Background: an optimization exercise with open tools, aiming at small area. Do not read the settings as production practice.
RTL that was checked went through simulation tests only; none was proved equivalent to the original.
Some runs may be left out. An edit can pass the tests and still lose a function that they never use.
Only the layout flow was run in runs 2 and 6 to 9; the RTL was not checked for function there.

## design/flow/design.v

```verilog
module EF
#(
    parameter TAP_N     = 17,  
    parameter DI_IL_W   = 2,  
    parameter DI_FL_W   = 5,  
    parameter DI_W      = DI_IL_W + DI_FL_W + 1,
    parameter C_IL_W    = 2,  
    parameter C_FL_W    = 5,  
    parameter C_W       = C_IL_W + C_FL_W + 1,
    parameter DO_IL_W   = 2,  
    parameter DO_FL_W   = 5,  
    parameter DO_W      = DO_IL_W + DO_FL_W + 1
)
(
    input  wire                 clk, 
    input  wire                 rst_n,
    input  wire                 valid_i,
    input  wire signed [DI_W-1:0]      data_i,
    input  wire  [TAP_N*C_W-1:0] coeff_i,
    output reg                  valid_o,  
    output reg  signed [DO_W-1:0]      data_o    
);
reg [4:0] cnt;
reg signed [7:0] buffer [16:0];
reg signed [19:0] result; 
wire signed [19:0] round;
reg signed [15:0] mut; 
reg signed [7:0] num_i; 
reg signed [7:0] num_c; 
assign round = (20'h00010 & result) + result;
always@(posedge clk or negedge rst_n) 
begin
	if(!rst_n) cnt <= 0;
	else if(cnt == 19) cnt <= 0;
	else if(cnt == 0 && valid_i == 1) cnt <= cnt + 1;
	else if(cnt == 0 && valid_i == 0) cnt <= cnt;
	else cnt <= cnt + 1;
end
always@(posedge clk or negedge rst_n) 
begin
	if(!rst_n)
	begin
	buffer[0] <= 0;
	buffer[1] <= 0;
	buffer[2] <= 0;
	buffer[3] <= 0;
	buffer[4] <= 0;
	buffer[5] <= 0;
	buffer[6] <= 0;
	buffer[7] <= 0;
	buffer[8] <= 0;
	buffer[9] <= 0;
	buffer[10] <= 0;
	buffer[11] <= 0;
	buffer[12] <= 0;
	buffer[13] <= 0;
	buffer[14] <= 0;
	buffer[15] <= 0;
	buffer[16] <= 0;
	end
	else if(cnt == 0 && valid_i == 1) 
			begin
				buffer[0] <= data_i;
				buffer[1] <= buffer[0];
				buffer[2] <= buffer[1];
				buffer[3] <= buffer[2];
				buffer[4] <= buffer[3];
				buffer[5] <= buffer[4];
				buffer[6] <= buffer[5];
				buffer[7] <= buffer[6];
				buffer[8] <= buffer[7];
				buffer[9] <= buffer[8];
				buffer[10] <= buffer[9];
				buffer[11] <= buffer[10];
				buffer[12] <= buffer[11];
				buffer[13] <= buffer[12];
				buffer[14] <= buffer[13];
				buffer[15] <= buffer[14];
				buffer[16] <= buffer[15];
			end
	else begin
		buffer[0] <= buffer[0];
		buffer[1] <= buffer[1];
		buffer[2] <= buffer[2];
		buffer[3] <= buffer[3];
		buffer[4] <= buffer[4];
		buffer[5] <= buffer[5];
		buffer[6] <= buffer[6];
		buffer[7] <= buffer[7];
		buffer[8] <= buffer[8];
		buffer[9] <= buffer[9];
		buffer[10] <= buffer[10];
		buffer[11] <= buffer[11];
		buffer[12] <= buffer[12];
		buffer[13] <= buffer[13];
		buffer[14] <= buffer[14];
		buffer[15] <= buffer[15];
		buffer[16] <= buffer[16];
	end
end
always@(posedge clk or negedge rst_n) 
begin
	if(!rst_n) result <= 0;
	else if(cnt == 2) result <= mut;
	else if(cnt >= 3 && cnt <= 18)
		begin
			result <= result + mut;
		end
 	else result <= result;
end
always@(posedge clk or negedge rst_n) 
begin
	if(!rst_n) valid_o <= 0;
	else if(cnt == 19) valid_o <= 1;
	else valid_o <= 0;
end
always@(posedge clk or negedge rst_n) 
begin
	if(!rst_n) data_o <= 0;
	else if(cnt == 19) 
		begin
			if(round[19] == 1) begin  
				if(round[18:12] == 7'b111_1111) 
				begin
					data_o[6:0] <= round[11:5]; 
					data_o[7] <= 1;
				end
				else begin 
					data_o <= 8'b1000_0000;
				end
			end
			else if(round[19] == 0) begin  
				if(round[18:12] == 7'b000_0000) 
				begin
					data_o[6:0] <= round[11:5]; 
					data_o[7] <= 0;
				end
				else begin 
					data_o <= 8'b0111_1111;
				end
			end
		end
	else data_o <= data_o;
end
always@(posedge clk or negedge rst_n) 
begin
	if(!rst_n) mut <= 0;
    else if(cnt >= 1 && cnt <= 17) mut <=  num_i * num_c;
    else mut <= 0;
end
always@(posedge clk or negedge rst_n) 
begin
	if(!rst_n) num_i <= 0;
	else if(cnt == 0 && valid_i == 1) num_i <= data_i;
	else if(cnt >= 1 && cnt <= 16) num_i <= buffer[cnt];
	else num_i <= 0;
end
always@(posedge clk or negedge rst_n) 
begin
	if(!rst_n) num_c <= 0;
	else if(cnt == 0 && valid_i == 1) num_c <= $signed(coeff_i[C_W*cnt+:C_W]);
	else if(cnt >= 1 && cnt <= 16) num_c <= $signed(coeff_i[C_W*cnt+:C_W]);
	else num_c <= 0;
end
endmodule
```

## design/flow/run.sh

```bash
#!/bin/bash
# synth_recipe.tcl (not shown) runs the flow's synth.tcl, then flattens the netlist and writes it again
# the make line also repeats each setting of config.mk as NAME=value (left out here)
make -C /OpenROAD-flow-scripts/flow DESIGN_CONFIG=/design/flow/config.mk WORK_HOME=/design/flow/orfs CLKGATE_MAP_FILE= SYNTH_SCRIPT=/design/flow/synth_recipe.tcl finish
```

## design/flow/config.mk

```make
export PLATFORM = sky130hd
export DESIGN_NAME = EF
export DESIGN_NICKNAME = EF
export VERILOG_FILES = /design/flow/design.v
export SDC_FILE = /design/flow/constraint.sdc
export NUM_CORES = 4
export LEC_CHECK = 0
export CAP_MARGIN = 20
export CORE_MARGIN = 2
export CORE_UTILIZATION = 40
export SLEW_MARGIN = 20
```

## design/flow/constraint.sdc

```tcl
create_clock -name core_clock -period 5.0 [get_ports {clk}]
set_input_delay 1.0000 -clock core_clock [delete_from_list [all_inputs] [get_ports {clk}]]
set_output_delay 1.0000 -clock core_clock [all_outputs]
set_load 0.01 [all_outputs]
```

### The metal 1 layer, run 1

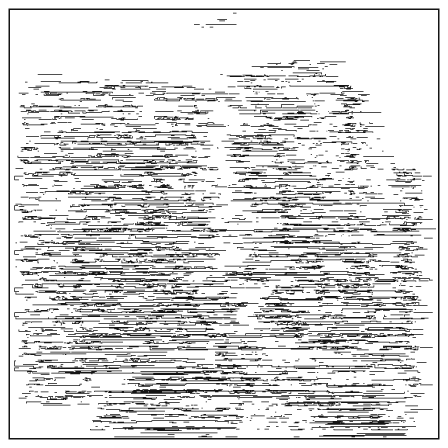
The longest straight run is 57.5 µm. The layer holds 46% of the routed length. The layer carries 17900 µm of wire.
routed wire length: 38700 µm
GR Layer Usage met1: 0.313
via count: 11100

### The metal 2 layer, run 1

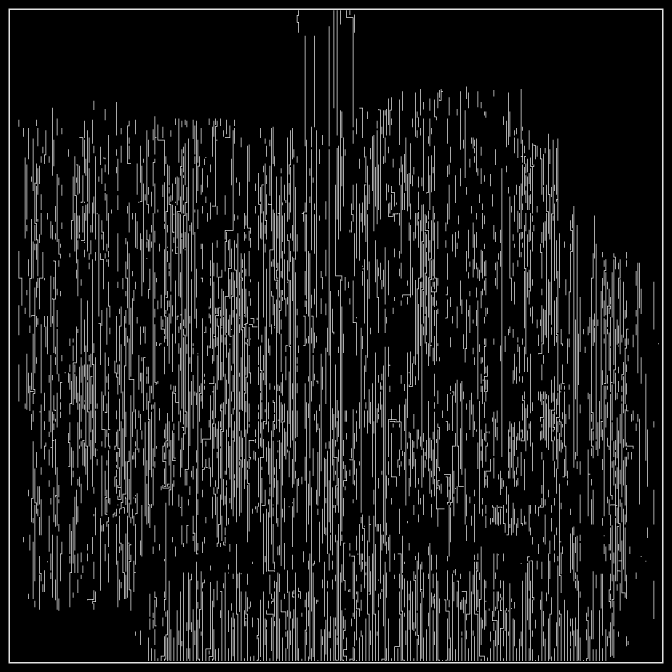
The layer holds 49% of the routed length. 1504 nets have wire on it. The wires run mostly vertical.

### M4 wires, run 1

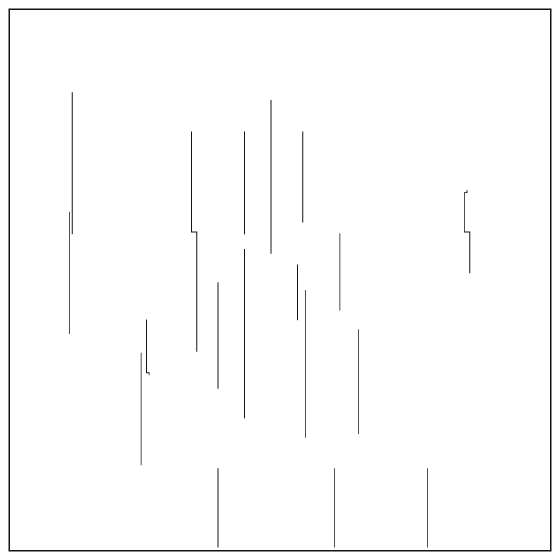
The longest straight run is 58.5 µm. The layer carries 688 µm of wire.

### Routing view, run 1

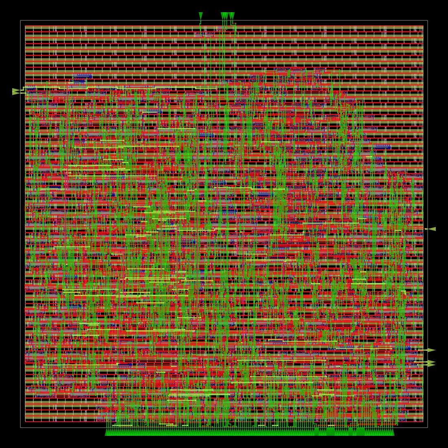
DR WL met3: 1330 µm
WL/cell: 18.2 µm
M1 WL: 17900 µm
top layer used by detailed routing: met4
total track usage: 0.220

==> impl_metrics.py, run 1 <==
metrics = {
    "outcome": {
        "outcome": "finished clean",
    },
    "floorplan": {
        "die_x_um": 188,
        "core_area_um2": 33400,
        "num_rows": 67,
        "start_util": 0.404,
        "fp.dieH_um": 188,
        "ios": 156,
        "dieArea_um2": 35200,
    },
    "layout": {
        "syn_to_final_growth_pct": 20.6,
        "final_net_count": 1916,
        "regArea_um2": 5060,
        "post-route-util": 0.487,
        "drive_above_1_share": 0.0704,
        "multi_input_area_um2": 7750,
        "fillCellCount": 3268,
        "antenna_cells_inserted": 0,
    },
    "synth": {
        "netlist_area_um2": 13500,
        "avgSynthCellArea_um2": 8.77,
        "syn_nets": 1792,
        "yosysSeqAreaShare": 0.375,
        "synth_cells": 1535,
        "ys_warn_count": 2,
        "synth_top_area_frac": 0.375,
        "yosys-top-cells-area": "dfrtp_1, nand2_1, fa_1",
        "ys_ff_latch": 202,
        "synth_top_flop_cell": "dfrtp_1",
        "synth_cell_type_count": 68,
        "synthArstFlopShare": 1.00,
        "synth_edf_count": 0,
        "synth_top_cell_by_area": "dfrtp_1",
    },
    "sta": {
        "holdWs_ns": 0.470,
        "hold_viol_final": 0,
        "fin_crit_sh": 0.928,
        "finClkSkew_ns": 0.0254,
        "setup_violations": 0,
        "setup_tns_ns": 0,
        "min_period_ns": 4.64,
        "drv_slew": 0,
        "max_freq_mhz": 215,
        "worst_slew_pin_slew_ns": 0.974,
        "slew_headroom": 0.349,
        "rsz0062_at_grt": "false",
    },
    "route": {
        "route.detailed.drc": 0,
        "drt-initial-drc-count": 691,
        "viasPerCell": 5.24,
        "drtPass1Iterations": 8,
        "antenna_left": 0,
        "wl_met2_um": 18800,
    },
    "critical_path": {
        "cp-end-kind": "register",
        "startpoint_type": "register",
        "required_ns": 5.41,
        "ff2ff_setup_slack_ns": 0.36,
        "rr_endpoint": "mut[12]",
        "reg2reg_depth": 16,
        "rr_startpoint": "num_i[3]",
        "crit_fanout": 8,
        "cp_data_arrival_time_ns": 5.05,
        "crit_type": "reg -> reg",
    },
    "clocking": {
        "cts_root_buf": "clkbuf_16",
        "ctsHtreeMaxLevel": 1,
        "cts_buffers": 24,
        "cts_setup_buffers": 0,
        "ctsLongestPathBuffers": 3,
        "cts_tree": "done",
        "path_clk_slew_ns": 0.07,
        "cts_resized": 0,
        "clock_sinks": 202,
        "clock_latency_ns": 0.54,
        "cts_hold_buffers": 0,
    },
    "global_route": {
        "grt_pass1_vias": 11100,
        "grt-ovfl-total": 0,
        "grt_max_degree": 87,
        "antenna_found_initial": 0,
        "grt_pass1_wl_um": 61900,
    },
    "hold_path": {
        "hold_class": "in -> async",
    },
    "placed_design": {
        "post-dp-hpwl_um": 28400,
        "gp_congestion": 0.881,
        "port-buffer-count": 155,
    },
    "job": {
        "drv_cap": 0,
    },
}
[run 1: synthesized netlist by cell type (18+ instances only)]
library cell    n
fa_1           56
a21oi_1        53
nand3_1        28
ha_1           54
mux4_2         35
nor3_1         18
nor2_1         56
clkbuf_1       50
dfrtp_1       202
nand2_1       528
inv_1         103
xnor2_1        24
and2_1         51
[run 1: worst max-delay path: stages, from the launching register on]
cell and delay, ns:
dfrtp_1 0.47, and2_1 0.21, fa_1 0.53, inv_1 0.05
fa_1 0.49, inv_1 0.06, fa_1 0.53, inv_1 0.05
fa_1 0.52, inv_1 0.04, ha_1 0.34, a21oi_1 0.23
o21bai_1 0.11, a2111oi_1 0.49, nor2_1 0.11, xor2_1 0.15
and2_1 0.15
[run 1: state kept, by name, summed over array words and instances (netlist names)]
signal,flops
buffer,136
result,20
mut,16
data_o,8
num_c,8
num_i,8
cnt,5
valid_o,1
[run 1: worst max path at each step]
stage	from	end	slack, ns	cells after the start
2_1_floorplan	num_i[3]	mut[12]	0.59	16
3_3_place_gp	num_i[3]	mut[12]	0.34	16
3_5_place_dp	num_i[3]	mut[12]	0.29	16
4_1_cts	num_i[3]	mut[12]	0.28	16
5_1_grt	num_i[3]	mut[15]	0.07	15
6_report	num_i[3]	mut[12]	0.36	16
[run 1: cells in the final DEF, fill, tap and decap left out, types with 5 or more instances in the layout]
master	instances
dfrtp_1	200
and3_1	9
mux2_2	9
nor2_1	56
nand2_1	528
a21o_1	14
o22ai_1	6
a222oi_1	7
buf_4	16
o21ai_1	14
ha_1	54
clkbuf_16	24
o21ai_0	17
nor3_1	17
inv_1	103
o21a_1	6
a22oi_1	16
and2_1	51
nand4_1	9
mux2i_1	15
nand2b_1	6
clkbuf_8	7
clkdlybuf4s50_1	154
nor2b_1	16
a21oi_1	53
fa_1	56
a211oi_1	10
clkbuf_1	5
a32oi_1	10
xnor2_1	24
o211ai_1	11
xor2_1	11
mux4_2	35
nand3_1	27
a31oi_1	10
[run 1: through the flow]
| step | std cells | setup WS, ns | area [µm²] |
|---|---|---|---|
| after CTS | 2125 | 0.283 | 16200 |
| after detailed placement | 2081 | 0.293 | 15500 |
| after floorplan | 1535 | 0.594 | 13500 |
| after global placement | 2081 | 0.344 | 15500 |
| final | 2125 | 0.358 | 16200 |
| after global routing | 2125 | 0.0685 | 16200 |
[run 1: logic make-up after synthesis]
group           synth area share
compound gates             0.107
xor+xnor                  0.0228
fa+ha+maj                  0.133
buf+inv                   0.0510
flops                      0.375
mux                       0.0780
simple gates               0.232
[run 1: layer usage]
layer	track usage	vias up
li1	-	5371
met1	0.313	5524
met2	0.369	195
met3	0.0210	44
met4	0.0439	0
met5	0	-
[run 1: cell type report]
type / count / share of cell area
clock inverter: 9 / 0.00539
inverter: 104 / 0.0240
clock buffer: 35 / 0.0432
multi-input combinational: 1155 / 0.477
sequential: 202 / 0.311
tap: 448 / 0.0345
timing repair buffer: 172 / 0.104
### Gate-type map, run 1

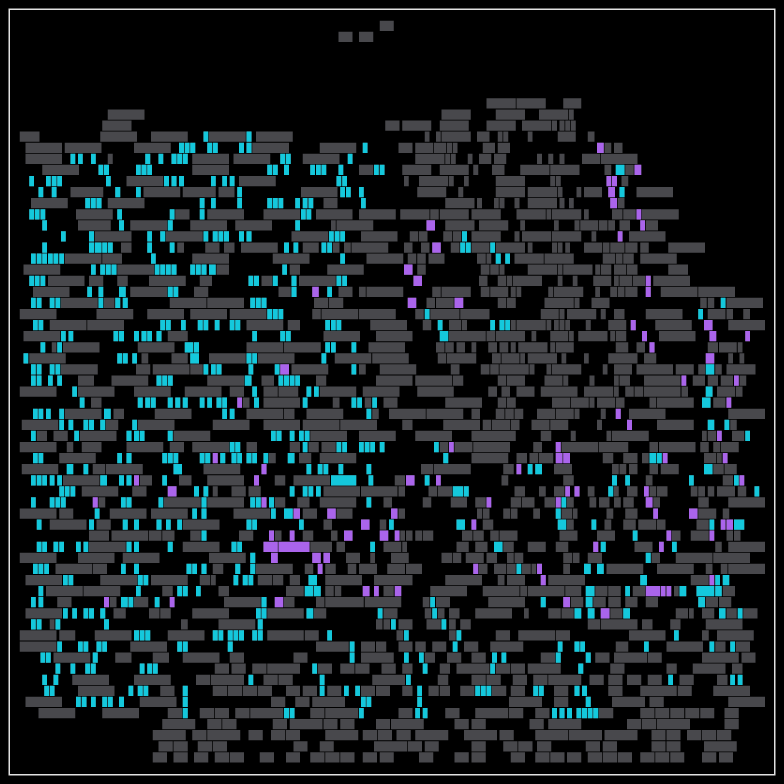

==> inputs of run 2 (changes only) <==
==> design/flow/design.v (replaced) <==
module EF
#(
    parameter TAP_N     = 17,
    parameter DI_IL_W   = 2,
    parameter DI_FL_W   = 5,
    parameter DI_W      = DI_IL_W + DI_FL_W + 1,
    parameter C_IL_W    = 2,
    parameter C_FL_W    = 5,
    parameter C_W       = C_IL_W + C_FL_W + 1,
    parameter DO_IL_W   = 2,
    parameter DO_FL_W   = 5,
    parameter DO_W      = DO_IL_W + DO_FL_W + 1
)
(
    input  wire                    clk,
    input  wire                    rst_n,
    input  wire                    valid_i,
    input  wire signed [DI_W-1:0]  data_i,
    input  wire [TAP_N*C_W-1:0]    coeff_i,
    output reg                     valid_o,
    output reg  signed [DO_W-1:0]  data_o
);
reg [7:0] ring [0:15];    
reg [7:0] xn;             
reg [3:0] d;              
reg [3:0] cnt;            
reg       busy;           
reg       primed;         
reg signed [19:0] acc;
wire       last = busy & (cnt == 4'd15);
wire       ins  = busy & (d == 4'd0);
wire [7:0] head = primed ? ring[0] : 8'd0;
integer i;
always @(posedge clk) begin
    for (i = 0; i < 15; i = i + 1) ring[i] <= ring[i+1];
    ring[15] <= ins ? xn : head;
    if (valid_i) xn <= data_i;
end
always @(posedge clk or negedge rst_n) begin
    if (!rst_n) begin
        d       <= 4'd0;
        cnt     <= 4'd0;
        busy    <= 1'b0;
        primed  <= 1'b0;
        valid_o <= 1'b0;
    end else begin
        if (!last) d <= d + 4'd1;
        if (busy) cnt <= cnt + 4'd1;
        if (valid_i) busy <= 1'b1;
        else if (last) busy <= 1'b0;
        if (last) primed <= 1'b1;
        valid_o <= last;
    end
end
wire [3:0]        ci  = ~d;             
wire [127:0]      chi = coeff_i[135:8];
wire signed [7:0] cr  = chi[8*ci +: 8];
wire signed [7:0] ma  = valid_i ? data_i : head;
wire signed [7:0] mb  = valid_i ? coeff_i[7:0] : (busy ? cr : 8'd0);
wire signed [15:0] prod = ma * mb;
always @(posedge clk)
    acc <= (valid_i ? 20'sd16 : acc) + prod;
always @(*) begin
    if (!acc[19] && acc[18:12] != 7'h00)      data_o = 8'h7f;
    else if (acc[19] && acc[18:12] != 7'h7f)  data_o = 8'h80;
    else                                      data_o = acc[12:5];
end
endmodule
### Gate-type map, run 2

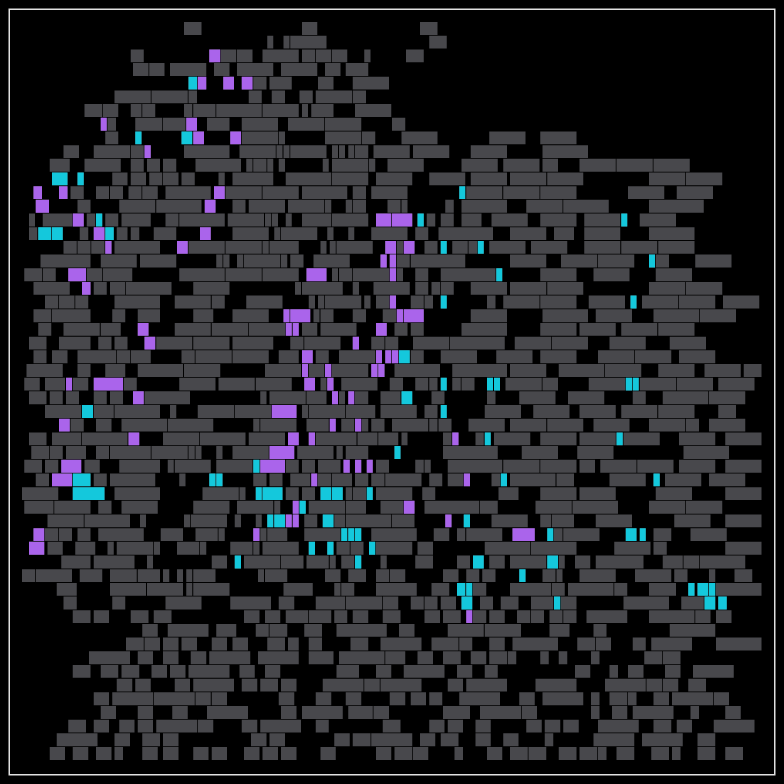
Key: cyan = NAND gates [cells 70, most used nand2_1]; purple = NOR gates [cells 82, most used nor2_1]

### The metal 1 layer, run 2

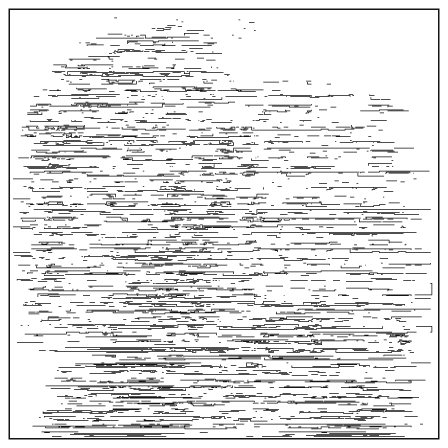
1239 nets have wire on it. The layer holds 48% of the routed length.
via count: 6208
routed wire length: 22400 µm
GR Layer Usage met1: 0.293

==> impl_metrics.py, run 2 <==
metrics = {
    "clocking": {
        "cts_tree": "done",
        "cts_hold_buffers": 0,
        "path_clk_slew_ns": 0.07,
        "ctsHtreeMaxLevel": 4,
        "clock_latency_ns": 0.42,
        "clock_sinks": 167,
        "cts_buffers": 17,
    },
    "placed_design": {
        "post-dp-hpwl_um": 17800,
        "port-buffer-count": 155,
        "dpl_worst_slack_ns": -1.82,
        "gp_congestion": 0.887,
    },
    "synth": {
        "synth_top_flop_cell": "dfxtp_1",
        "yosysMostFrequentCell": "dfxtp_1",
        "synth_commonest_cells": "dfxtp_1, fa_1, inv_1, nor2_1",
        "synth_cells": 720,
        "syn_nets": 1004,
        "synth_top_cell_by_area": "dfxtp_1",
        "synth_edf_count": 8,
        "yosys-top-cells-area": "dfxtp_1, fa_1, ha_1",
        "synth_top_area_frac": 0.339,
        "synthArstFlopShare": 0.0659,
    },
    "layout": {
        "layout_commonest_cell": "dfxtp_1",
        "final_net_count": 1305,
        "antenna_cells_inserted": 0,
        "syn_to_final_growth_pct": 47.4,
        "top_register": "ring",
        "drive_above_1_share": 0.324,
    },
    "sta": {
        "setup_violations": 13,
        "min_period_ns": 5.98,
        "max_freq_mhz": 167,
        "setup_ws_ns": -0.980,
        "drv_slew": 0,
        "slew_headroom": 0.449,
        "hold_viol_final": 0,
        "finClkSkew_ns": 0.0119,
        "worst_slew_pin_slew_ns": 0.824,
        "fin_crit_sh": 1.20,
    },
    "outcome": {
        "so.violations": "setup timing",
        "outcome": "failed layout checks",
    },
    "critical_path": {
        "ff2ff_setup_slack_ns": -0.93,
        "crit_type": "in -> reg",
        "crit_fanout": 4,
        "cp_data_arrival_time_ns": 6.29,
    },
    "global_route": {
        "grt-ovfl-total": 0,
        "grt_pass1_vias": 6856,
        "grt_use_total": 0.204,
        "antenna_found_initial": 1,
    },
    "route": {
        "viasPerCell": 4.72,
        "route.detailed.drc": 0,
        "drtPass1Iterations": 4,
    },
    "floorplan": {
        "core_area_um2": 21600,
        "ios": 156,
        "num_rows": 54,
        "die_x_um": 152,
    },
    "job": {
        "drv_cap": 0,
    },
    "hold_path": {
        "hold_class": "reg -> reg",
    },
}
run 2: cell types whose count changed after synthesis, sizes merged, moves of 37 or more:
cell,before,now
dfxtp,0,148
a21oi,54,17
nand2,528,48
clkbuf,50,9
and2,51,1
dfrtp,202,11
run 2: final timing paths:
path                         startpoint          end  depth (start not counted)
max in group asynchronous         rst_n         d[0]                          1
max                        coeff_i[132]      acc[14]                         20
min                         ring[11][7]  ring[10][7]                          0
min in group asynchronous         rst_n       cnt[2]                          1
max reg2reg                        d[0]      acc[14]                         22
min reg2reg                 ring[11][7]  ring[10][7]                          0
run 2: area by class of cell:
cell class	count	area, µm²
fill	1806	8720
timing repair buffer	304	2680
clock inverter	15	180
clock buffer	17	425
tap	280	350
multi-input combinational	449	5480
inverter	82	308
sequential	167	3480
run 2: logic make-up (layout without fill, tap and decap cells):
logic type                 Yosys count  count (layout)  share of synthesized area
AOI/OAI and AO/OA                   79              79                     0.0603
xor gates and xnor gates            26              26                     0.0260
buffers and inverters              104             418                     0.0510
muxes                               50              50                      0.110
adders and majority gates          137             137                      0.272
DFF                                167             167                      0.397
and+or+nand+nor                    157             157                     0.0829
run 2: metrics by stage:
stage | TNS (ns) | utilization | hold slack, ns | area (µm²) | std cells
floorplan | -8.10 | - | 0.310 | 8870 | 720
global placement | -21.91 | 0.533 | 0.310 | 11500 | 1246
detailed placement | -22.28 | 0.533 | 0.312 | 11500 | 1246
CTS | -10.33 | 0.584 | 0.322 | 12600 | 1306
global route | -11.48 | 0.597 | 0.320 | 12900 | 1314
finish | -9.52 | 0.597 | 0.320 | 12900 | 1314
run 2: worst max-delay path, stage by stage:
cell and delay [ns]:
dlygate4sd2_1 0.23, mux4_2 0.49, mux2i_4 0.19, o22ai_2 0.11
a21oi_2 0.20, buf_6 0.16, buf_12 0.10, nor2_4 0.03
fa_1 0.51, fa_1 0.56, fa_1 0.46, fa_1 0.52
ha_4 0.30, ha_4 0.19, a21o_1 0.19, a31o_2 0.25
a31o_4 0.23, a2111oi_4 0.35, nor3_2 0.07, xor2_1 0.16
run 2: what timing repair did:
| action | CTS | global route |
|---|---|---|
| gates cloned | 1 | 1 |
| gates resized for setup | 267 | 54 |
| buffers inserted | 28 | 9 |
| pin swaps | 72 | 33 |
| endpoints found under the setup margin | 15 | 14 |
run 2: per-layer routing:
metal	up-vias	global-route usage	share of wire
met3	30	0.0357	0.034
met5	-	0	0
met1	3079	0.293	0.48
li1	2987	-	-
met2	112	0.320	0.47
met4	0	0.0570	0.019
### Routing view, run 2

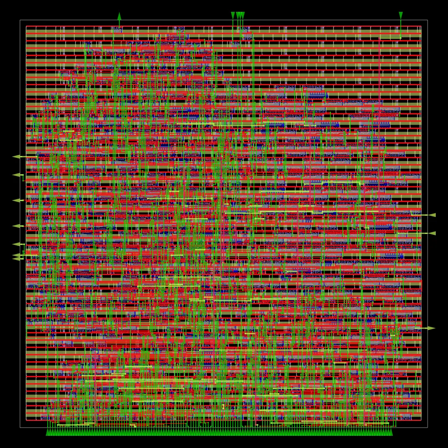

--- run 3 (changed files replaced; the others as in run 2) ---
==> design/flow/design.v <==
module EF
#(
    parameter TAP_N     = 17,
    parameter DI_IL_W   = 2,
    parameter DI_FL_W   = 5,
    parameter DI_W      = DI_IL_W + DI_FL_W + 1,
    parameter C_IL_W    = 2,
    parameter C_FL_W    = 5,
    parameter C_W       = C_IL_W + C_FL_W + 1,
    parameter DO_IL_W   = 2,
    parameter DO_FL_W   = 5,
    parameter DO_W      = DO_IL_W + DO_FL_W + 1
)
(
    input  wire                    clk,
    input  wire                    rst_n,
    input  wire                    valid_i,
    input  wire signed [DI_W-1:0]  data_i,
    input  wire [TAP_N*C_W-1:0]    coeff_i,
    output reg                     valid_o,
    output reg  signed [DO_W-1:0]  data_o
);
reg [7:0]  ring [0:15];    
reg [7:0]  xn;             
reg [7:0]  cb;             
reg [3:0]  d;              
reg [3:0]  cnt;            
reg        v1;             
reg        busy;           
reg        primed;         
reg [19:0] acc;
wire       last = busy & (cnt == 4'd15);
wire       ins  = busy & (d == 4'd0);
wire [7:0] head = primed ? ring[0] : 8'd0;
integer i;
always @(posedge clk) begin
    for (i = 0; i < 15; i = i + 1) ring[i] <= ring[i+1];
    ring[15] <= ins ? xn : head;
    if (valid_i) xn <= data_i;
end
always @(posedge clk or negedge rst_n) begin
    if (!rst_n) begin
        d       <= 4'd0;
        cnt     <= 4'd0;
        v1      <= 1'b0;
        busy    <= 1'b0;
        primed  <= 1'b0;
        valid_o <= 1'b0;
    end else begin
        if (!last) d <= d + 4'd1;
        if (busy) cnt <= cnt + 4'd1;
        v1 <= valid_i;
        if (v1) busy <= 1'b1;
        else if (last) busy <= 1'b0;
        if (last) primed <= 1'b1;
        valid_o <= last;
    end
end
wire [3:0] ci  = ~(d + 4'd1);
wire       cgo = 1'b1;
wire [127:0] chi = coeff_i[135:8];
wire [7:0]   csel = chi[8*ci +: 8];
wire [7:0]   cb_d = valid_i ? coeff_i[7:0] : (cgo ? csel : 8'd0);
always @(posedge clk)
    cb <= cb_d;
wire [7:0]  ma     = v1 ? xn : head;
wire [19:0] acc_in = v1 ? 20'h79110 : acc;
wire [19:0] sum;
wire pp1;
wire pp2;
wire pp3;
wire pp4;
wire pp5;
wire pp6;
wire pp7;
wire pp8;
wire pp9;
wire pp10;
wire pp11;
wire pp12;
wire pp13;
wire pp14;
wire pp15;
wire pp16;
wire pp17;
wire pp18;
wire pp19;
wire pp20;
wire pp21;
wire pp22;
wire pp23;
wire pp24;
wire pp25;
wire pp26;
wire pp27;
wire pp28;
wire pp29;
wire pp30;
wire pp31;
wire pp32;
wire pp33;
wire pp34;
wire pp35;
wire pp36;
wire pp37;
wire pp38;
wire pp39;
wire pp40;
wire pp41;
wire pp42;
wire pp43;
wire pp44;
wire pp45;
wire pp46;
wire pp47;
wire pp48;
wire pp49;
wire pp50;
wire pp51;
wire pp52;
wire pp53;
wire pp54;
wire pp55;
wire pp56;
wire pp57;
wire pp58;
wire pp59;
wire pp60;
wire pp61;
wire pp62;
wire pp63;
wire pp64;
wire s65;
wire c66;
wire s67;
wire c68;
wire s69;
wire c70;
wire s71;
wire c72;
wire s73;
wire c74;
wire s75;
wire c76;
wire s77;
wire c78;
wire s79;
wire c80;
wire s81;
wire c82;
wire s83;
wire c84;
wire s85;
wire c86;
wire s87;
wire c88;
wire s89;
wire c90;
wire s91;
wire c92;
wire s93;
wire c94;
wire s95;
wire c96;
wire s97;
wire c98;
wire s99;
wire c100;
wire s101;
wire c102;
wire s103;
wire c104;
wire s105;
wire c106;
wire s107;
wire c108;
wire s109;
wire c110;
wire s111;
wire c112;
wire s113;
wire c114;
wire s115;
wire c116;
wire s117;
wire c118;
wire s119;
wire c120;
wire s121;
wire c122;
wire s123;
wire c124;
wire s125;
wire c126;
wire s127;
wire c128;
wire s129;
wire c130;
wire s131;
wire c132;
wire s133;
wire c134;
wire s135;
wire c136;
wire s137;
wire c138;
wire s139;
wire c140;
wire s141;
wire c142;
wire s143;
wire c144;
wire s145;
wire c146;
wire s147;
wire c148;
wire s149;
wire c150;
wire s151;
wire c152;
wire s153;
wire c154;
wire s155;
wire c156;
wire s157;
wire c158;
wire s159;
wire c160;
wire s161;
wire c162;
wire s163;
wire c164;
wire s165;
wire c166;
wire s167;
wire c168;
wire s169;
wire c170;
wire s171;
wire c172;
wire s173;
wire c174;
wire s175;
wire c176;
wire g177;
wire p178;
wire g179;
wire p180;
wire g181;
wire p182;
wire g183;
wire p184;
wire g185;
wire p186;
wire g187;
wire p188;
wire g189;
wire p190;
wire g191;
wire p192;
wire g193;
wire p194;
wire g195;
wire p196;
wire g197;
wire p198;
wire g199;
wire p200;
wire g201;
wire p202;
wire g203;
wire p204;
wire g205;
wire p206;
wire g207;
wire p208;
wire G209;
wire P210;
wire G211;
wire P212;
wire G213;
wire P214;
wire G215;
wire P216;
wire G217;
wire P218;
wire G219;
wire P220;
wire G221;
wire P222;
wire G223;
wire P224;
wire G225;
wire P226;
wire G227;
wire P228;
wire G229;
wire P230;
wire G231;
wire P232;
wire G233;
wire P234;
wire G235;
wire P236;
wire G237;
wire P238;
wire G239;
wire P240;
wire G241;
wire P242;
wire G243;
wire P244;
wire G245;
wire P246;
wire G247;
wire P248;
wire G249;
wire P250;
wire G251;
wire P252;
wire G253;
wire P254;
wire G255;
wire P256;
wire G257;
wire P258;
wire G259;
wire P260;
wire G261;
wire P262;
wire G263;
wire P264;
wire G265;
wire P266;
wire G267;
wire P268;
wire G269;
wire P270;
wire G271;
wire P272;
wire G273;
wire P274;
wire G275;
wire P276;
wire G277;
wire P278;
wire G279;
wire P280;
wire G281;
wire P282;
wire G283;
wire P284;
wire G285;
wire P286;
wire G287;
wire P288;
assign pp1 = ma[0] & cb[0];
assign pp2 = ma[0] & cb[1];
assign pp3 = ma[0] & cb[2];
assign pp4 = ma[0] & cb[3];
assign pp5 = ma[0] & cb[4];
assign pp6 = ma[0] & cb[5];
assign pp7 = ma[0] & cb[6];
assign pp8 = ~(ma[0] & cb[7]);
assign pp9 = ma[1] & cb[0];
assign pp10 = ma[1] & cb[1];
assign pp11 = ma[1] & cb[2];
assign pp12 = ma[1] & cb[3];
assign pp13 = ma[1] & cb[4];
assign pp14 = ma[1] & cb[5];
assign pp15 = ma[1] & cb[6];
assign pp16 = ~(ma[1] & cb[7]);
assign pp17 = ma[2] & cb[0];
assign pp18 = ma[2] & cb[1];
assign pp19 = ma[2] & cb[2];
assign pp20 = ma[2] & cb[3];
assign pp21 = ma[2] & cb[4];
assign pp22 = ma[2] & cb[5];
assign pp23 = ma[2] & cb[6];
assign pp24 = ~(ma[2] & cb[7]);
assign pp25 = ma[3] & cb[0];
assign pp26 = ma[3] & cb[1];
assign pp27 = ma[3] & cb[2];
assign pp28 = ma[3] & cb[3];
assign pp29 = ma[3] & cb[4];
assign pp30 = ma[3] & cb[5];
assign pp31 = ma[3] & cb[6];
assign pp32 = ~(ma[3] & cb[7]);
assign pp33 = ma[4] & cb[0];
assign pp34 = ma[4] & cb[1];
assign pp35 = ma[4] & cb[2];
assign pp36 = ma[4] & cb[3];
assign pp37 = ma[4] & cb[4];
assign pp38 = ma[4] & cb[5];
assign pp39 = ma[4] & cb[6];
assign pp40 = ~(ma[4] & cb[7]);
assign pp41 = ma[5] & cb[0];
assign pp42 = ma[5] & cb[1];
assign pp43 = ma[5] & cb[2];
assign pp44 = ma[5] & cb[3];
assign pp45 = ma[5] & cb[4];
assign pp46 = ma[5] & cb[5];
assign pp47 = ma[5] & cb[6];
assign pp48 = ~(ma[5] & cb[7]);
assign pp49 = ma[6] & cb[0];
assign pp50 = ma[6] & cb[1];
assign pp51 = ma[6] & cb[2];
assign pp52 = ma[6] & cb[3];
assign pp53 = ma[6] & cb[4];
assign pp54 = ma[6] & cb[5];
assign pp55 = ma[6] & cb[6];
assign pp56 = ~(ma[6] & cb[7]);
assign pp57 = ~(ma[7] & cb[0]);
assign pp58 = ~(ma[7] & cb[1]);
assign pp59 = ~(ma[7] & cb[2]);
assign pp60 = ~(ma[7] & cb[3]);
assign pp61 = ~(ma[7] & cb[4]);
assign pp62 = ~(ma[7] & cb[5]);
assign pp63 = ~(ma[7] & cb[6]);
assign pp64 = ma[7] & cb[7];
assign s65 = pp6 ^ pp13;
assign c66 = pp6 & pp13;
assign s67 = pp7 ^ pp14 ^ pp21;
assign c68 = (pp7 & pp14) | (pp7 & pp21) | (pp14 & pp21);
assign s69 = pp28 ^ pp35;
assign c70 = pp28 & pp35;
assign s71 = pp8 ^ pp15 ^ pp22;
assign c72 = (pp8 & pp15) | (pp8 & pp22) | (pp15 & pp22);
assign s73 = pp29 ^ pp36 ^ pp43;
assign c74 = (pp29 & pp36) | (pp29 & pp43) | (pp36 & pp43);
assign s75 = pp50 ^ pp57;
assign c76 = pp50 & pp57;
assign s77 = pp16 ^ pp23 ^ pp30;
assign c78 = (pp16 & pp23) | (pp16 & pp30) | (pp23 & pp30);
assign s79 = pp37 ^ pp44 ^ pp51;
assign c80 = (pp37 & pp44) | (pp37 & pp51) | (pp44 & pp51);
assign s81 = pp58 ^ acc_in[8];
assign c82 = pp58 & acc_in[8];
assign s83 = pp24 ^ pp31 ^ pp38;
assign c84 = (pp24 & pp31) | (pp24 & pp38) | (pp31 & pp38);
assign s85 = pp45 ^ pp52 ^ pp59;
assign c86 = (pp45 & pp52) | (pp45 & pp59) | (pp52 & pp59);
assign s87 = pp32 ^ pp39 ^ pp46;
assign c88 = (pp32 & pp39) | (pp32 & pp46) | (pp39 & pp46);
assign s89 = pp4 ^ pp11;
assign c90 = pp4 & pp11;
assign s91 = pp5 ^ pp12 ^ pp19;
assign c92 = (pp5 & pp12) | (pp5 & pp19) | (pp12 & pp19);
assign s93 = pp26 ^ pp33;
assign c94 = pp26 & pp33;
assign s95 = s65 ^ pp20 ^ pp27;
assign c96 = (s65 & pp20) | (s65 & pp27) | (pp20 & pp27);
assign s97 = pp34 ^ pp41 ^ acc_in[5];
assign c98 = (pp34 & pp41) | (pp34 & acc_in[5]) | (pp41 & acc_in[5]);
assign s99 = c66 ^ s67 ^ s69;
assign c100 = (c66 & s67) | (c66 & s69) | (s67 & s69);
assign s101 = pp42 ^ pp49 ^ acc_in[6];
assign c102 = (pp42 & pp49) | (pp42 & acc_in[6]) | (pp49 & acc_in[6]);
assign s103 = c68 ^ c70 ^ s71;
assign c104 = (c68 & c70) | (c68 & s71) | (c70 & s71);
assign s105 = s73 ^ s75 ^ acc_in[7];
assign c106 = (s73 & s75) | (s73 & acc_in[7]) | (s75 & acc_in[7]);
assign s107 = c72 ^ c74 ^ c76;
assign c108 = (c72 & c74) | (c72 & c76) | (c74 & c76);
assign s109 = s77 ^ s79 ^ s81;
assign c110 = (s77 & s79) | (s77 & s81) | (s79 & s81);
assign s111 = c78 ^ c80 ^ c82;
assign c112 = (c78 & c80) | (c78 & c82) | (c80 & c82);
assign s113 = s83 ^ s85 ^ acc_in[9];
assign c114 = (s83 & s85) | (s83 & acc_in[9]) | (s85 & acc_in[9]);
assign s115 = c84 ^ c86 ^ s87;
assign c116 = (c84 & c86) | (c84 & s87) | (c86 & s87);
assign s117 = pp53 ^ pp60 ^ acc_in[10];
assign c118 = (pp53 & pp60) | (pp53 & acc_in[10]) | (pp60 & acc_in[10]);
assign s119 = c88 ^ pp40 ^ pp47;
assign c120 = (c88 & pp40) | (c88 & pp47) | (pp40 & pp47);
assign s121 = pp54 ^ pp61 ^ acc_in[11];
assign c122 = (pp54 & pp61) | (pp54 & acc_in[11]) | (pp61 & acc_in[11]);
assign s123 = pp48 ^ pp55 ^ pp62;
assign c124 = (pp48 & pp55) | (pp48 & pp62) | (pp55 & pp62);
assign s125 = pp3 ^ pp10;
assign c126 = pp3 & pp10;
assign s127 = s89 ^ pp18 ^ pp25;
assign c128 = (s89 & pp18) | (s89 & pp25) | (pp18 & pp25);
assign s129 = c90 ^ s91 ^ s93;
assign c130 = (c90 & s91) | (c90 & s93) | (s91 & s93);
assign s131 = c92 ^ c94 ^ s95;
assign c132 = (c92 & c94) | (c92 & s95) | (c94 & s95);
assign s133 = c96 ^ c98 ^ s99;
assign c134 = (c96 & c98) | (c96 & s99) | (c98 & s99);
assign s135 = c100 ^ c102 ^ s103;
assign c136 = (c100 & c102) | (c100 & s103) | (c102 & s103);
assign s137 = c104 ^ c106 ^ s107;
assign c138 = (c104 & c106) | (c104 & s107) | (c106 & s107);
assign s139 = c108 ^ c110 ^ s111;
assign c140 = (c108 & c110) | (c108 & s111) | (c110 & s111);
assign s141 = c112 ^ c114 ^ s115;
assign c142 = (c112 & c114) | (c112 & s115) | (c114 & s115);
assign s143 = c116 ^ c118 ^ s119;
assign c144 = (c116 & c118) | (c116 & s119) | (c118 & s119);
assign s145 = c120 ^ c122 ^ s123;
assign c146 = (c120 & c122) | (c120 & s123) | (c122 & s123);
assign s147 = c124 ^ pp56 ^ pp63;
assign c148 = (c124 & pp56) | (c124 & pp63) | (pp56 & pp63);
assign s149 = pp2 ^ pp9;
assign c150 = pp2 & pp9;
assign s151 = s125 ^ pp17 ^ acc_in[2];
assign c152 = (s125 & pp17) | (s125 & acc_in[2]) | (pp17 & acc_in[2]);
assign s153 = c126 ^ s127 ^ acc_in[3];
assign c154 = (c126 & s127) | (c126 & acc_in[3]) | (s127 & acc_in[3]);
assign s155 = c128 ^ s129 ^ acc_in[4];
assign c156 = (c128 & s129) | (c128 & acc_in[4]) | (s129 & acc_in[4]);
assign s157 = c130 ^ s131 ^ s97;
assign c158 = (c130 & s131) | (c130 & s97) | (s131 & s97);
assign s159 = c132 ^ s133 ^ s101;
assign c160 = (c132 & s133) | (c132 & s101) | (s133 & s101);
assign s161 = c134 ^ s135 ^ s105;
assign c162 = (c134 & s135) | (c134 & s105) | (s135 & s105);
assign s163 = c136 ^ s137 ^ s109;
assign c164 = (c136 & s137) | (c136 & s109) | (s137 & s109);
assign s165 = c138 ^ s139 ^ s113;
assign c166 = (c138 & s139) | (c138 & s113) | (s139 & s113);
assign s167 = c140 ^ s141 ^ s117;
assign c168 = (c140 & s141) | (c140 & s117) | (s141 & s117);
assign s169 = c142 ^ s143 ^ s121;
assign c170 = (c142 & s143) | (c142 & s121) | (s143 & s121);
assign s171 = c144 ^ s145 ^ acc_in[12];
assign c172 = (c144 & s145) | (c144 & acc_in[12]) | (s145 & acc_in[12]);
assign s173 = c146 ^ s147 ^ acc_in[13];
assign c174 = (c146 & s147) | (c146 & acc_in[13]) | (s147 & acc_in[13]);
assign s175 = c148 ^ pp64 ^ acc_in[14];
assign c176 = (c148 & pp64) | (c148 & acc_in[14]) | (pp64 & acc_in[14]);
assign p178 = pp1 ^ acc_in[0];
assign g177 = pp1 & acc_in[0];
assign p180 = s149 ^ acc_in[1];
assign g179 = s149 & acc_in[1];
assign p182 = c150 ^ s151;
assign g181 = c150 & s151;
assign p184 = c152 ^ s153;
assign g183 = c152 & s153;
assign p186 = c154 ^ s155;
assign g185 = c154 & s155;
assign p188 = c156 ^ s157;
assign g187 = c156 & s157;
assign p190 = c158 ^ s159;
assign g189 = c158 & s159;
assign p192 = c160 ^ s161;
assign g191 = c160 & s161;
assign p194 = c162 ^ s163;
assign g193 = c162 & s163;
assign p196 = c164 ^ s165;
assign g195 = c164 & s165;
assign p198 = c166 ^ s167;
assign g197 = c166 & s167;
assign p200 = c168 ^ s169;
assign g199 = c168 & s169;
assign p202 = c170 ^ s171;
assign g201 = c170 & s171;
assign p204 = c172 ^ s173;
assign g203 = c172 & s173;
assign p206 = c174 ^ s175;
assign g205 = c174 & s175;
assign p208 = c176 ^ acc_in[15];
assign g207 = c176 & acc_in[15];
assign G209 = g179 | (p180 & g177);
assign P210 = p180 & p178;
assign G211 = g183 | (p184 & g181);
assign P212 = p184 & p182;
assign G213 = g187 | (p188 & g185);
assign P214 = p188 & p186;
assign G215 = g191 | (p192 & g189);
assign P216 = p192 & p190;
assign G217 = g195 | (p196 & g193);
assign P218 = p196 & p194;
assign G219 = g199 | (p200 & g197);
assign P220 = p200 & p198;
assign G221 = g203 | (p204 & g201);
assign P222 = p204 & p202;
assign G223 = g207 | (p208 & g205);
assign P224 = p208 & p206;
assign G225 = 1'b0 | (acc_in[17] & 1'b0);
assign P226 = acc_in[17] & acc_in[16];
assign G227 = 1'b0 | (acc_in[19] & 1'b0);
assign P228 = acc_in[19] & acc_in[18];
assign G229 = g181 | (p182 & G209);
assign P230 = p182 & P210;
assign G231 = G211 | (P212 & G209);
assign P232 = P212 & P210;
assign G233 = g189 | (p190 & G213);
assign P234 = p190 & P214;
assign G235 = G215 | (P216 & G213);
assign P236 = P216 & P214;
assign G237 = g197 | (p198 & G217);
assign P238 = p198 & P218;
assign G239 = G219 | (P220 & G217);
assign P240 = P220 & P218;
assign G241 = g205 | (p206 & G221);
assign P242 = p206 & P222;
assign G243 = G223 | (P224 & G221);
assign P244 = P224 & P222;
assign G245 = 1'b0 | (acc_in[18] & G225);
assign P246 = acc_in[18] & P226;
assign G247 = G227 | (P228 & G225);
assign P248 = P228 & P226;
assign G249 = g185 | (p186 & G231);
assign P250 = p186 & P232;
assign G251 = G213 | (P214 & G231);
assign P252 = P214 & P232;
assign G253 = G233 | (P234 & G231);
assign P254 = P234 & P232;
assign G255 = G235 | (P236 & G231);
assign P256 = P236 & P232;
assign G257 = g201 | (p202 & G239);
assign P258 = p202 & P240;
assign G259 = G221 | (P222 & G239);
assign P260 = P222 & P240;
assign G261 = G241 | (P242 & G239);
assign P262 = P242 & P240;
assign G263 = G243 | (P244 & G239);
assign P264 = P244 & P240;
assign G265 = g193 | (p194 & G255);
assign P266 = p194 & P256;
assign G267 = G217 | (P218 & G255);
assign P268 = P218 & P256;
assign G269 = G237 | (P238 & G255);
assign P270 = P238 & P256;
assign G271 = G239 | (P240 & G255);
assign P272 = P240 & P256;
assign G273 = G257 | (P258 & G255);
assign P274 = P258 & P256;
assign G275 = G259 | (P260 & G255);
assign P276 = P260 & P256;
assign G277 = G261 | (P262 & G255);
assign P278 = P262 & P256;
assign G279 = G263 | (P264 & G255);
assign P280 = P264 & P256;
assign G281 = 1'b0 | (acc_in[16] & G279);
assign P282 = acc_in[16] & P280;
assign G283 = G225 | (P226 & G279);
assign P284 = P226 & P280;
assign G285 = G245 | (P246 & G279);
assign P286 = P246 & P280;
assign G287 = G247 | (P248 & G279);
assign P288 = P248 & P280;
assign sum[0] = p178 ^ 1'b0;
assign sum[1] = p180 ^ g177;
assign sum[2] = p182 ^ G209;
assign sum[3] = p184 ^ G229;
assign sum[4] = p186 ^ G231;
assign sum[5] = p188 ^ G249;
assign sum[6] = p190 ^ G251;
assign sum[7] = p192 ^ G253;
assign sum[8] = p194 ^ G255;
assign sum[9] = p196 ^ G265;
assign sum[10] = p198 ^ G267;
assign sum[11] = p200 ^ G269;
assign sum[12] = p202 ^ G271;
assign sum[13] = p204 ^ G273;
assign sum[14] = p206 ^ G275;
assign sum[15] = p208 ^ G277;
assign sum[16] = acc_in[16] ^ G279;
assign sum[17] = acc_in[17] ^ G281;
assign sum[18] = acc_in[18] ^ G283;
assign sum[19] = acc_in[19] ^ G285;
always @(posedge clk)
    acc <= sum;
always @(*) begin
    if (!acc[19] && acc[18:12] != 7'h00)      data_o = 8'h7f;
    else if (acc[19] && acc[18:12] != 7'h7f)  data_o = 8'h80;
    else                                      data_o = acc[12:5];
end
endmodule
### Routing view, run 3

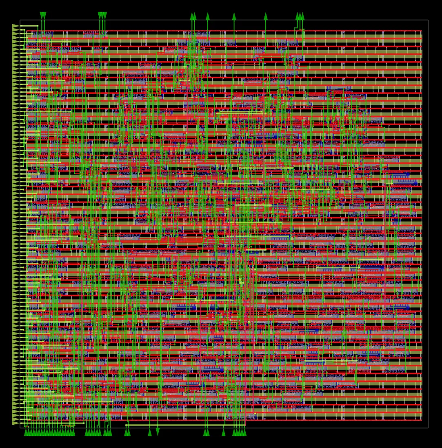
WL/cell: 15.3 µm
M1 WL: 6770 µm
DR WL met3: 908 µm

==> impl_metrics.py, run 3 <==
metrics = {
    "outcome": {
        "outcome": "finished clean",
    },
    "layout": {
        "post-route-cell-area_um2": 10300,
        "top_register": "ring",
        "syn_to_final_growth_pct": 34.2,
        "antenna_cells_inserted": 0,
        "post-route-util": 0.548,
        "final_cell_mix": "dfxtp_1, clkdlybuf4s50_1, nand2_1",
        "layout_commonest_cell": "dfxtp_1",
        "largest_reg_flops": 128,
        "final_net_count": 1072,
        "reg_top3": "ring x128, acc x20",
        "drive_above_1_share": 0.134,
    },
    "critical_path": {
        "path_buf_inv": 4,
        "ff2ff_setup_slack_ns": 0.16,
        "crit_top_cell": "fa_1",
        "crit_path_max_incr_delay_ns": 0.53,
        "required_ns": 5.31,
        "path_delay_family": "adder cells",
        "cp-end-kind": "register",
        "critical_path_cell_count": 18,
        "startpoint_type": "register",
        "cp_cell_sequence": "nand2_1, o21ai_2, nand2_1, fa_1, fa_1, inv_1, fa_1, inv_1, fa_1, inv_1, ha_1, a21o_1, a31o_1, a211o_1, o31ai_4, inv_2, and3_4, o32a_1",
        "cp_slowest_cell": "fa_1",
        "cp_data_arrival_time_ns": 5.16,
        "reg2reg_depth": 18,
        "crit_type": "reg -> reg",
        "crit_fanout": 9,
    },
    "synth": {
        "ys_ff_latch": 176,
        "synth_cells": 664,
        "ys_warn_count": 2,
        "yosysSeqAreaShare": 0.478,
        "synth_top_area_frac": 0.407,
        "netlist_area_um2": 7670,
        "syn_nets": 890,
        "synth_commonest_cells": "dfxtp_1, nand2_1, inv_1, fa_1, mux4_2",
        "yosys-top-cells-area": "dfxtp_1, fa_1, mux4_2",
        "synthArstFlopShare": 0.0682,
        "synth_edf_count": 8,
        "yosysMostFrequentCell": "dfxtp_1",
        "synth_cell_type_count": 43,
        "synth_top_cell_by_area": "dfxtp_1",
        "avgSynthCellArea_um2": 11.6,
        "synth_top_flop_cell": "dfxtp_1",
    },
    "sta": {
        "slew_headroom": 0.523,
        "min_period_ns": 4.84,
        "max_freq_mhz": 206,
        "rsz0062_at_grt": "true",
        "hold_viol_final": 0,
        "setup_violations": 0,
        "drv_slew": 0,
        "setup_ws_ns": 0.157,
        "finClkSkew_ns": 0.0108,
        "worst_slew_pin_slew_ns": 0.716,
        "fin_crit_sh": 0.969,
    },
    "clocking": {
        "clock_sinks": 176,
        "cts_root_buf": "clkbuf_16",
        "cts_tree": "done",
        "ctsHtreeMaxLevel": 4,
        "clock_latency_ns": 0.42,
        "ctsLongestPathBuffers": 2,
        "cts_buffers": 17,
        "path_clk_slew_ns": 0.07,
    },
    "placed_design": {
        "dpl_worst_slack_ns": -0.115,
        "dpl-instance-area_um2": 9610,
        "post-dp-hpwl_um": 13400,
        "port-buffer-count": 155,
        "gp_congestion": 0.855,
    },
    "route": {
        "wl_met2_um": 8670,
        "routed_wl_um": 16700,
        "antenna_left": 0,
        "viasPerCell": 4.75,
        "route.detailed.drc": 0,
        "highest-signal-layer": "met4",
        "drt-initial-drc-count": 165,
        "drtPass1Iterations": 4,
    },
    "floorplan": {
        "fp.dieH_um": 142,
        "num_rows": 50,
        "start_util": 0.409,
        "dieArea_um2": 20300,
        "core_area_um2": 18800,
        "die_x_um": 142,
        "ios": 156,
    },
    "global_route": {
        "grt_max_degree": 36,
        "grt_pass1_vias": 5837,
        "antenna_found_initial": 0,
        "grt_pass1_wl_um": 27600,
        "grt_use_total": 0.176,
        "grt-ovfl-total": 0,
    },
    "hold_path": {
        "min_delay_path_depth": 0,
        "hold_class": "reg -> reg",
    },
    "job": {
        "drv_cap": 0,
    },
}
### The metal 1 layer, run 3

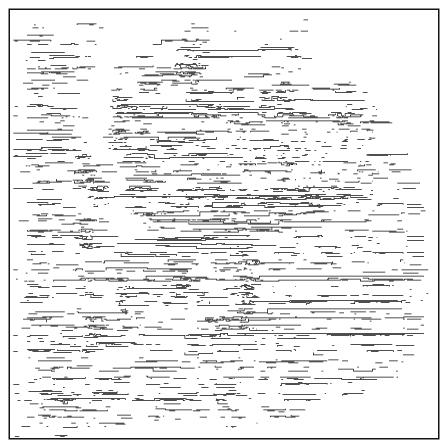
The layer carries 6770 µm of wire. The layer holds 40% of the routed length. The wires run mostly horizontal.
GR Layer Usage met1: 0.198
via count: 5189

[run 3: cell count changes in the layout (fill, tap and decap cells not counted), sizes merged, moves of 8 or more]
cell           delta
clkdlybuf4s15    -22
clkdlybuf4s50   +129
and2             +19
dlygate4sd2      -91
o21a             -10
mux2i            -17
buf             -130
dfxtp             +8
nand2            +36
ha               -21
inv              -13
fa               -37
nor2             -33
nand3             +9
[run 3: worst register-to-register path: stages (launching register included)]
cell     delay (ns)
dfrtp_2        0.44
nand2_1        0.15
o21ai_2        0.20
nand2_1        0.11
fa_1           0.45
fa_1           0.50
inv_1          0.06
fa_1           0.53
inv_1          0.05
fa_1           0.49
inv_1          0.04
ha_1           0.30
a21o_1         0.18
a31o_1         0.22
a211o_1        0.30
o31ai_4        0.20
inv_2          0.07
and3_4         0.18
o32a_1         0.29
[run 3: area by class of cell]
type	instances	area (µm²)
clock buffer	21	460
clock inverter	11	104
timing repair buffer	183	1780
fill	1612	8470
sequential	176	3670
tap	234	293
multi-input combinational	393	3710
inverter	75	282
[run 3: layer usage]
metal | vias up | global-route usage
li1 | 2540 | -
met1 | 2480 | 0.198
met2 | 147 | 0.319
met3 | 22 | 0.0461
met4 | 0 | 0.0657
met5 | - | 0
[run 3: cell families after synthesis]
kind of cell             Yosys count  share of synthesized area
AO/OA/AOI/OAI                     65                     0.0524
XOR/XNOR                          20                     0.0228
adder cells (fa/ha/maj)           79                      0.180
buffers and inverters             95                     0.0470
flip-flops                       176                      0.478
multiplexers                      33                     0.0954
AND/OR/NAND/NOR                  196                      0.125
[run 3: stage by stage]
stage	instances	hold slack, ns	setup TNS [ns]
floorplan	664	0.310	0
global placement	1055	0.310	0
detailed placement	1055	0.312	-0.115
CTS	1089	0.323	0
global route	1093	0.326	-0.0946
finish	1093	0.319	0
[run 3: path summary, 6_finish.rpt]
path,from,to
setup / recovery,primed,acc[18]
max in group asynchronous,rst_n,primed
min in group asynchronous,rst_n,cnt[0]
hold / removal,ring[4][6],ring[3][6]
setup reg to reg,primed,acc[18]
hold reg to reg,ring[4][6],ring[3][6]
[run 3: repair_timing]
item,CTS,global route
resized for setup,4,12
gates cloned,0,0
setup endpoints to repair,1,6
pin swaps,0,3
buffers inserted,2,3
hold buffers,0,0
### Gate-type map, run 3

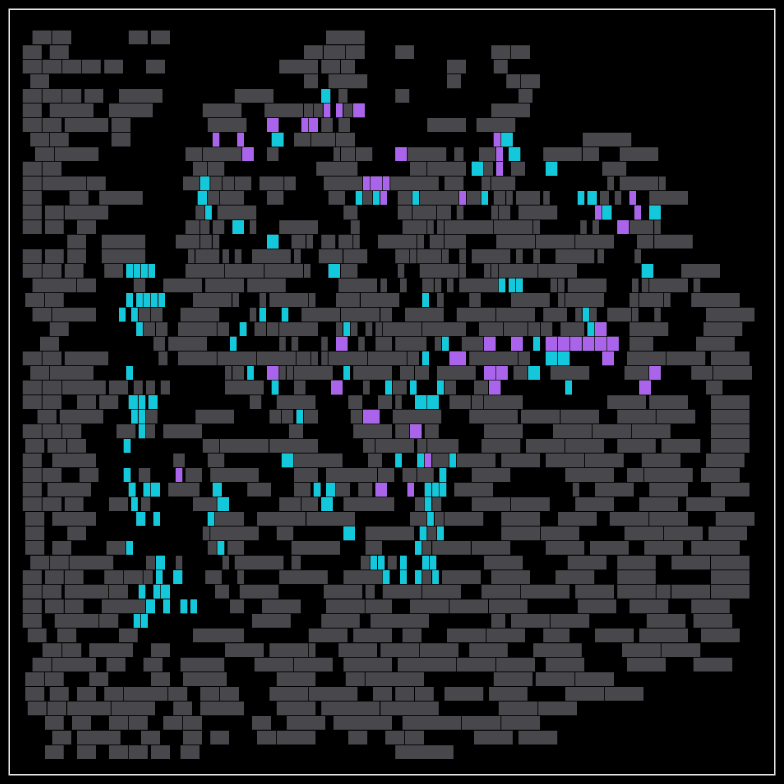

==> inputs of run 4 (changes only) <==
--- a/design/flow/config.mk
+++ b/design/flow/config.mk
@@ -10,2 +10,3 @@
 export CORE_UTILIZATION = 40
+export CTS_BUF_LIST = sky130_fd_sc_hd__clkbuf_4 sky130_fd_sc_hd__clkbuf_8
 export SLEW_MARGIN = 20
### Gate-type map, run 4

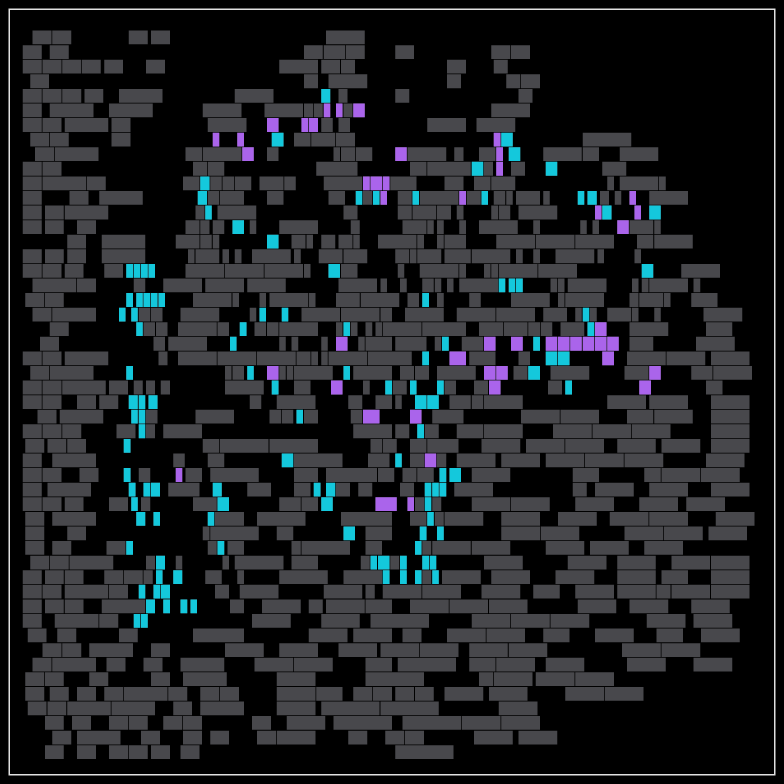
Key: purple = NOR gates [cells 47, most used nor2b_1]; cyan = NAND gates [cells 118, most used nand2_1]

==> impl_metrics.py, run 4 <==
metrics = {
    "clocking": {
        "cts_buffers": 17,
        "clock_sinks": 176,
        "cts_root_buf": "clkbuf_8",
        "cts_hold_buffers": 0,
        "ctsLongestPathBuffers": 2,
        "ctsHtreeMaxLevel": 4,
        "path_clk_slew_ns": 0.10,
    },
    "critical_path": {
        "cp_cell_sequence": "buf_4, nand2_2, o21ai_4, and2_4, fa_1, inv_1, fa_1, inv_1, fa_1, fa_1, ha_1, a21o_1, a31o_1, a211o_1, o31ai_4, inv_2, and3_4, o32a_1",
        "crit_fanout": 6,
        "crit_top_cell": "fa_1",
        "crit_type": "reg -> reg",
        "cp_slowest_cell": "fa_1",
        "startpoint_type": "register",
        "required_ns": 5.36,
        "cp_data_arrival_time_ns": 5.19,
    },
    "global_route": {
        "grt_max_degree": 36,
        "grt_pass1_vias": 5817,
        "grt-ovfl-total": 0,
        "grt_pass1_wl_um": 27500,
        "antenna_found_initial": 0,
        "grt_use_total": 0.175,
    },
    "floorplan": {
        "ios": 156,
        "start_util": 0.409,
        "die_x_um": 142,
    },
    "placed_design": {
        "gp_congestion": 0.855,
        "dpl-instance-area_um2": 9610,
        "dpl_worst_slack_ns": -0.115,
        "dp.cells": 1055,
        "port-buffer-count": 155,
    },
    "sta": {
        "slew_headroom": 0.516,
        "drv_slew": 0,
        "setup_violations": 0,
        "max_freq_mhz": 207,
        "worst_slew_pin_slew_ns": 0.727,
        "hold_viol_final": 0,
        "setup_ws_ns": 0.168,
        "finClkSkew_ns": 0.0189,
        "setup_tns_ns": 0,
        "rsz0062_at_grt": "true",
        "min_period_ns": 4.83,
    },
    "job": {
        "drv_cap": 0,
    },
    "synth": {
        "synth_cell_type_count": 43,
        "syn_nets": 890,
        "synthArstFlopShare": 0.0682,
        "yosysSeqAreaShare": 0.478,
        "ys_ff_latch": 176,
        "yosys-top-cells-area": "dfxtp_1, fa_1, mux4_2",
        "synth_commonest_cells": "dfxtp_1, nand2_1, inv_1, fa_1, mux4_2",
        "synth_cells": 664,
        "ys_warn_count": 2,
        "synth_edf_count": 8,
        "synth_top_area_frac": 0.407,
    },
    "layout": {
        "syn_to_final_growth_pct": 32.1,
        "drive_above_1_share": 0.144,
        "fillCellCount": 1639,
        "layout_commonest_cell": "dfxtp_1",
        "reg_top3": "ring x128, acc x20",
        "final_cell_mix": "dfxtp_1, clkdlybuf4s50_1, nand2_1",
        "top_register": "ring",
        "final_net_count": 1072,
        "fin_cells": 1093,
        "post-route-cell-area_um2": 10100,
        "largest_reg_flops": 128,
        "antenna_cells_inserted": 0,
    },
    "route": {
        "antenna_left": 0,
        "route.detailed.drc": 0,
        "viasPerCell": 4.79,
        "drtPass1Iterations": 4,
    },
    "outcome": {
        "outcome": "finished clean",
    },
    "hold_path": {
        "hold_class": "reg -> reg",
    },
}
### M4 wires, run 4

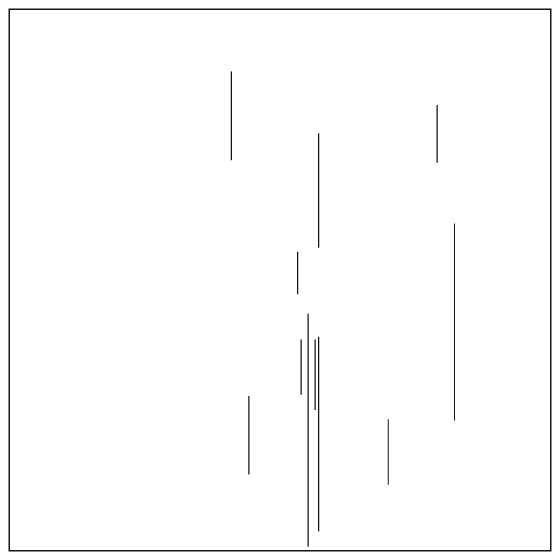
The layer holds 1.9% of the routed length. The wires run mostly vertical. 8 nets have wire on it.
via count: 5235
routed wire length: 16600 µm

-- run 4: final cells by class --
class / count / area (µm²) / share of cell area
repair buffers: 183 / 1770 / 0.175
clock buffers: 21 / 277 / 0.0273
inverters: 75 / 282 / 0.0278
multi-input cells: 393 / 3740 / 0.369
flip-flops and latches: 176 / 3670 / 0.362
clock inverters: 11 / 104 / 0.0102
well taps: 234 / 293 / 0.0289
-- run 4: repair_timing --
action | 4_1_cts | 5_1_grt
endpoints found under the setup margin | 1 | 6
pin swaps | 0 | 4
buffers inserted | 2 | 3
resized for setup | 4 | 22
-- run 4: kinds of logic (layout without fill, tap and decap cells) --
| family | after synthesis | count (layout) | synth area share |
|---|---|---|---|
| buffers and inverters | 95 | 290 | 0.0470 |
| AND/OR/NAND/NOR | 196 | 196 | 0.125 |
| adder cells (fa/ha/maj) | 79 | 79 | 0.180 |
| flip-flops | 176 | 176 | 0.478 |
| AO/OA/AOI/OAI | 65 | 65 | 0.0524 |
| XOR/XNOR | 20 | 20 | 0.0228 |
| multiplexers | 33 | 33 | 0.0954 |
-- run 4: per-layer routing --
layer / vias up / global-route usage / wire length (µm)
met5: - / 0 / 0
met4: 0 / 0.0610 / 312
met3: 25 / 0.0458 / 913
met2: 151 / 0.320 / 8630
met1: 2526 / 0.197 / 6760
li1: 2533 / - / -
-- run 4: worst paths after layout --
kind                            startpoint          to  slack (ns)  cells after the start
max in group asynchronous            rst_n      primed        3.70                      1
worst max-delay path                    v1     acc[18]        0.17                     18
worst max register to register          v1     acc[18]        0.17                     18
worst min-delay path            ring[4][6]  ring[3][6]        0.32                      0
worst min register to register  ring[4][6]  ring[3][6]        0.32                      0
min in group asynchronous            rst_n        d[0]        0.90                      1
-- run 4: per-stage QoR --
step	util	hold WS [ns]
2_1_floorplan	-	0.310
3_3_place_gp	0.512	0.310
3_5_place_dp	0.512	0.312
4_1_cts	0.534	0.325
5_1_grt	0.540	0.328
6_report	0.540	0.320
-- run 4: critical path, delay by kind of cell (launching register included) --
family          cells  cell delay [ns]
fa+ha+maj           5             2.27
simple gates        3             0.43
flops               1             0.45
compound gates      6             1.25
buf+inv             4             0.34
### The metal 2 layer, run 4

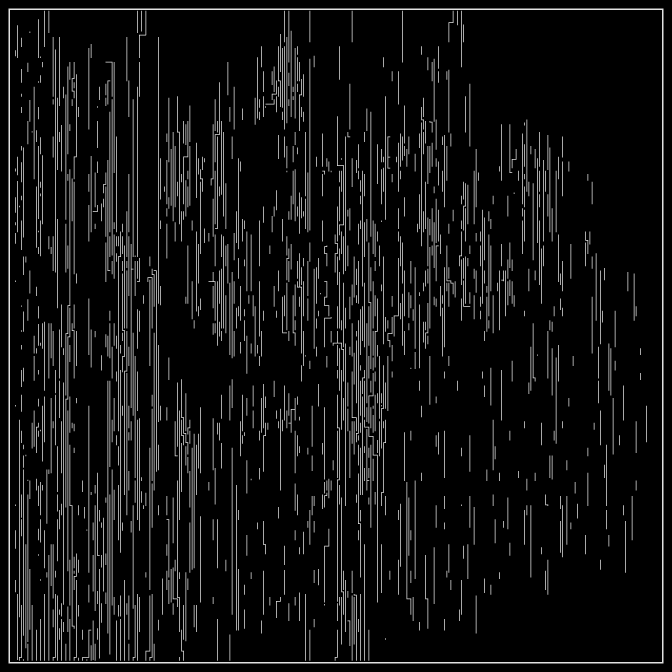

==> inputs of run 5 (changes only) <==
==> design/flow/flow/run.sh (new file) <==
#!/bin/bash
# The standard layout, with plain buf_1 cells as the port buffers.
set -euo pipefail
bash standard.sh BUFFER_PORTS_ARGS="-buffer_cell sky130_fd_sc_hd__buf_1" finish > make_finish.log 2>&1
==> design/flow/standard.sh (new file) <==
#!/bin/bash
# synth_recipe.tcl (not shown) runs the flow's synth.tcl, then flattens the netlist and writes it again
# the make line also repeats each setting of config.mk as NAME=value (left out here)
make -C /OpenROAD-flow-scripts/flow DESIGN_CONFIG=/design/flow/config.mk WORK_HOME=/design/flow/orfs CLKGATE_MAP_FILE= SYNTH_SCRIPT=/design/flow/synth_recipe.tcl "${@:-finish}"
removed: design/flow/run.sh
### The metal 2 layer, run 5

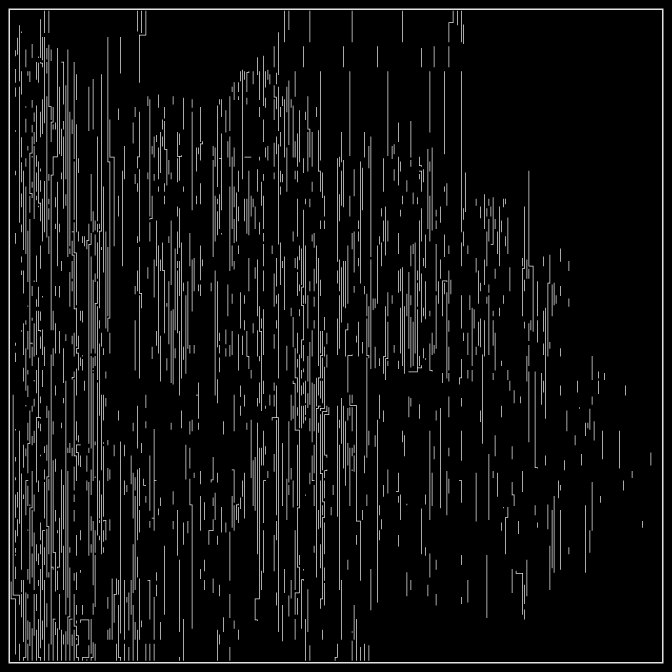
934 nets have wire on it. The longest straight run is 63.2 µm. The wires run mostly vertical.
GR Util met2: 0.287
routed wire length: 15700 µm
via count: 5202

### The metal 1 layer, run 5

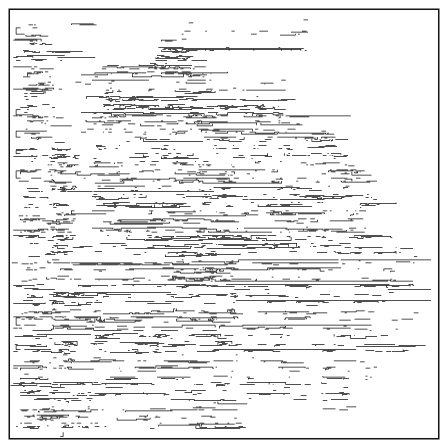
The longest straight run is 64.9 µm. The wires run mostly horizontal. The layer carries 6750 µm of wire.

==> impl_metrics.py, run 5 <==
metrics = {
    "layout": {
        "drive_above_1_share": 0.148,
        "fillCellCount": 1770,
        "layout_commonest_cell": "dfxtp_1",
        "final_cell_mix": "dfxtp_1, buf_1, nand2_1",
        "final_net_count": 1077,
        "antenna_cells_inserted": 0,
    },
    "hold_path": {
        "holdPathEnd": "ring[5][2]",
        "hold_class": "reg -> reg",
    },
    "sta": {
        "setup_tns_ns": 0,
        "setup_ws_ns": 0.168,
        "hold_viol_final": 0,
        "max_freq_mhz": 207,
        "rsz0062_at_grt": "true",
        "finClkSkew_ns": 0.0131,
        "setup_violations": 0,
        "fin_crit_sh": 0.966,
        "slew_headroom": 0.278,
    },
    "global_route": {
        "use_met3": 0.0397,
    },
    "placed_design": {
        "gp_congestion": 0.801,
    },
    "synth": {
        "synth_edf_count": 8,
        "synthXorXnorAreaFrac": 0.0228,
        "synth_cells": 664,
        "ys_ff_latch": 176,
        "synth_top_flop_cell": "dfxtp_1",
        "yosysMostFrequentCell": "dfxtp_1",
        "synth_top_area_frac": 0.407,
        "yosysSeqAreaShare": 0.478,
        "synth_compound_area_frac": 0.0524,
        "netlist_area_um2": 7670,
        "synthSimpleGateAreaFrac": 0.125,
        "synth_top_cell_by_area": "dfxtp_1",
        "synth_top_family_by_area": "adder cells",
    },
    "clocking": {
        "cts_hold_buffers": 0,
        "path_clk_slew_ns": 0.09,
        "cts_tree": "done",
        "ctsHtreeMaxLevel": 4,
        "cts_buffers": 17,
        "clock_sinks": 176,
    },
    "floorplan": {
        "start_util": 0.409,
        "ios": 156,
    },
    "outcome": {
        "outcome": "finished clean",
    },
    "critical_path": {
        "reg2reg_depth": 19,
        "cp-end-kind": "register",
    },
    "route": {
        "antenna_left": 0,
        "drtPass1Iterations": 4,
    },
}
-- run 5: cell counts after synthesis --
Identical to the previous run, type by type.
-- run 5: cells by family after synthesis --
| group | Yosys count |
|---|---|
| mux | 33 |
| xor+xnor | 20 |
| fa+ha+maj | 79 |
| simple gates | 196 |
| compound gates | 65 |
| flops | 176 |
| buf+inv | 95 |
-- run 5: how the worst max path moves through the flow --
| stage | from | slack, ns | depth (start not counted) | endpoint |
|---|---|---|---|---|
| 2_1_floorplan | primed | 0.001 | 19 | acc[18] |
| 3_3_place_gp | v1 | -0.03 | 16 | acc[18] |
| 3_5_place_dp | v1 | -0.12 | 17 | acc[18] |
| 4_1_cts | v1 | 0.005 | 18 | acc[18] |
| 5_1_grt | primed | -0.04 | 19 | acc[18] |
| 6_report | primed | 0.17 | 19 | acc[18] |
-- run 5: cell type report --
cell class,count,area (µm²),share of cell area
repair buffers,188,856,0.0925
clock inverters,12,148,0.0160
well taps,234,293,0.0316
clock buffers,20,263,0.0284
inverters,75,282,0.0304
multi-input cells,393,3750,0.405
flip-flops and latches,176,3670,0.396
-- run 5: layer usage --
metal | part of all wire | vias to the layer above
li1 | - | 2547
met1 | 0.43 | 2467
met2 | 0.50 | 161
met3 | 0.049 | 27
met4 | 0.026 | 0
met5 | 0 | -
-- run 5: through the flow --
step                utilization  instances  instance area [µm²]
finish                    0.493       1098                 9260
global route              0.493       1098                 9260
global placement          0.461       1057                 8660
floorplan                     -        664                 7680
CTS                       0.485       1090                 9090
detailed placement        0.461       1057                 8660
-- run 5: what timing repair did --
action	CTS	global route
setup endpoints to repair	2	6
pin swaps	0	7
gates resized for setup	5	19
setup buffers	1	8
-- run 5: critical path: stages, from the launching register on --
cell     delay [ns]
dfrtp_2        0.40
buf_2          0.15
nand2_1        0.10
o21ai_4        0.21
nand2_2        0.09
fa_2           0.36
fa_1           0.48
inv_1          0.05
fa_1           0.53
inv_1          0.05
fa_1           0.49
inv_1          0.04
ha_1           0.29
a21o_1         0.21
a31o_1         0.23
a211o_1        0.29
o31ai_4        0.21
inv_2          0.06
and3_4         0.18
o32a_1         0.28
### Routing view, run 5

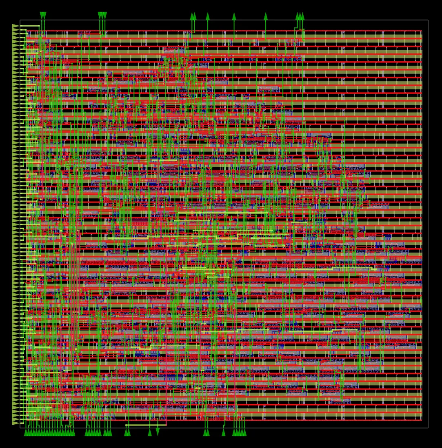

==> run 6: a larger rewrite; changed files in full <==
==> design/flow/design.v <==
module EF
#(
    parameter TAP_N     = 17,
    parameter DI_IL_W   = 2,
    parameter DI_FL_W   = 5,
    parameter DI_W      = DI_IL_W + DI_FL_W + 1,
    parameter C_IL_W    = 2,
    parameter C_FL_W    = 5,
    parameter C_W       = C_IL_W + C_FL_W + 1,
    parameter DO_IL_W   = 2,
    parameter DO_FL_W   = 5,
    parameter DO_W      = DO_IL_W + DO_FL_W + 1
)
(
    input  wire                    clk,
    input  wire                    rst_n,
    input  wire                    valid_i,
    input  wire signed [DI_W-1:0]  data_i,
    input  wire [TAP_N*C_W-1:0]    coeff_i,
    output reg                     valid_o,
    output reg  signed [DO_W-1:0]  data_o
);
reg [7:0]  ring [0:15];    
reg [7:0]  xn;             
reg [7:0]  cb;             
reg [3:0]  d;              
reg [3:0]  cnt;            
reg        v1;             
reg        busy;           
reg        primed;         
reg [19:0] acc;
wire       last = busy & (cnt == 4'd15);
wire       ins  = busy & (d == 4'd0);
wire [7:0] head = primed ? ring[0] : 8'd0;
integer i;
always @(posedge clk) begin
    for (i = 0; i < 15; i = i + 1) ring[i] <= ring[i+1];
    ring[15] <= ins ? xn : head;
    if (valid_i) xn <= data_i;
end
always @(posedge clk or negedge rst_n) begin
    if (!rst_n) begin
        d       <= 4'd0;
        cnt     <= 4'd0;
        v1      <= 1'b0;
        busy    <= 1'b0;
        primed  <= 1'b0;
        valid_o <= 1'b0;
    end else begin
        if (!last) d <= d + 4'd1;
        if (busy) cnt <= cnt + 4'd1;
        v1 <= valid_i;
        if (v1) busy <= 1'b1;
        else if (last) busy <= 1'b0;
        if (last) primed <= 1'b1;
        valid_o <= last;
    end
end
wire [3:0] ci  = ~(d + 4'd1);
wire       cgo = 1'b1;
wire [127:0] chi = coeff_i[135:8];
wire [7:0]   csel = chi[8*ci +: 8];
wire [7:0]   cb_d = valid_i ? coeff_i[7:0] : (cgo ? csel : 8'd0);
always @(posedge clk)
    cb <= cb_d;
wire [7:0]  ma     = v1 ? xn : head;
wire [19:0] acc_in = v1 ? 20'h79110 : acc;
wire [19:0] sum;
wire pp1;
wire pp2;
wire pp3;
wire pp4;
wire pp5;
wire pp6;
wire pp7;
wire pp8;
wire pp9;
wire pp10;
wire pp11;
wire pp12;
wire pp13;
wire pp14;
wire pp15;
wire pp16;
wire pp17;
wire pp18;
wire pp19;
wire pp20;
wire pp21;
wire pp22;
wire pp23;
wire pp24;
wire pp25;
wire pp26;
wire pp27;
wire pp28;
wire pp29;
wire pp30;
wire pp31;
wire pp32;
wire pp33;
wire pp34;
wire pp35;
wire pp36;
wire pp37;
wire pp38;
wire pp39;
wire pp40;
wire pp41;
wire pp42;
wire pp43;
wire pp44;
wire pp45;
wire pp46;
wire pp47;
wire pp48;
wire pp49;
wire pp50;
wire pp51;
wire pp52;
wire pp53;
wire pp54;
wire pp55;
wire pp56;
wire pp57;
wire pp58;
wire pp59;
wire pp60;
wire pp61;
wire pp62;
wire pp63;
wire pp64;
wire s65;
wire c66;
wire s67;
wire c68;
wire s69;
wire c70;
wire s71;
wire c72;
wire s73;
wire c74;
wire s75;
wire c76;
wire s77;
wire c78;
wire s79;
wire c80;
wire s81;
wire c82;
wire s83;
wire c84;
wire s85;
wire c86;
wire s87;
wire c88;
wire s89;
wire c90;
wire s91;
wire c92;
wire s93;
wire c94;
wire s95;
wire c96;
wire s97;
wire c98;
wire s99;
wire c100;
wire s101;
wire c102;
wire s103;
wire c104;
wire s105;
wire c106;
wire s107;
wire c108;
wire s109;
wire c110;
wire s111;
wire c112;
wire s113;
wire c114;
wire s115;
wire c116;
wire s117;
wire c118;
wire s119;
wire c120;
wire s121;
wire c122;
wire s123;
wire c124;
wire s125;
wire c126;
wire s127;
wire c128;
wire s129;
wire c130;
wire s131;
wire c132;
wire s133;
wire c134;
wire s135;
wire c136;
wire s137;
wire c138;
wire s139;
wire c140;
wire s141;
wire c142;
wire s143;
wire c144;
wire s145;
wire c146;
wire s147;
wire c148;
wire s149;
wire c150;
wire s151;
wire c152;
wire s153;
wire c154;
wire s155;
wire c156;
wire s157;
wire c158;
wire s159;
wire c160;
wire s161;
wire c162;
wire s163;
wire c164;
wire s165;
wire c166;
wire s167;
wire c168;
wire s169;
wire c170;
wire s171;
wire c172;
wire s173;
wire c174;
wire s175;
wire c176;
wire g177;
wire p178;
wire g179;
wire p180;
wire g181;
wire p182;
wire g183;
wire p184;
wire g185;
wire p186;
wire g187;
wire p188;
wire g189;
wire p190;
wire g191;
wire p192;
wire g193;
wire p194;
wire g195;
wire p196;
wire g197;
wire p198;
wire g199;
wire p200;
wire g201;
wire p202;
wire g203;
wire p204;
wire g205;
wire p206;
wire g207;
wire p208;
wire G209;
wire P210;
wire G211;
wire P212;
wire G213;
wire P214;
wire G215;
wire P216;
wire G217;
wire P218;
wire G219;
wire P220;
wire G221;
wire P222;
wire G223;
wire P224;
wire G225;
wire P226;
wire G227;
wire P228;
wire G229;
wire P230;
wire G231;
wire P232;
wire G233;
wire P234;
wire G235;
wire P236;
wire G237;
wire P238;
wire G239;
wire P240;
wire G241;
wire P242;
wire G243;
wire P244;
wire G245;
wire P246;
wire G247;
wire P248;
wire G249;
wire P250;
wire G251;
wire P252;
wire G253;
wire P254;
wire G255;
wire P256;
wire G257;
wire P258;
wire G259;
wire P260;
wire G261;
wire P262;
wire G263;
wire P264;
wire G265;
wire P266;
wire G267;
wire P268;
wire G269;
wire P270;
wire G271;
wire P272;
wire G273;
wire P274;
wire G275;
wire P276;
wire G277;
wire P278;
wire G279;
wire P280;
wire G281;
wire P282;
wire G283;
wire P284;
wire G285;
wire P286;
wire G287;
wire P288;
assign pp1 = ma[0] & cb[0];
assign pp2 = ma[0] & cb[1];
assign pp3 = ma[0] & cb[2];
assign pp4 = ma[0] & cb[3];
assign pp5 = ma[0] & cb[4];
assign pp6 = ma[0] & cb[5];
assign pp7 = ma[0] & cb[6];
assign pp8 = ~(ma[0] & cb[7]);
assign pp9 = ma[1] & cb[0];
assign pp10 = ma[1] & cb[1];
assign pp11 = ma[1] & cb[2];
assign pp12 = ma[1] & cb[3];
assign pp13 = ma[1] & cb[4];
assign pp14 = ma[1] & cb[5];
assign pp15 = ma[1] & cb[6];
assign pp16 = ~(ma[1] & cb[7]);
assign pp17 = ma[2] & cb[0];
assign pp18 = ma[2] & cb[1];
assign pp19 = ma[2] & cb[2];
assign pp20 = ma[2] & cb[3];
assign pp21 = ma[2] & cb[4];
assign pp22 = ma[2] & cb[5];
assign pp23 = ma[2] & cb[6];
assign pp24 = ~(ma[2] & cb[7]);
assign pp25 = ma[3] & cb[0];
assign pp26 = ma[3] & cb[1];
assign pp27 = ma[3] & cb[2];
assign pp28 = ma[3] & cb[3];
assign pp29 = ma[3] & cb[4];
assign pp30 = ma[3] & cb[5];
assign pp31 = ma[3] & cb[6];
assign pp32 = ~(ma[3] & cb[7]);
assign pp33 = ma[4] & cb[0];
assign pp34 = ma[4] & cb[1];
assign pp35 = ma[4] & cb[2];
assign pp36 = ma[4] & cb[3];
assign pp37 = ma[4] & cb[4];
assign pp38 = ma[4] & cb[5];
assign pp39 = ma[4] & cb[6];
assign pp40 = ~(ma[4] & cb[7]);
assign pp41 = ma[5] & cb[0];
assign pp42 = ma[5] & cb[1];
assign pp43 = ma[5] & cb[2];
assign pp44 = ma[5] & cb[3];
assign pp45 = ma[5] & cb[4];
assign pp46 = ma[5] & cb[5];
assign pp47 = ma[5] & cb[6];
assign pp48 = ~(ma[5] & cb[7]);
assign pp49 = ma[6] & cb[0];
assign pp50 = ma[6] & cb[1];
assign pp51 = ma[6] & cb[2];
assign pp52 = ma[6] & cb[3];
assign pp53 = ma[6] & cb[4];
assign pp54 = ma[6] & cb[5];
assign pp55 = ma[6] & cb[6];
assign pp56 = ~(ma[6] & cb[7]);
assign pp57 = ~(ma[7] & cb[0]);
assign pp58 = ~(ma[7] & cb[1]);
assign pp59 = ~(ma[7] & cb[2]);
assign pp60 = ~(ma[7] & cb[3]);
assign pp61 = ~(ma[7] & cb[4]);
assign pp62 = ~(ma[7] & cb[5]);
assign pp63 = ~(ma[7] & cb[6]);
assign pp64 = ma[7] & cb[7];
EF_ha u_s65 (.a(pp6), .b(pp13), .s(s65), .co(c66));
EF_fa u_s67 (.a(pp7), .b(pp14), .c(pp21), .s(s67), .co(c68));
EF_ha u_s69 (.a(pp28), .b(pp35), .s(s69), .co(c70));
EF_fa u_s71 (.a(pp8), .b(pp15), .c(pp22), .s(s71), .co(c72));
EF_fa u_s73 (.a(pp29), .b(pp36), .c(pp43), .s(s73), .co(c74));
EF_ha u_s75 (.a(pp50), .b(pp57), .s(s75), .co(c76));
EF_fa u_s77 (.a(pp16), .b(pp23), .c(pp30), .s(s77), .co(c78));
EF_fa u_s79 (.a(pp37), .b(pp44), .c(pp51), .s(s79), .co(c80));
EF_ha u_s81 (.a(pp58), .b(acc_in[8]), .s(s81), .co(c82));
EF_fa u_s83 (.a(pp24), .b(pp31), .c(pp38), .s(s83), .co(c84));
EF_fa u_s85 (.a(pp45), .b(pp52), .c(pp59), .s(s85), .co(c86));
EF_fa u_s87 (.a(pp32), .b(pp39), .c(pp46), .s(s87), .co(c88));
EF_ha u_s89 (.a(pp4), .b(pp11), .s(s89), .co(c90));
EF_fa u_s91 (.a(pp5), .b(pp12), .c(pp19), .s(s91), .co(c92));
EF_ha u_s93 (.a(pp26), .b(pp33), .s(s93), .co(c94));
EF_fa u_s95 (.a(s65), .b(pp20), .c(pp27), .s(s95), .co(c96));
EF_fa u_s97 (.a(pp34), .b(pp41), .c(acc_in[5]), .s(s97), .co(c98));
EF_fa u_s99 (.a(c66), .b(s67), .c(s69), .s(s99), .co(c100));
EF_fa u_s101 (.a(pp42), .b(pp49), .c(acc_in[6]), .s(s101), .co(c102));
EF_fa u_s103 (.a(c68), .b(c70), .c(s71), .s(s103), .co(c104));
EF_fa u_s105 (.a(s73), .b(s75), .c(acc_in[7]), .s(s105), .co(c106));
EF_fa u_s107 (.a(c72), .b(c74), .c(c76), .s(s107), .co(c108));
EF_fa u_s109 (.a(s77), .b(s79), .c(s81), .s(s109), .co(c110));
EF_fa u_s111 (.a(c78), .b(c80), .c(c82), .s(s111), .co(c112));
EF_fa u_s113 (.a(s83), .b(s85), .c(acc_in[9]), .s(s113), .co(c114));
EF_fa u_s115 (.a(c84), .b(c86), .c(s87), .s(s115), .co(c116));
EF_fa u_s117 (.a(pp53), .b(pp60), .c(acc_in[10]), .s(s117), .co(c118));
EF_fa u_s119 (.a(c88), .b(pp40), .c(pp47), .s(s119), .co(c120));
EF_fa u_s121 (.a(pp54), .b(pp61), .c(acc_in[11]), .s(s121), .co(c122));
EF_fa u_s123 (.a(pp48), .b(pp55), .c(pp62), .s(s123), .co(c124));
EF_ha u_s125 (.a(pp3), .b(pp10), .s(s125), .co(c126));
EF_fa u_s127 (.a(s89), .b(pp18), .c(pp25), .s(s127), .co(c128));
EF_fa u_s129 (.a(c90), .b(s91), .c(s93), .s(s129), .co(c130));
EF_fa u_s131 (.a(c92), .b(c94), .c(s95), .s(s131), .co(c132));
EF_fa u_s133 (.a(c96), .b(c98), .c(s99), .s(s133), .co(c134));
EF_fa u_s135 (.a(c100), .b(c102), .c(s103), .s(s135), .co(c136));
EF_fa u_s137 (.a(c104), .b(c106), .c(s107), .s(s137), .co(c138));
EF_fa u_s139 (.a(c108), .b(c110), .c(s111), .s(s139), .co(c140));
EF_fa u_s141 (.a(c112), .b(c114), .c(s115), .s(s141), .co(c142));
EF_fa u_s143 (.a(c116), .b(c118), .c(s119), .s(s143), .co(c144));
EF_fa u_s145 (.a(c120), .b(c122), .c(s123), .s(s145), .co(c146));
EF_fa u_s147 (.a(c124), .b(pp56), .c(pp63), .s(s147), .co(c148));
EF_ha u_s149 (.a(pp2), .b(pp9), .s(s149), .co(c150));
EF_fa u_s151 (.a(s125), .b(pp17), .c(acc_in[2]), .s(s151), .co(c152));
EF_fa u_s153 (.a(c126), .b(s127), .c(acc_in[3]), .s(s153), .co(c154));
EF_fa u_s155 (.a(c128), .b(s129), .c(acc_in[4]), .s(s155), .co(c156));
EF_fa u_s157 (.a(c130), .b(s131), .c(s97), .s(s157), .co(c158));
EF_fa u_s159 (.a(c132), .b(s133), .c(s101), .s(s159), .co(c160));
EF_fa u_s161 (.a(c134), .b(s135), .c(s105), .s(s161), .co(c162));
EF_fa u_s163 (.a(c136), .b(s137), .c(s109), .s(s163), .co(c164));
EF_fa u_s165 (.a(c138), .b(s139), .c(s113), .s(s165), .co(c166));
EF_fa u_s167 (.a(c140), .b(s141), .c(s117), .s(s167), .co(c168));
EF_fa u_s169 (.a(c142), .b(s143), .c(s121), .s(s169), .co(c170));
EF_fa u_s171 (.a(c144), .b(s145), .c(acc_in[12]), .s(s171), .co(c172));
EF_fa u_s173 (.a(c146), .b(s147), .c(acc_in[13]), .s(s173), .co(c174));
EF_fa u_s175 (.a(c148), .b(pp64), .c(acc_in[14]), .s(s175), .co(c176));
assign p178 = pp1 ^ acc_in[0];
assign g177 = pp1 & acc_in[0];
assign p180 = s149 ^ acc_in[1];
assign g179 = s149 & acc_in[1];
assign p182 = c150 ^ s151;
assign g181 = c150 & s151;
assign p184 = c152 ^ s153;
assign g183 = c152 & s153;
assign p186 = c154 ^ s155;
assign g185 = c154 & s155;
assign p188 = c156 ^ s157;
assign g187 = c156 & s157;
assign p190 = c158 ^ s159;
assign g189 = c158 & s159;
assign p192 = c160 ^ s161;
assign g191 = c160 & s161;
assign p194 = c162 ^ s163;
assign g193 = c162 & s163;
assign p196 = c164 ^ s165;
assign g195 = c164 & s165;
assign p198 = c166 ^ s167;
assign g197 = c166 & s167;
assign p200 = c168 ^ s169;
assign g199 = c168 & s169;
assign p202 = c170 ^ s171;
assign g201 = c170 & s171;
assign p204 = c172 ^ s173;
assign g203 = c172 & s173;
assign p206 = c174 ^ s175;
assign g205 = c174 & s175;
assign p208 = c176 ^ acc_in[15];
assign g207 = c176 & acc_in[15];
assign G209 = g179 | (p180 & g177);
assign P210 = p180 & p178;
assign G211 = g183 | (p184 & g181);
assign P212 = p184 & p182;
assign G213 = g187 | (p188 & g185);
assign P214 = p188 & p186;
assign G215 = g191 | (p192 & g189);
assign P216 = p192 & p190;
assign G217 = g195 | (p196 & g193);
assign P218 = p196 & p194;
assign G219 = g199 | (p200 & g197);
assign P220 = p200 & p198;
assign G221 = g203 | (p204 & g201);
assign P222 = p204 & p202;
assign G223 = g207 | (p208 & g205);
assign P224 = p208 & p206;
assign G225 = 1'b0 | (acc_in[17] & 1'b0);
assign P226 = acc_in[17] & acc_in[16];
assign G227 = 1'b0 | (acc_in[19] & 1'b0);
assign P228 = acc_in[19] & acc_in[18];
assign G229 = g181 | (p182 & G209);
assign P230 = p182 & P210;
assign G231 = G211 | (P212 & G209);
assign P232 = P212 & P210;
assign G233 = g189 | (p190 & G213);
assign P234 = p190 & P214;
assign G235 = G215 | (P216 & G213);
assign P236 = P216 & P214;
assign G237 = g197 | (p198 & G217);
assign P238 = p198 & P218;
assign G239 = G219 | (P220 & G217);
assign P240 = P220 & P218;
assign G241 = g205 | (p206 & G221);
assign P242 = p206 & P222;
assign G243 = G223 | (P224 & G221);
assign P244 = P224 & P222;
assign G245 = 1'b0 | (acc_in[18] & G225);
assign P246 = acc_in[18] & P226;
assign G247 = G227 | (P228 & G225);
assign P248 = P228 & P226;
assign G249 = g185 | (p186 & G231);
assign P250 = p186 & P232;
assign G251 = G213 | (P214 & G231);
assign P252 = P214 & P232;
assign G253 = G233 | (P234 & G231);
assign P254 = P234 & P232;
assign G255 = G235 | (P236 & G231);
assign P256 = P236 & P232;
assign G257 = g201 | (p202 & G239);
assign P258 = p202 & P240;
assign G259 = G221 | (P222 & G239);
assign P260 = P222 & P240;
assign G261 = G241 | (P242 & G239);
assign P262 = P242 & P240;
assign G263 = G243 | (P244 & G239);
assign P264 = P244 & P240;
assign G265 = g193 | (p194 & G255);
assign P266 = p194 & P256;
assign G267 = G217 | (P218 & G255);
assign P268 = P218 & P256;
assign G269 = G237 | (P238 & G255);
assign P270 = P238 & P256;
assign G271 = G239 | (P240 & G255);
assign P272 = P240 & P256;
assign G273 = G257 | (P258 & G255);
assign P274 = P258 & P256;
assign G275 = G259 | (P260 & G255);
assign P276 = P260 & P256;
assign G277 = G261 | (P262 & G255);
assign P278 = P262 & P256;
assign G279 = G263 | (P264 & G255);
assign P280 = P264 & P256;
assign G281 = 1'b0 | (acc_in[16] & G279);
assign P282 = acc_in[16] & P280;
assign G283 = G225 | (P226 & G279);
assign P284 = P226 & P280;
assign G285 = G245 | (P246 & G279);
assign P286 = P246 & P280;
assign G287 = G247 | (P248 & G279);
assign P288 = P248 & P280;
assign sum[0] = p178 ^ 1'b0;
assign sum[1] = p180 ^ g177;
assign sum[2] = p182 ^ G209;
assign sum[3] = p184 ^ G229;
assign sum[4] = p186 ^ G231;
assign sum[5] = p188 ^ G249;
assign sum[6] = p190 ^ G251;
assign sum[7] = p192 ^ G253;
assign sum[8] = p194 ^ G255;
assign sum[9] = p196 ^ G265;
assign sum[10] = p198 ^ G267;
assign sum[11] = p200 ^ G269;
assign sum[12] = p202 ^ G271;
assign sum[13] = p204 ^ G273;
assign sum[14] = p206 ^ G275;
assign sum[15] = p208 ^ G277;
assign sum[16] = acc_in[16] ^ G279;
assign sum[17] = acc_in[17] ^ G281;
assign sum[18] = acc_in[18] ^ G283;
assign sum[19] = acc_in[19] ^ G285;
always @(posedge clk)
    acc <= sum;
always @(*) begin
    if (!acc[19] && acc[18:12] != 7'h00)      data_o = 8'h7f;
    else if (acc[19] && acc[18:12] != 7'h7f)  data_o = 8'h80;
    else                                      data_o = acc[12:5];
end
endmodule
module EF_fa (input wire a, input wire b, input wire c, output wire s, output wire co);
assign s  = a ^ b ^ c;
assign co = (a & b) | (a & c) | (b & c);
endmodule
module EF_ha (input wire a, input wire b, output wire s, output wire co);
assign s  = a ^ b;
assign co = a & b;
endmodule
==> design/flow/config.mk <==
export PLATFORM = sky130hd
export DESIGN_NAME = EF
export DESIGN_NICKNAME = EF
export VERILOG_FILES = /design/flow/design.v
export SDC_FILE = /design/flow/constraint.sdc
export NUM_CORES = 4
export LEC_CHECK = 0
export CAP_MARGIN = 20
export CORE_MARGIN = 2
export CORE_UTILIZATION = 40
export CTS_BUF_LIST = sky130_fd_sc_hd__clkbuf_4 sky130_fd_sc_hd__clkbuf_8
export SLEW_MARGIN = 20
export SYNTH_HIERARCHICAL = 1
export SYNTH_MINIMUM_KEEP_SIZE = 0
### Routing view, run 6

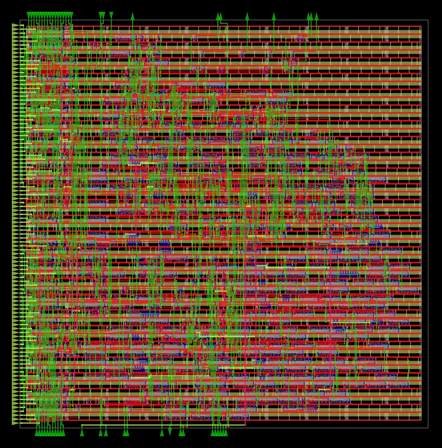
routed wire length: 16100 µm
DR WL met3: 609 µm
WL met2: 8590 µm
M1 WL: 6470 µm
via count: 4955

### Gate-type map, run 6

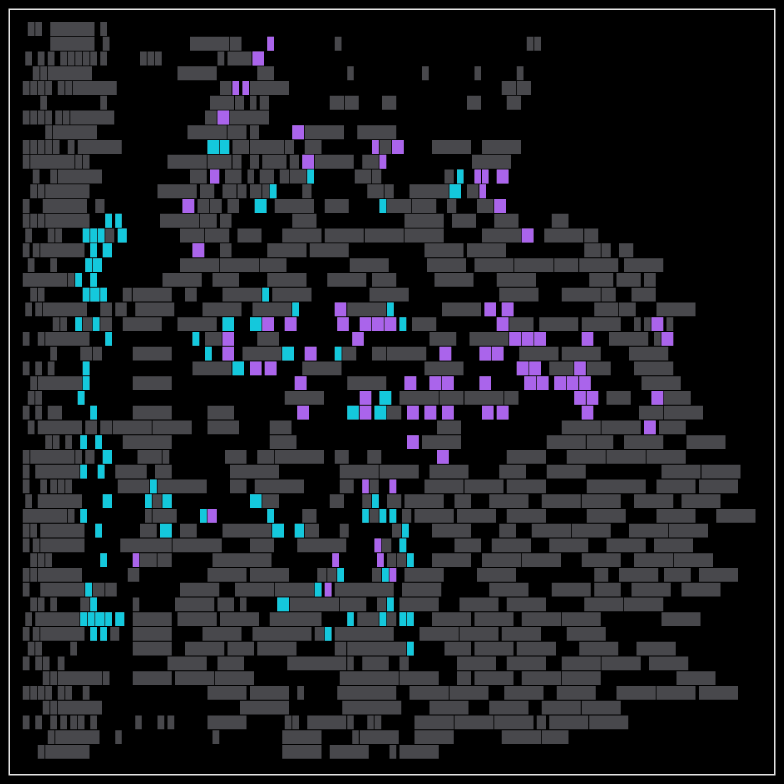
Key: cyan = NAND gates [cells 89, most used nand2_1]; purple = NOR gates [cells 81, most used nor2b_1]

==> impl_metrics.py, run 6 <==
metrics = {
    "synth": {
        "synth_cell_type_count": 40,
        "ys_ff_latch": 176,
        "synth_compound_area_frac": 0.0591,
        "synth_top_cell_by_area": "dfxtp_1",
        "synth_cells": 593,
        "synth_commonest_cells": "dfxtp_1, nand2_1, nor2b_1, fa_1, mux4_2",
        "synth_top_family_by_area": "adder cells",
        "synth_edf_count": 8,
        "synthXorXnorAreaFrac": 0.0254,
        "synth_top_flop_cell": "dfxtp_1",
        "yosys-top-cells-area": "dfxtp_1, fa_1, mux4_2",
        "ys_warn_count": 8,
        "synth_top_area_frac": 0.417,
        "yosysSeqAreaShare": 0.489,
        "synthMuxAreaShare": 0.0990,
        "netlist_area_um2": 7490,
    },
    "critical_path": {
        "cp_slowest_cell": "fa_1",
        "rr_startpoint": "primed",
        "rr_endpoint": "acc[9]",
        "crit_end": "acc[9]",
        "cp_cell_sequence": "nand2_1, nor2_1, a21oi_1, nor2b_1, ha_1, fa_1, fa_1, fa_1, ha_1, a21oi_1, o21ai_2, and2_1, o21ai_0, nand2b_1, fa_1, xor2_1",
        "startpoint_type": "register",
    },
    "sta": {
        "setup_tns_ns": 0,
        "fin_crit_sh": 0.933,
        "slew_headroom": 0.293,
        "rsz0062_at_grt": "false",
    },
    "clocking": {
        "clock_latency_ns": 0.46,
        "ctsHtreeMaxLevel": 4,
        "clock_sinks": 176,
        "cts_hold_buffers": 0,
    },
    "layout": {
        "top_register": "ring",
        "final_net_count": 985,
        "drive_above_1_share": 0.123,
        "syn_to_final_growth_pct": 17.1,
        "antenna_cells_inserted": 0,
        "fin_cells": 1006,
        "fillCellCount": 1710,
        "layout_commonest_cell": "dfxtp_1",
        "multi_input_area_um2": 3680,
    },
    "global_route": {
        "antenna_found_initial": 0,
        "grt_pass1_vias": 5441,
        "grt_pass1_wl_um": 26400,
        "grt_max_degree": 36,
    },
    "placed_design": {
        "dpl-instance-area_um2": 8350,
        "dpl_worst_slack_ns": 0.275,
        "dp.cells": 974,
    },
    "floorplan": {
        "die_x_um": 141,
        "dieArea_um2": 19800,
        "fp.dieH_um": 141,
        "core_area_um2": 18500,
        "num_rows": 50,
    },
    "outcome": {
        "outcome": "finished clean",
    },
    "route": {
        "antenna_left": 0,
    },
}
run 6: changes by cell type after synthesis, moves of 5 or more:
cell,before,now
and2_1,20,5
buf_2,3,8
nand2_1,84,64
inv_1,73,11
or2_1,5,0
nand2b_1,16,10
or2_2,2,7
o21ai_0,1,21
o21ai_1,26,4
clkbuf_1,15,8
nor2b_1,25,62
run 6: area by class of cell:
cell class | instances | area share
clock inverter | 14 | 0.0195
sequential | 176 | 0.418
tap | 234 | 0.0334
timing repair buffer | 167 | 0.0766
multi-input combinational | 386 | 0.420
inverter | 11 | 0.00471
clock buffer | 18 | 0.0282
run 6: critical path, delay by kind of cell (launching register included):
kind                     cells  cell delay, ns
AND/OR/NAND/NOR              5            0.59
flip-flops                   1            0.49
adder cells (fa/ha/maj)      6            2.52
AO/OA/AOI/OAI                4            0.79
XOR/XNOR                     1            0.18
run 6: per-module statistics from Yosys (local to each module, per instance):
module | area (µm²) | times used | flops+latches
EF_fa | 20.0 | 48 | 0
EF | 6430 | 1 | 176
EF_ha | 12.5 | 8 | 0
run 6: kinds of logic after synthesis:
logic type / after synthesis
simple gates: 183
xor+xnor: 20
compound gates: 70
mux: 34
fa+ha+maj: 79
buf+inv: 31
flops: 176
run 6: worst min path at each step:
| stage | from | to | depth (start not counted) |
|---|---|---|---|
| 4_1_cts | ring[10][1] | ring[9][1] | 0 |
| 6_report | ring[10][1] | ring[9][1] | 0 |
| 5_1_grt | ring[15][5] | ring[14][5] | 0 |
| 2_1_floorplan | ring[1][0] | ring[0][0] | 0 |
| 3_3_place_gp | ring[7][4] | ring[6][4] | 0 |
| 3_5_place_dp | ring[1][5] | ring[0][5] | 0 |
run 6: per-layer routing:
metal  vias up  GRT usage
met3        31     0.0299
met5         -          0
met2       153      0.314
met1      2426      0.193
met4         0     0.0884
li1       2345          -
==> inputs of run 7 (changes only) <==
--- a/design/flow/config.mk
+++ b/design/flow/config.mk
@@ -10,3 +10,5 @@
 export CORE_UTILIZATION = 40
-export CTS_BUF_LIST = sky130_fd_sc_hd__clkbuf_4 sky130_fd_sc_hd__clkbuf_8
+export CTS_BUF_LIST = sky130_fd_sc_hd__clkbuf_8
+export CTS_CLUSTER_DIAMETER = 60
+export CTS_CLUSTER_SIZE = 30
 export SLEW_MARGIN = 20
### M4 wires, run 7

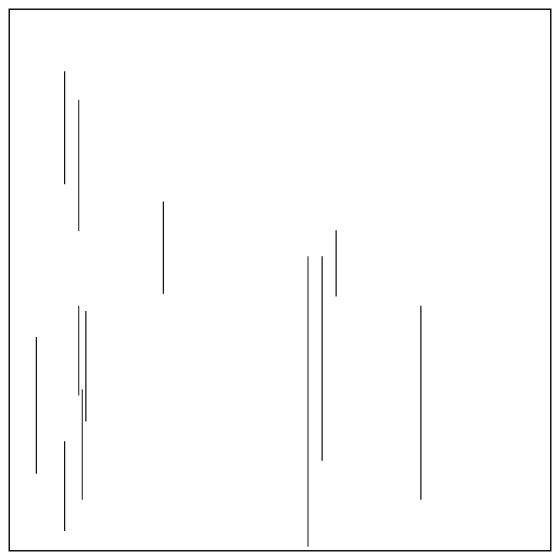
The longest straight run is 75.5 µm. The wires run mostly vertical. 10 nets have wire on it. The layer carries 422 µm of wire. The layer holds 2.6% of the routed length.

### The metal 2 layer, run 7

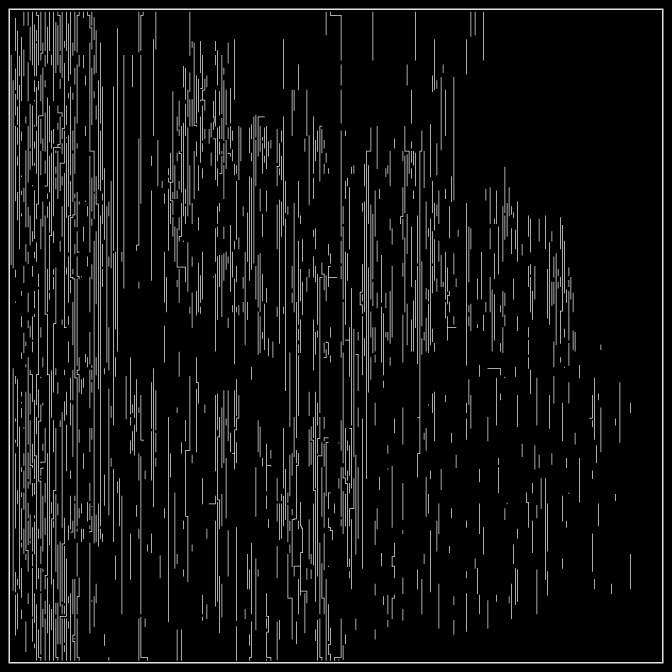
The layer carries 8590 µm of wire. 880 nets have wire on it.

==> impl_metrics.py, run 7 <==
metrics = {
    "global_route": {
        "antenna_found_initial": 0,
        "use_met3": 0.0299,
        "grt_use_met2": 0.314,
        "grt-ovfl-total": 0,
        "grt_pass1_vias": 5441,
        "use_met1": 0.193,
        "grt-busiest-layer": "met2",
        "grt_use_total": 0.172,
        "grt_max_degree": 36,
        "grt_pass1_wl_um": 26400,
    },
    "critical_path": {
        "path_buf_inv": 0,
        "cp_cell_sequence": "nand2_1, nor2_1, a21oi_1, nor2b_1, ha_1, fa_1, fa_1, fa_1, ha_1, a21oi_1, o21ai_2, and2_1, o21ai_0, nand2b_1, fa_1, xor2_1",
        "crit_fanout": 9,
        "path_delay_family": "adder cells",
        "ff2ff_setup_slack_ns": 0.33,
        "critical_path_cell_count": 16,
        "cp_slowest_cell": "fa_1",
        "crit_top_cell": "fa_1",
        "crit_path_max_incr_delay_ns": 0.56,
        "startpoint_type": "register",
        "crit_type": "reg -> reg",
        "required_ns": 5.36,
        "cp_data_arrival_time_ns": 5.02,
        "reg2reg_depth": 16,
    },
    "sta": {
        "max_freq_mhz": 214,
        "fin_crit_sh": 0.933,
        "slew_headroom": 0.293,
        "hold_viol_final": 0,
        "finClkSkew_ns": 0.0139,
        "drv_slew": 0,
        "rsz0062_at_grt": "false",
        "setup_tns_ns": 0,
        "worst_slew_pin_slew_ns": 1.06,
        "min_period_ns": 4.67,
        "holdWs_ns": 0.323,
        "setup_violations": 0,
    },
    "layout": {
        "reg_top3": "ring x128, acc x20",
        "antenna_cells_inserted": 0,
        "layout_commonest_cell": "dfxtp_1",
        "final_net_count": 985,
        "fillCellCount": 1710,
        "fin_cells": 1006,
        "syn_to_final_growth_pct": 17.1,
        "drive_above_1_share": 0.123,
        "final_cell_mix": "dfxtp_1, buf_1, nand2_1",
        "largest_reg_flops": 128,
        "top_register": "ring",
    },
    "synth": {
        "synth_top_area_frac": 0.417,
        "synthMuxAreaShare": 0.0990,
        "yosysMostFrequentCell": "dfxtp_1",
        "synth_cell_type_count": 40,
        "synth_top_cell_by_area": "dfxtp_1",
        "synth_compound_area_frac": 0.0591,
        "ys_ff_latch": 176,
        "synth_edf_count": 8,
        "synth_top_family_by_area": "adder cells",
        "syn_nets": 819,
        "yosysSeqAreaShare": 0.489,
        "synthSimpleGateAreaFrac": 0.124,
        "post_synth_fa_ha_maj_area_fraction": 0.184,
        "synth_cells": 593,
        "synth_top_flop_cell": "dfxtp_1",
        "avgSynthCellArea_um2": 12.6,
        "synthArstFlopShare": 0.0682,
        "netlist_area_um2": 7490,
        "synthXorXnorAreaFrac": 0.0254,
        "synth_commonest_cells": "dfxtp_1, nand2_1, nor2b_1, fa_1, mux4_2",
        "ys_warn_count": 8,
    },
    "route": {
        "route.detailed.drc": 0,
        "vias": 4955,
        "drt-initial-drc-count": 161,
        "drtPass1Iterations": 4,
        "viasPerCell": 4.93,
        "routed_wl_um": 16100,
        "avgRoutedWirePerCell_um": 16.0,
    },
    "floorplan": {
        "core_area_um2": 18500,
        "start_util": 0.405,
        "num_rows": 50,
        "ios": 156,
        "fp.dieH_um": 141,
        "die_x_um": 141,
    },
    "placed_design": {
        "port-buffer-count": 155,
        "gp_congestion": 0.920,
        "post-dp-hpwl_um": 12700,
        "dp.cells": 974,
    },
    "hold_path": {
        "hold_class": "reg -> reg",
        "min_delay_path_depth": 0,
    },
    "job": {
        "drv_cap": 0,
    },
    "clocking": {
        "ctsLongestPathBuffers": 2,
        "path_clk_slew_ns": 0.10,
        "cts_root_buf": "clkbuf_8",
        "cts_buffers": 17,
        "clock_sinks": 176,
        "ctsHtreeMaxLevel": 4,
        "clock_latency_ns": 0.46,
        "cts_tree": "done",
    },
    "outcome": {
        "outcome": "finished clean",
    },
}
==> run 7: cell counts in the layout (fill, tap and decap cells not counted) <==
Identical to the previous run, type by type.
==> run 7: layer usage <==
layer,part of all wire,routed length [µm]
met1,0.40,6470
met3,0.038,609
met4,0.026,421
met5,0,0
met2,0.53,8590
==> run 7: path summary, 6_finish.rpt <==
kind / startpoint / endpoint
max in group asynchronous: rst_n / d[0]
worst min-delay path: ring[10][1] / ring[9][1]
worst max-delay path: primed / acc[9]
worst max register to register: primed / acc[9]
min in group asynchronous: rst_n / d[3]
worst min register to register: ring[10][1] / ring[9][1]
==> run 7: layout make-up <==
type | count | area (µm²) | share of cell area
flip-flops and latches | 176 | 3670 | 0.418
repair buffers | 167 | 672 | 0.0766
inverters | 11 | 41.3 | 0.00471
well taps | 234 | 293 | 0.0334
clock inverters | 14 | 171 | 0.0195
clock buffers | 18 | 248 | 0.0282
multi-input cells | 386 | 3680 | 0.420
==> run 7: cells by family (layout without fill, tap and decap cells) <==
family	Yosys count	after routing
xor+xnor	20	20
buf+inv	31	210
compound gates	70	70
mux	34	34
simple gates	183	183
flops	176	176
fa+ha+maj	79	79
==> run 7: modules after synthesis, one instance, submodules excluded <==
module | times used | flip-flops and latches
EF | 1 | 176
EF_fa | 48 | 0
EF_ha | 8 | 0
==> run 7: timing repair <==
action,4_1_cts,5_1_grt
gates resized for setup,0,1
hold buffers,0,0
setup endpoints to repair,0,6
hold endpoints to repair,0,0
buffers inserted,0,0
==> run 7: worst reg2reg max path: stages (launching register included) <==
cell	delay, ns
dfrtp_1	0.49
nand2_1	0.15
nor2_1	0.06
a21oi_1	0.35
nor2b_1	0.10
ha_1	0.34
fa_1	0.56
fa_1	0.44
fa_1	0.47
ha_1	0.33
a21oi_1	0.17
o21ai_2	0.13
and2_1	0.20
o21ai_0	0.15
nand2b_1	0.09
fa_1	0.38
xor2_1	0.18
==> run 7: stage by stage <==
stage	instance area, µm²	setup WS (ns)	util
6_report	8770	0.335	0.474
5_1_grt	8770	0.00813	0.474
4_1_cts	8770	0.247	0.474
3_5_place_dp	8350	0.275	0.451
3_3_place_gp	8350	0.388	0.451
2_1_floorplan	7490	0.534	-
### The metal 1 layer, run 7

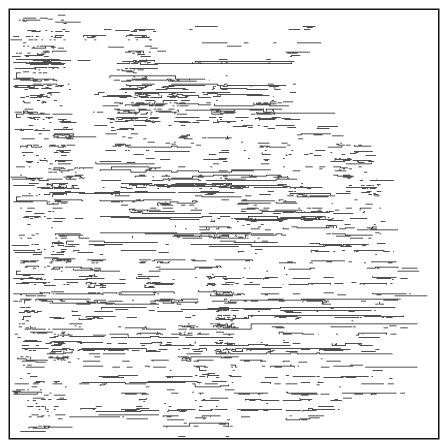

==> inputs of run 8 (changes only) <==
--- a/design/flow/config.mk
+++ b/design/flow/config.mk
@@ -10,5 +10,5 @@
 export CORE_UTILIZATION = 40
-export CTS_BUF_LIST = sky130_fd_sc_hd__clkbuf_8
-export CTS_CLUSTER_DIAMETER = 60
-export CTS_CLUSTER_SIZE = 30
+export CTS_BUF_LIST = sky130_fd_sc_hd__clkbuf_16
+export CTS_CLUSTER_DIAMETER = 100
+export CTS_CLUSTER_SIZE = 50
 export SLEW_MARGIN = 20
### The metal 1 layer, run 8

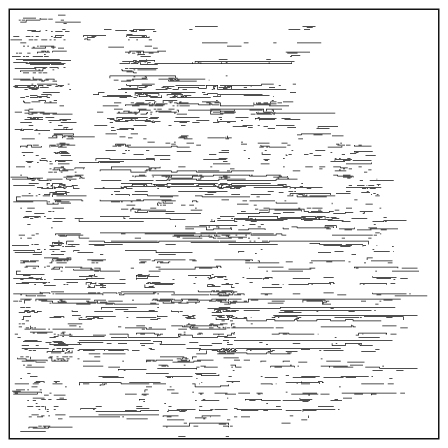
The longest straight run is 52.0 µm. The layer holds 41% of the routed length. 866 nets have wire on it.

### Routing view, run 8

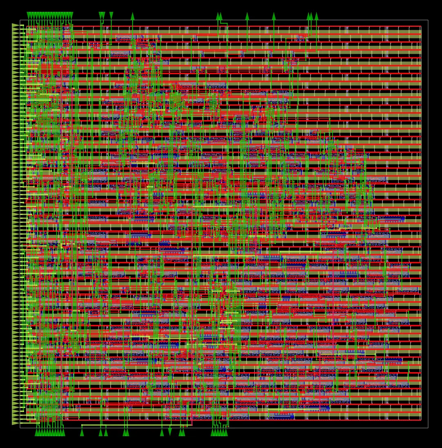
WL/cell: 16.1 µm
total track usage: 0.173

==> impl_metrics.py, run 8 <==
metrics = {
    "outcome": {
        "outcome": "finished clean",
    },
    "route": {
        "drtPass1Iterations": 4,
        "viasPerCell": 4.96,
        "vias": 4993,
        "routed_wl_um": 16200,
        "route.detailed.drc": 0,
        "antenna_left": 0,
    },
    "placed_design": {
        "dpl-instance-area_um2": 8350,
        "port-buffer-count": 155,
        "post-dp-hpwl_um": 12700,
    },
    "critical_path": {
        "crit_top_cell": "fa_1",
        "rr_endpoint": "acc[9]",
        "path_delay_family": "adder cells",
        "required_ns": 5.31,
        "cp_slowest_cell": "fa_1",
        "crit_path_max_incr_delay_ns": 0.56,
        "rr_startpoint": "primed",
        "cp-end-kind": "register",
        "cp_data_arrival_time_ns": 5.00,
        "reg2reg_depth": 16,
    },
    "global_route": {
        "grt_pass1_wl_um": 26500,
        "grt_pass1_vias": 5441,
        "antenna_found_initial": 0,
        "grt-ovfl-total": 0,
    },
    "sta": {
        "min_period_ns": 4.69,
        "setup_tns_ns": 0,
        "max_freq_mhz": 213,
        "finClkSkew_ns": 0.00815,
        "drv_slew": 0,
        "slew_headroom": 0.290,
        "worst_slew_pin_slew_ns": 1.06,
        "setup_violations": 0,
        "hold_viol_final": 0,
    },
    "hold_path": {
        "min_from": "ring[4][0]",
        "min_delay_path_depth": 0,
    },
    "synth": {
        "synth_top_area_frac": 0.417,
        "syn_nets": 819,
        "synth_top_flop_cell": "dfxtp_1",
        "yosys-top-cells-area": "dfxtp_1, fa_1, mux4_2",
        "yosysMostFrequentCell": "dfxtp_1",
        "synth_cells": 593,
        "synth_top_cell_by_area": "dfxtp_1",
        "synth_commonest_cells": "dfxtp_1, nand2_1, nor2b_1, fa_1, mux4_2",
        "synthArstFlopShare": 0.0682,
    },
    "clocking": {
        "path_clk_slew_ns": 0.07,
        "cts_hold_buffers": 0,
        "cts_tree": "done",
        "ctsLongestPathBuffers": 2,
        "ctsHtreeMaxLevel": 4,
        "clock_latency_ns": 0.42,
    },
    "floorplan": {
        "num_rows": 50,
        "ios": 156,
        "dieArea_um2": 19800,
        "fp.dieH_um": 141,
    },
    "layout": {
        "top_register": "ring",
        "reg_top3": "ring x128, acc x20",
        "layout_commonest_cell": "dfxtp_1",
        "final_cell_mix": "dfxtp_1, buf_1, nand2_1",
        "post-route-cell-area_um2": 8950,
        "largest_reg_flops": 128,
    },
}
==> run 8: changes by cell type in the layout (fill, tap and decap cells not counted) <==
cell	delta
bufinv_16	-1
clkbuf_16	+18
clkbuf_8	-18
clkinv_1	+1
==> run 8: per-layer routing <==
layer  up-vias  part of all wire  track usage
met5         -                 0            0
met4         0             0.023       0.0821
met3        26             0.039       0.0329
met2       163              0.53        0.314
met1      2457              0.41        0.196
li1       2347                 -            -
==> run 8: worst max path at each step <==
stage,to,depth (start not counted)
global route,acc[14],16
global placement,acc[17],15
detailed placement,acc[9],15
finish,acc[9],16
floorplan,acc[9],16
CTS,acc[9],15
==> run 8: cell type report <==
type                            instances  area, µm²  share of cell area
Clock inverter                         14        145              0.0162
Tap cell                              234        293              0.0327
Sequential cell                       176       3670               0.410
Inverter                               11       41.3             0.00461
Multi-Input combinational cell        386       3680               0.411
Timing Repair Buffer                  167        672              0.0751
Clock buffer                           18        450              0.0503
==> run 8: metrics by stage <==
| stage | util | hold WS [ns] | std cells |
|---|---|---|---|
| 2_1_floorplan | - | 0.310 | 593 |
| 3_5_place_dp | 0.451 | 0.312 | 974 |
| 3_3_place_gp | 0.451 | 0.309 | 974 |
| 5_1_grt | 0.483 | 0.330 | 1006 |
| 6_report | 0.483 | 0.324 | 1006 |
| 4_1_cts | 0.483 | 0.325 | 1006 |
==> run 8: cells by family after synthesis <==
family | Yosys count | synth area share
and+or+nand+nor | 183 | 0.124
DFF | 176 | 0.489
adders and majority gates | 79 | 0.184
AOI/OAI and AO/OA | 70 | 0.0591
muxes | 34 | 0.0990
buffers and inverters | 31 | 0.0199
xor gates and xnor gates | 20 | 0.0254
==> run 8: what timing repair did <==
| item | in CTS | in global routing |
|---|---|---|
| setup buffers | 0 | 0 |
| gates resized for setup | 0 | 1 |
| endpoints found under the hold margin | 0 | 0 |
| endpoints found under the setup margin | 0 | 5 |
==> run 8: per-module statistics from Yosys, one instance, submodules excluded <==
| module | copies in the design | flops+latches | cell area, µm² |
|---|---|---|---|
| EF | 1 | 176 | 6430 |
| EF_fa | 48 | 0 | 20.0 |
| EF_ha | 8 | 0 | 12.5 |
### The metal 2 layer, run 8

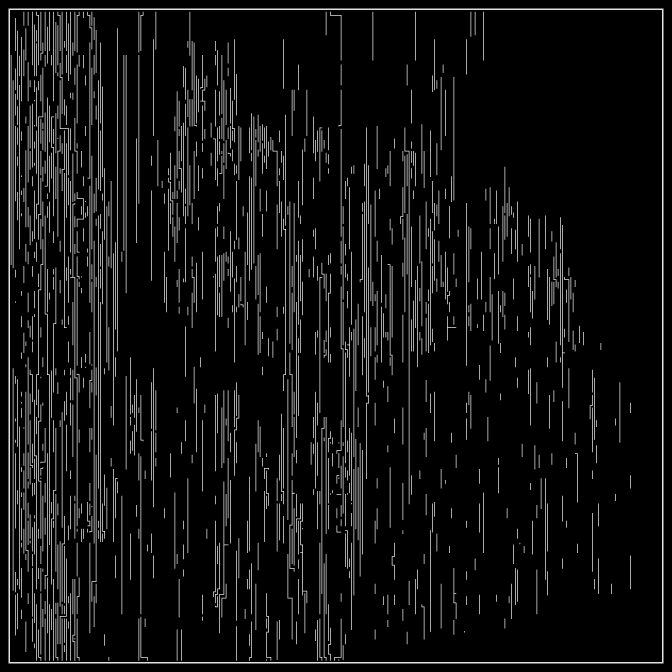

==> inputs of run 9 (changes only) <==
--- a/design/flow/design.v
+++ b/design/flow/design.v
@@ -24,3 +24,3 @@
 reg [7:0]  xn;             
-reg [7:0]  cb;             
+reg [7:0]  cbn;            
 reg [3:0]  d;              
@@ -64,3 +64,4 @@
 always @(posedge clk)
-    cb <= cb_d;
+    cbn <= ~cb_d;
+wire [7:0] cb = ~cbn;
 wire [7:0]  ma     = v1 ? xn : head;
@@ -588,3 +589,3 @@
 assign P288 = P248 & P280;
-assign sum[0] = p178 ^ 1'b0;
+assign sum[0] = p178;
 assign sum[1] = p180 ^ g177;
@@ -610,6 +611,7 @@
     acc <= sum;
+wire [19:0] acc_t = acc;    
 always @(*) begin
-    if (!acc[19] && acc[18:12] != 7'h00)      data_o = 8'h7f;
-    else if (acc[19] && acc[18:12] != 7'h7f)  data_o = 8'h80;
-    else                                      data_o = acc[12:5];
+    if (!acc_t[19] && acc_t[18:12] != 7'h00)      data_o = 8'h7f;
+    else if (acc_t[19] && acc_t[18:12] != 7'h7f)  data_o = 8'h80;
+    else                                          data_o = acc_t[12:5];
 end
--- a/design/flow/config.mk
+++ b/design/flow/config.mk
@@ -10,5 +10,3 @@
 export CORE_UTILIZATION = 40
-export CTS_BUF_LIST = sky130_fd_sc_hd__clkbuf_16
-export CTS_CLUSTER_DIAMETER = 100
-export CTS_CLUSTER_SIZE = 50
+export CTS_BUF_LIST = sky130_fd_sc_hd__clkbuf_4 sky130_fd_sc_hd__clkbuf_8
 export SLEW_MARGIN = 20
### The metal 2 layer, run 9

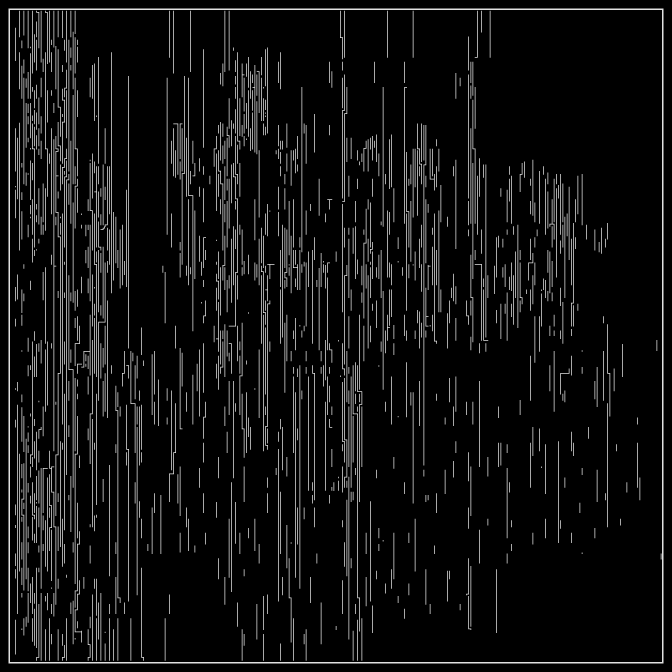
The longest straight run is 67.0 µm. The wires run mostly vertical. 873 nets have wire on it. The layer holds 52% of the routed length.
routed wire length: 16100 µm
GR Util met2: 0.312

### The metal 1 layer, run 9

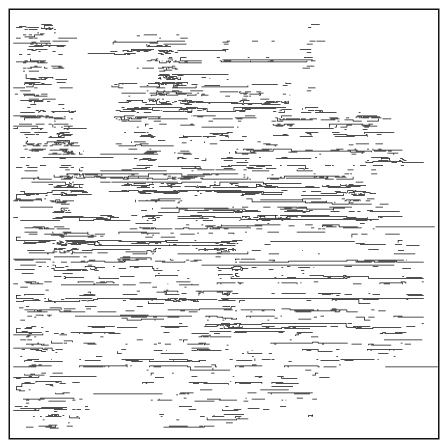
The layer carries 6400 µm of wire. The longest straight run is 66.2 µm. The layer holds 40% of the routed length. The wires run mostly horizontal. 843 nets have wire on it.

==> impl_metrics.py, run 9 <==
metrics = {
    "outcome": {
        "outcome": "finished clean",
    },
    "hold_path": {
        "min_from": "ring[13][5]",
        "min_delay_path_depth": 0,
    },
    "sta": {
        "setup_violations": 0,
        "hold_viol_final": 0,
        "min_period_ns": 4.64,
        "rsz0062_at_grt": "false",
        "worst_slew_pin_slew_ns": 0.678,
        "max_freq_mhz": 215,
        "holdWs_ns": 0.313,
        "setup_ws_ns": 0.355,
        "setup_tns_ns": 0,
        "fin_crit_sh": 0.929,
        "slew_headroom": 0.548,
        "drv_slew": 0,
    },
    "placed_design": {
        "dpl_worst_slack_ns": 0.276,
        "port-buffer-count": 155,
        "post-dp-hpwl_um": 12900,
    },
    "global_route": {
        "grt_pass1_vias": 5406,
        "grt_max_degree": 36,
        "antenna_found_initial": 0,
        "grt_use_total": 0.174,
    },
    "synth": {
        "ys_ff_latch": 176,
        "synth_top_flop_cell": "dfxtp_1",
        "synth_cell_type_count": 40,
        "synth_cells": 583,
        "yosysSeqAreaShare": 0.493,
    },
    "critical_path": {
        "reg2reg_depth": 16,
        "required_ns": 5.35,
        "cp-end-kind": "register",
        "ff2ff_setup_slack_ns": 0.36,
        "crit_type": "reg -> reg",
        "startpoint_type": "register",
    },
    "clocking": {
        "clock_latency_ns": 0.46,
        "cts_setup_buffers": 0,
        "cts_resized": 0,
        "cts_root_buf": "clkbuf_8",
        "path_clk_slew_ns": 0.11,
        "cts_hold_buffers": 0,
        "ctsLongestPathBuffers": 2,
    },
    "floorplan": {
        "core_area_um2": 18100,
        "start_util": 0.411,
        "die_x_um": 140,
    },
    "layout": {
        "fin_cells": 985,
        "multi_input_area_um2": 3580,
        "final_cell_mix": "dfxtp_1, buf_1, nor2_1",
        "drive_above_1_share": 0.146,
        "largest_reg_flops": 128,
    },
    "job": {
        "drv_cap": 0,
    },
    "route": {
        "drt-initial-drc-count": 271,
        "drtPass1Iterations": 15,
    },
}
-- run 9: changes by cell type after synthesis, moves of 3 or more --
cell	previous run	this run
a32oi_1	0	8
mux2i_1	1	9
or2_2	7	21
buf_1	0	8
nand3_1	11	3
o21ai_1	4	10
nand2b_1	10	3
a31oi_1	9	1
nor2_1	16	67
nand2_1	64	40
o21ai_0	21	14
buf_6	2	5
nor2b_1	62	13
-- run 9: metal layers --
metal	track usage	vias up	share of wire
met1	0.200	2353	0.40
li1	-	2306	-
met4	0.0776	0	0.034
met5	0	-	0
met3	0.0366	37	0.049
met2	0.312	201	0.52
-- run 9: worst max-delay path by stage --
stage / slack (ns) / from / end
2_1_floorplan: 0.51 / v1 / acc[17]
6_report: 0.36 / v1 / acc[17]
3_3_place_gp: 0.41 / primed / acc[17]
4_1_cts: 0.26 / primed / acc[17]
5_1_grt: 0.05 / primed / acc[17]
3_5_place_dp: 0.28 / primed / acc[17]
-- run 9: layout make-up --
cell class,count,share of cell area
sequential,176,0.425
clock inverter,15,0.0165
multi-input combinational,370,0.415
tap,229,0.0332
inverter,11,0.00479
clock buffer,17,0.0271
timing repair buffer,167,0.0779
-- run 9: critical path, stage by stage, from the launching register on --
cell and delay, ns:
dfrtp_2 0.51, buf_4 0.25, a21oi_1 0.08, buf_4 0.17, nor2_1 0.15, fa_1 0.46
fa_1 0.42, fa_1 0.58, fa_1 0.42, ha_1 0.34, a21oi_1 0.23, o21ai_0 0.15
a22oi_2 0.16, o211a_4 0.21, inv_1 0.07, ha_1 0.22, xnor2_1 0.13
-- run 9: per-module statistics from Yosys (local to each module, per instance) --
| module | cells | area, µm² |
|---|---|---|
| EF_ha | 1 | 12.5 |
| EF_fa | 1 | 20.0 |
| EF | 527 | 6360 |
-- run 9: logic make-up after synthesis --
kind of cell,after synthesis,synth area share
muxes,42,0.111
DFF,176,0.493
AOI/OAI and AO/OA,70,0.0623
buffers and inverters,37,0.0248
xor gates and xnor gates,20,0.0261
and+or+nand+nor,159,0.0971
adders and majority gates,79,0.186
-- run 9: through the flow --
| stage | instance area (µm²) | utilization |
|---|---|---|
| 3_3_place_gp | 8240 | 0.456 |
| 4_1_cts | 8620 | 0.477 |
| 2_1_floorplan | 7430 | - |
| 3_5_place_dp | 8240 | 0.456 |
| 5_1_grt | 8620 | 0.477 |
| 6_report | 8620 | 0.477 |

==> port drivers added, routing unchanged <==
The results above use ideal ports. As a check the final layouts listed here were re-extracted and re-timed, cells and wires unchanged. Step 1, drivers: a clkbuf_16 drives clk and a buf_2 each remaining input, both assumed. Step 2 times the ports against the registers' clock, not the clock port: input delays grow and output delays shrink by t, the midpoint of the rising clock arrivals with the driver on. Slacks: no drivers / after step 1 / after step 2; pairs: no drivers / after step 1.
| run | t (ns) | setup WS [ns] | worst hold slack (ns) | worst register clock-pin slew, ns |
|---|---|---|---|---|
| run 1 | 0.577 | 0.358 / 0.358 / 0.358 | 0.470 / 0.458 / 0.478 | 0.07 / 0.07 |
| run 2 | 0.460 | -0.980 / -0.968 / -1.428 | 0.320 / 0.320 / 0.320 | 0.08 / 0.08 |
| run 3 | 0.458 | 0.157 / 0.157 / 0.157 | 0.319 / 0.319 / 0.319 | 0.07 / 0.07 |
| run 4 | 0.484 | 0.168 / 0.168 / 0.168 | 0.320 / 0.320 / 0.320 | 0.10 / 0.10 |
| run 5 | 0.478 | 0.168 / 0.168 / 0.168 | 0.322 / 0.322 / 0.322 | 0.09 / 0.09 |
| run 6 | 0.489 | 0.335 / 0.335 / 0.335 | 0.323 / 0.323 / 0.323 | 0.10 / 0.10 |
| run 7 | 0.489 | 0.335 / 0.335 / 0.335 | 0.323 / 0.323 / 0.323 | 0.10 / 0.10 |
| run 8 | 0.464 | 0.315 / 0.315 / 0.315 | 0.324 / 0.324 / 0.324 | 0.07 / 0.07 |
| run 9 | 0.481 | 0.355 / 0.355 / 0.355 | 0.313 / 0.313 / 0.313 | 0.11 / 0.11 |
For run 2, which loses most, drivers alone change the setup slack by +0.012 ns; drivers and shift together by -0.448 ns.
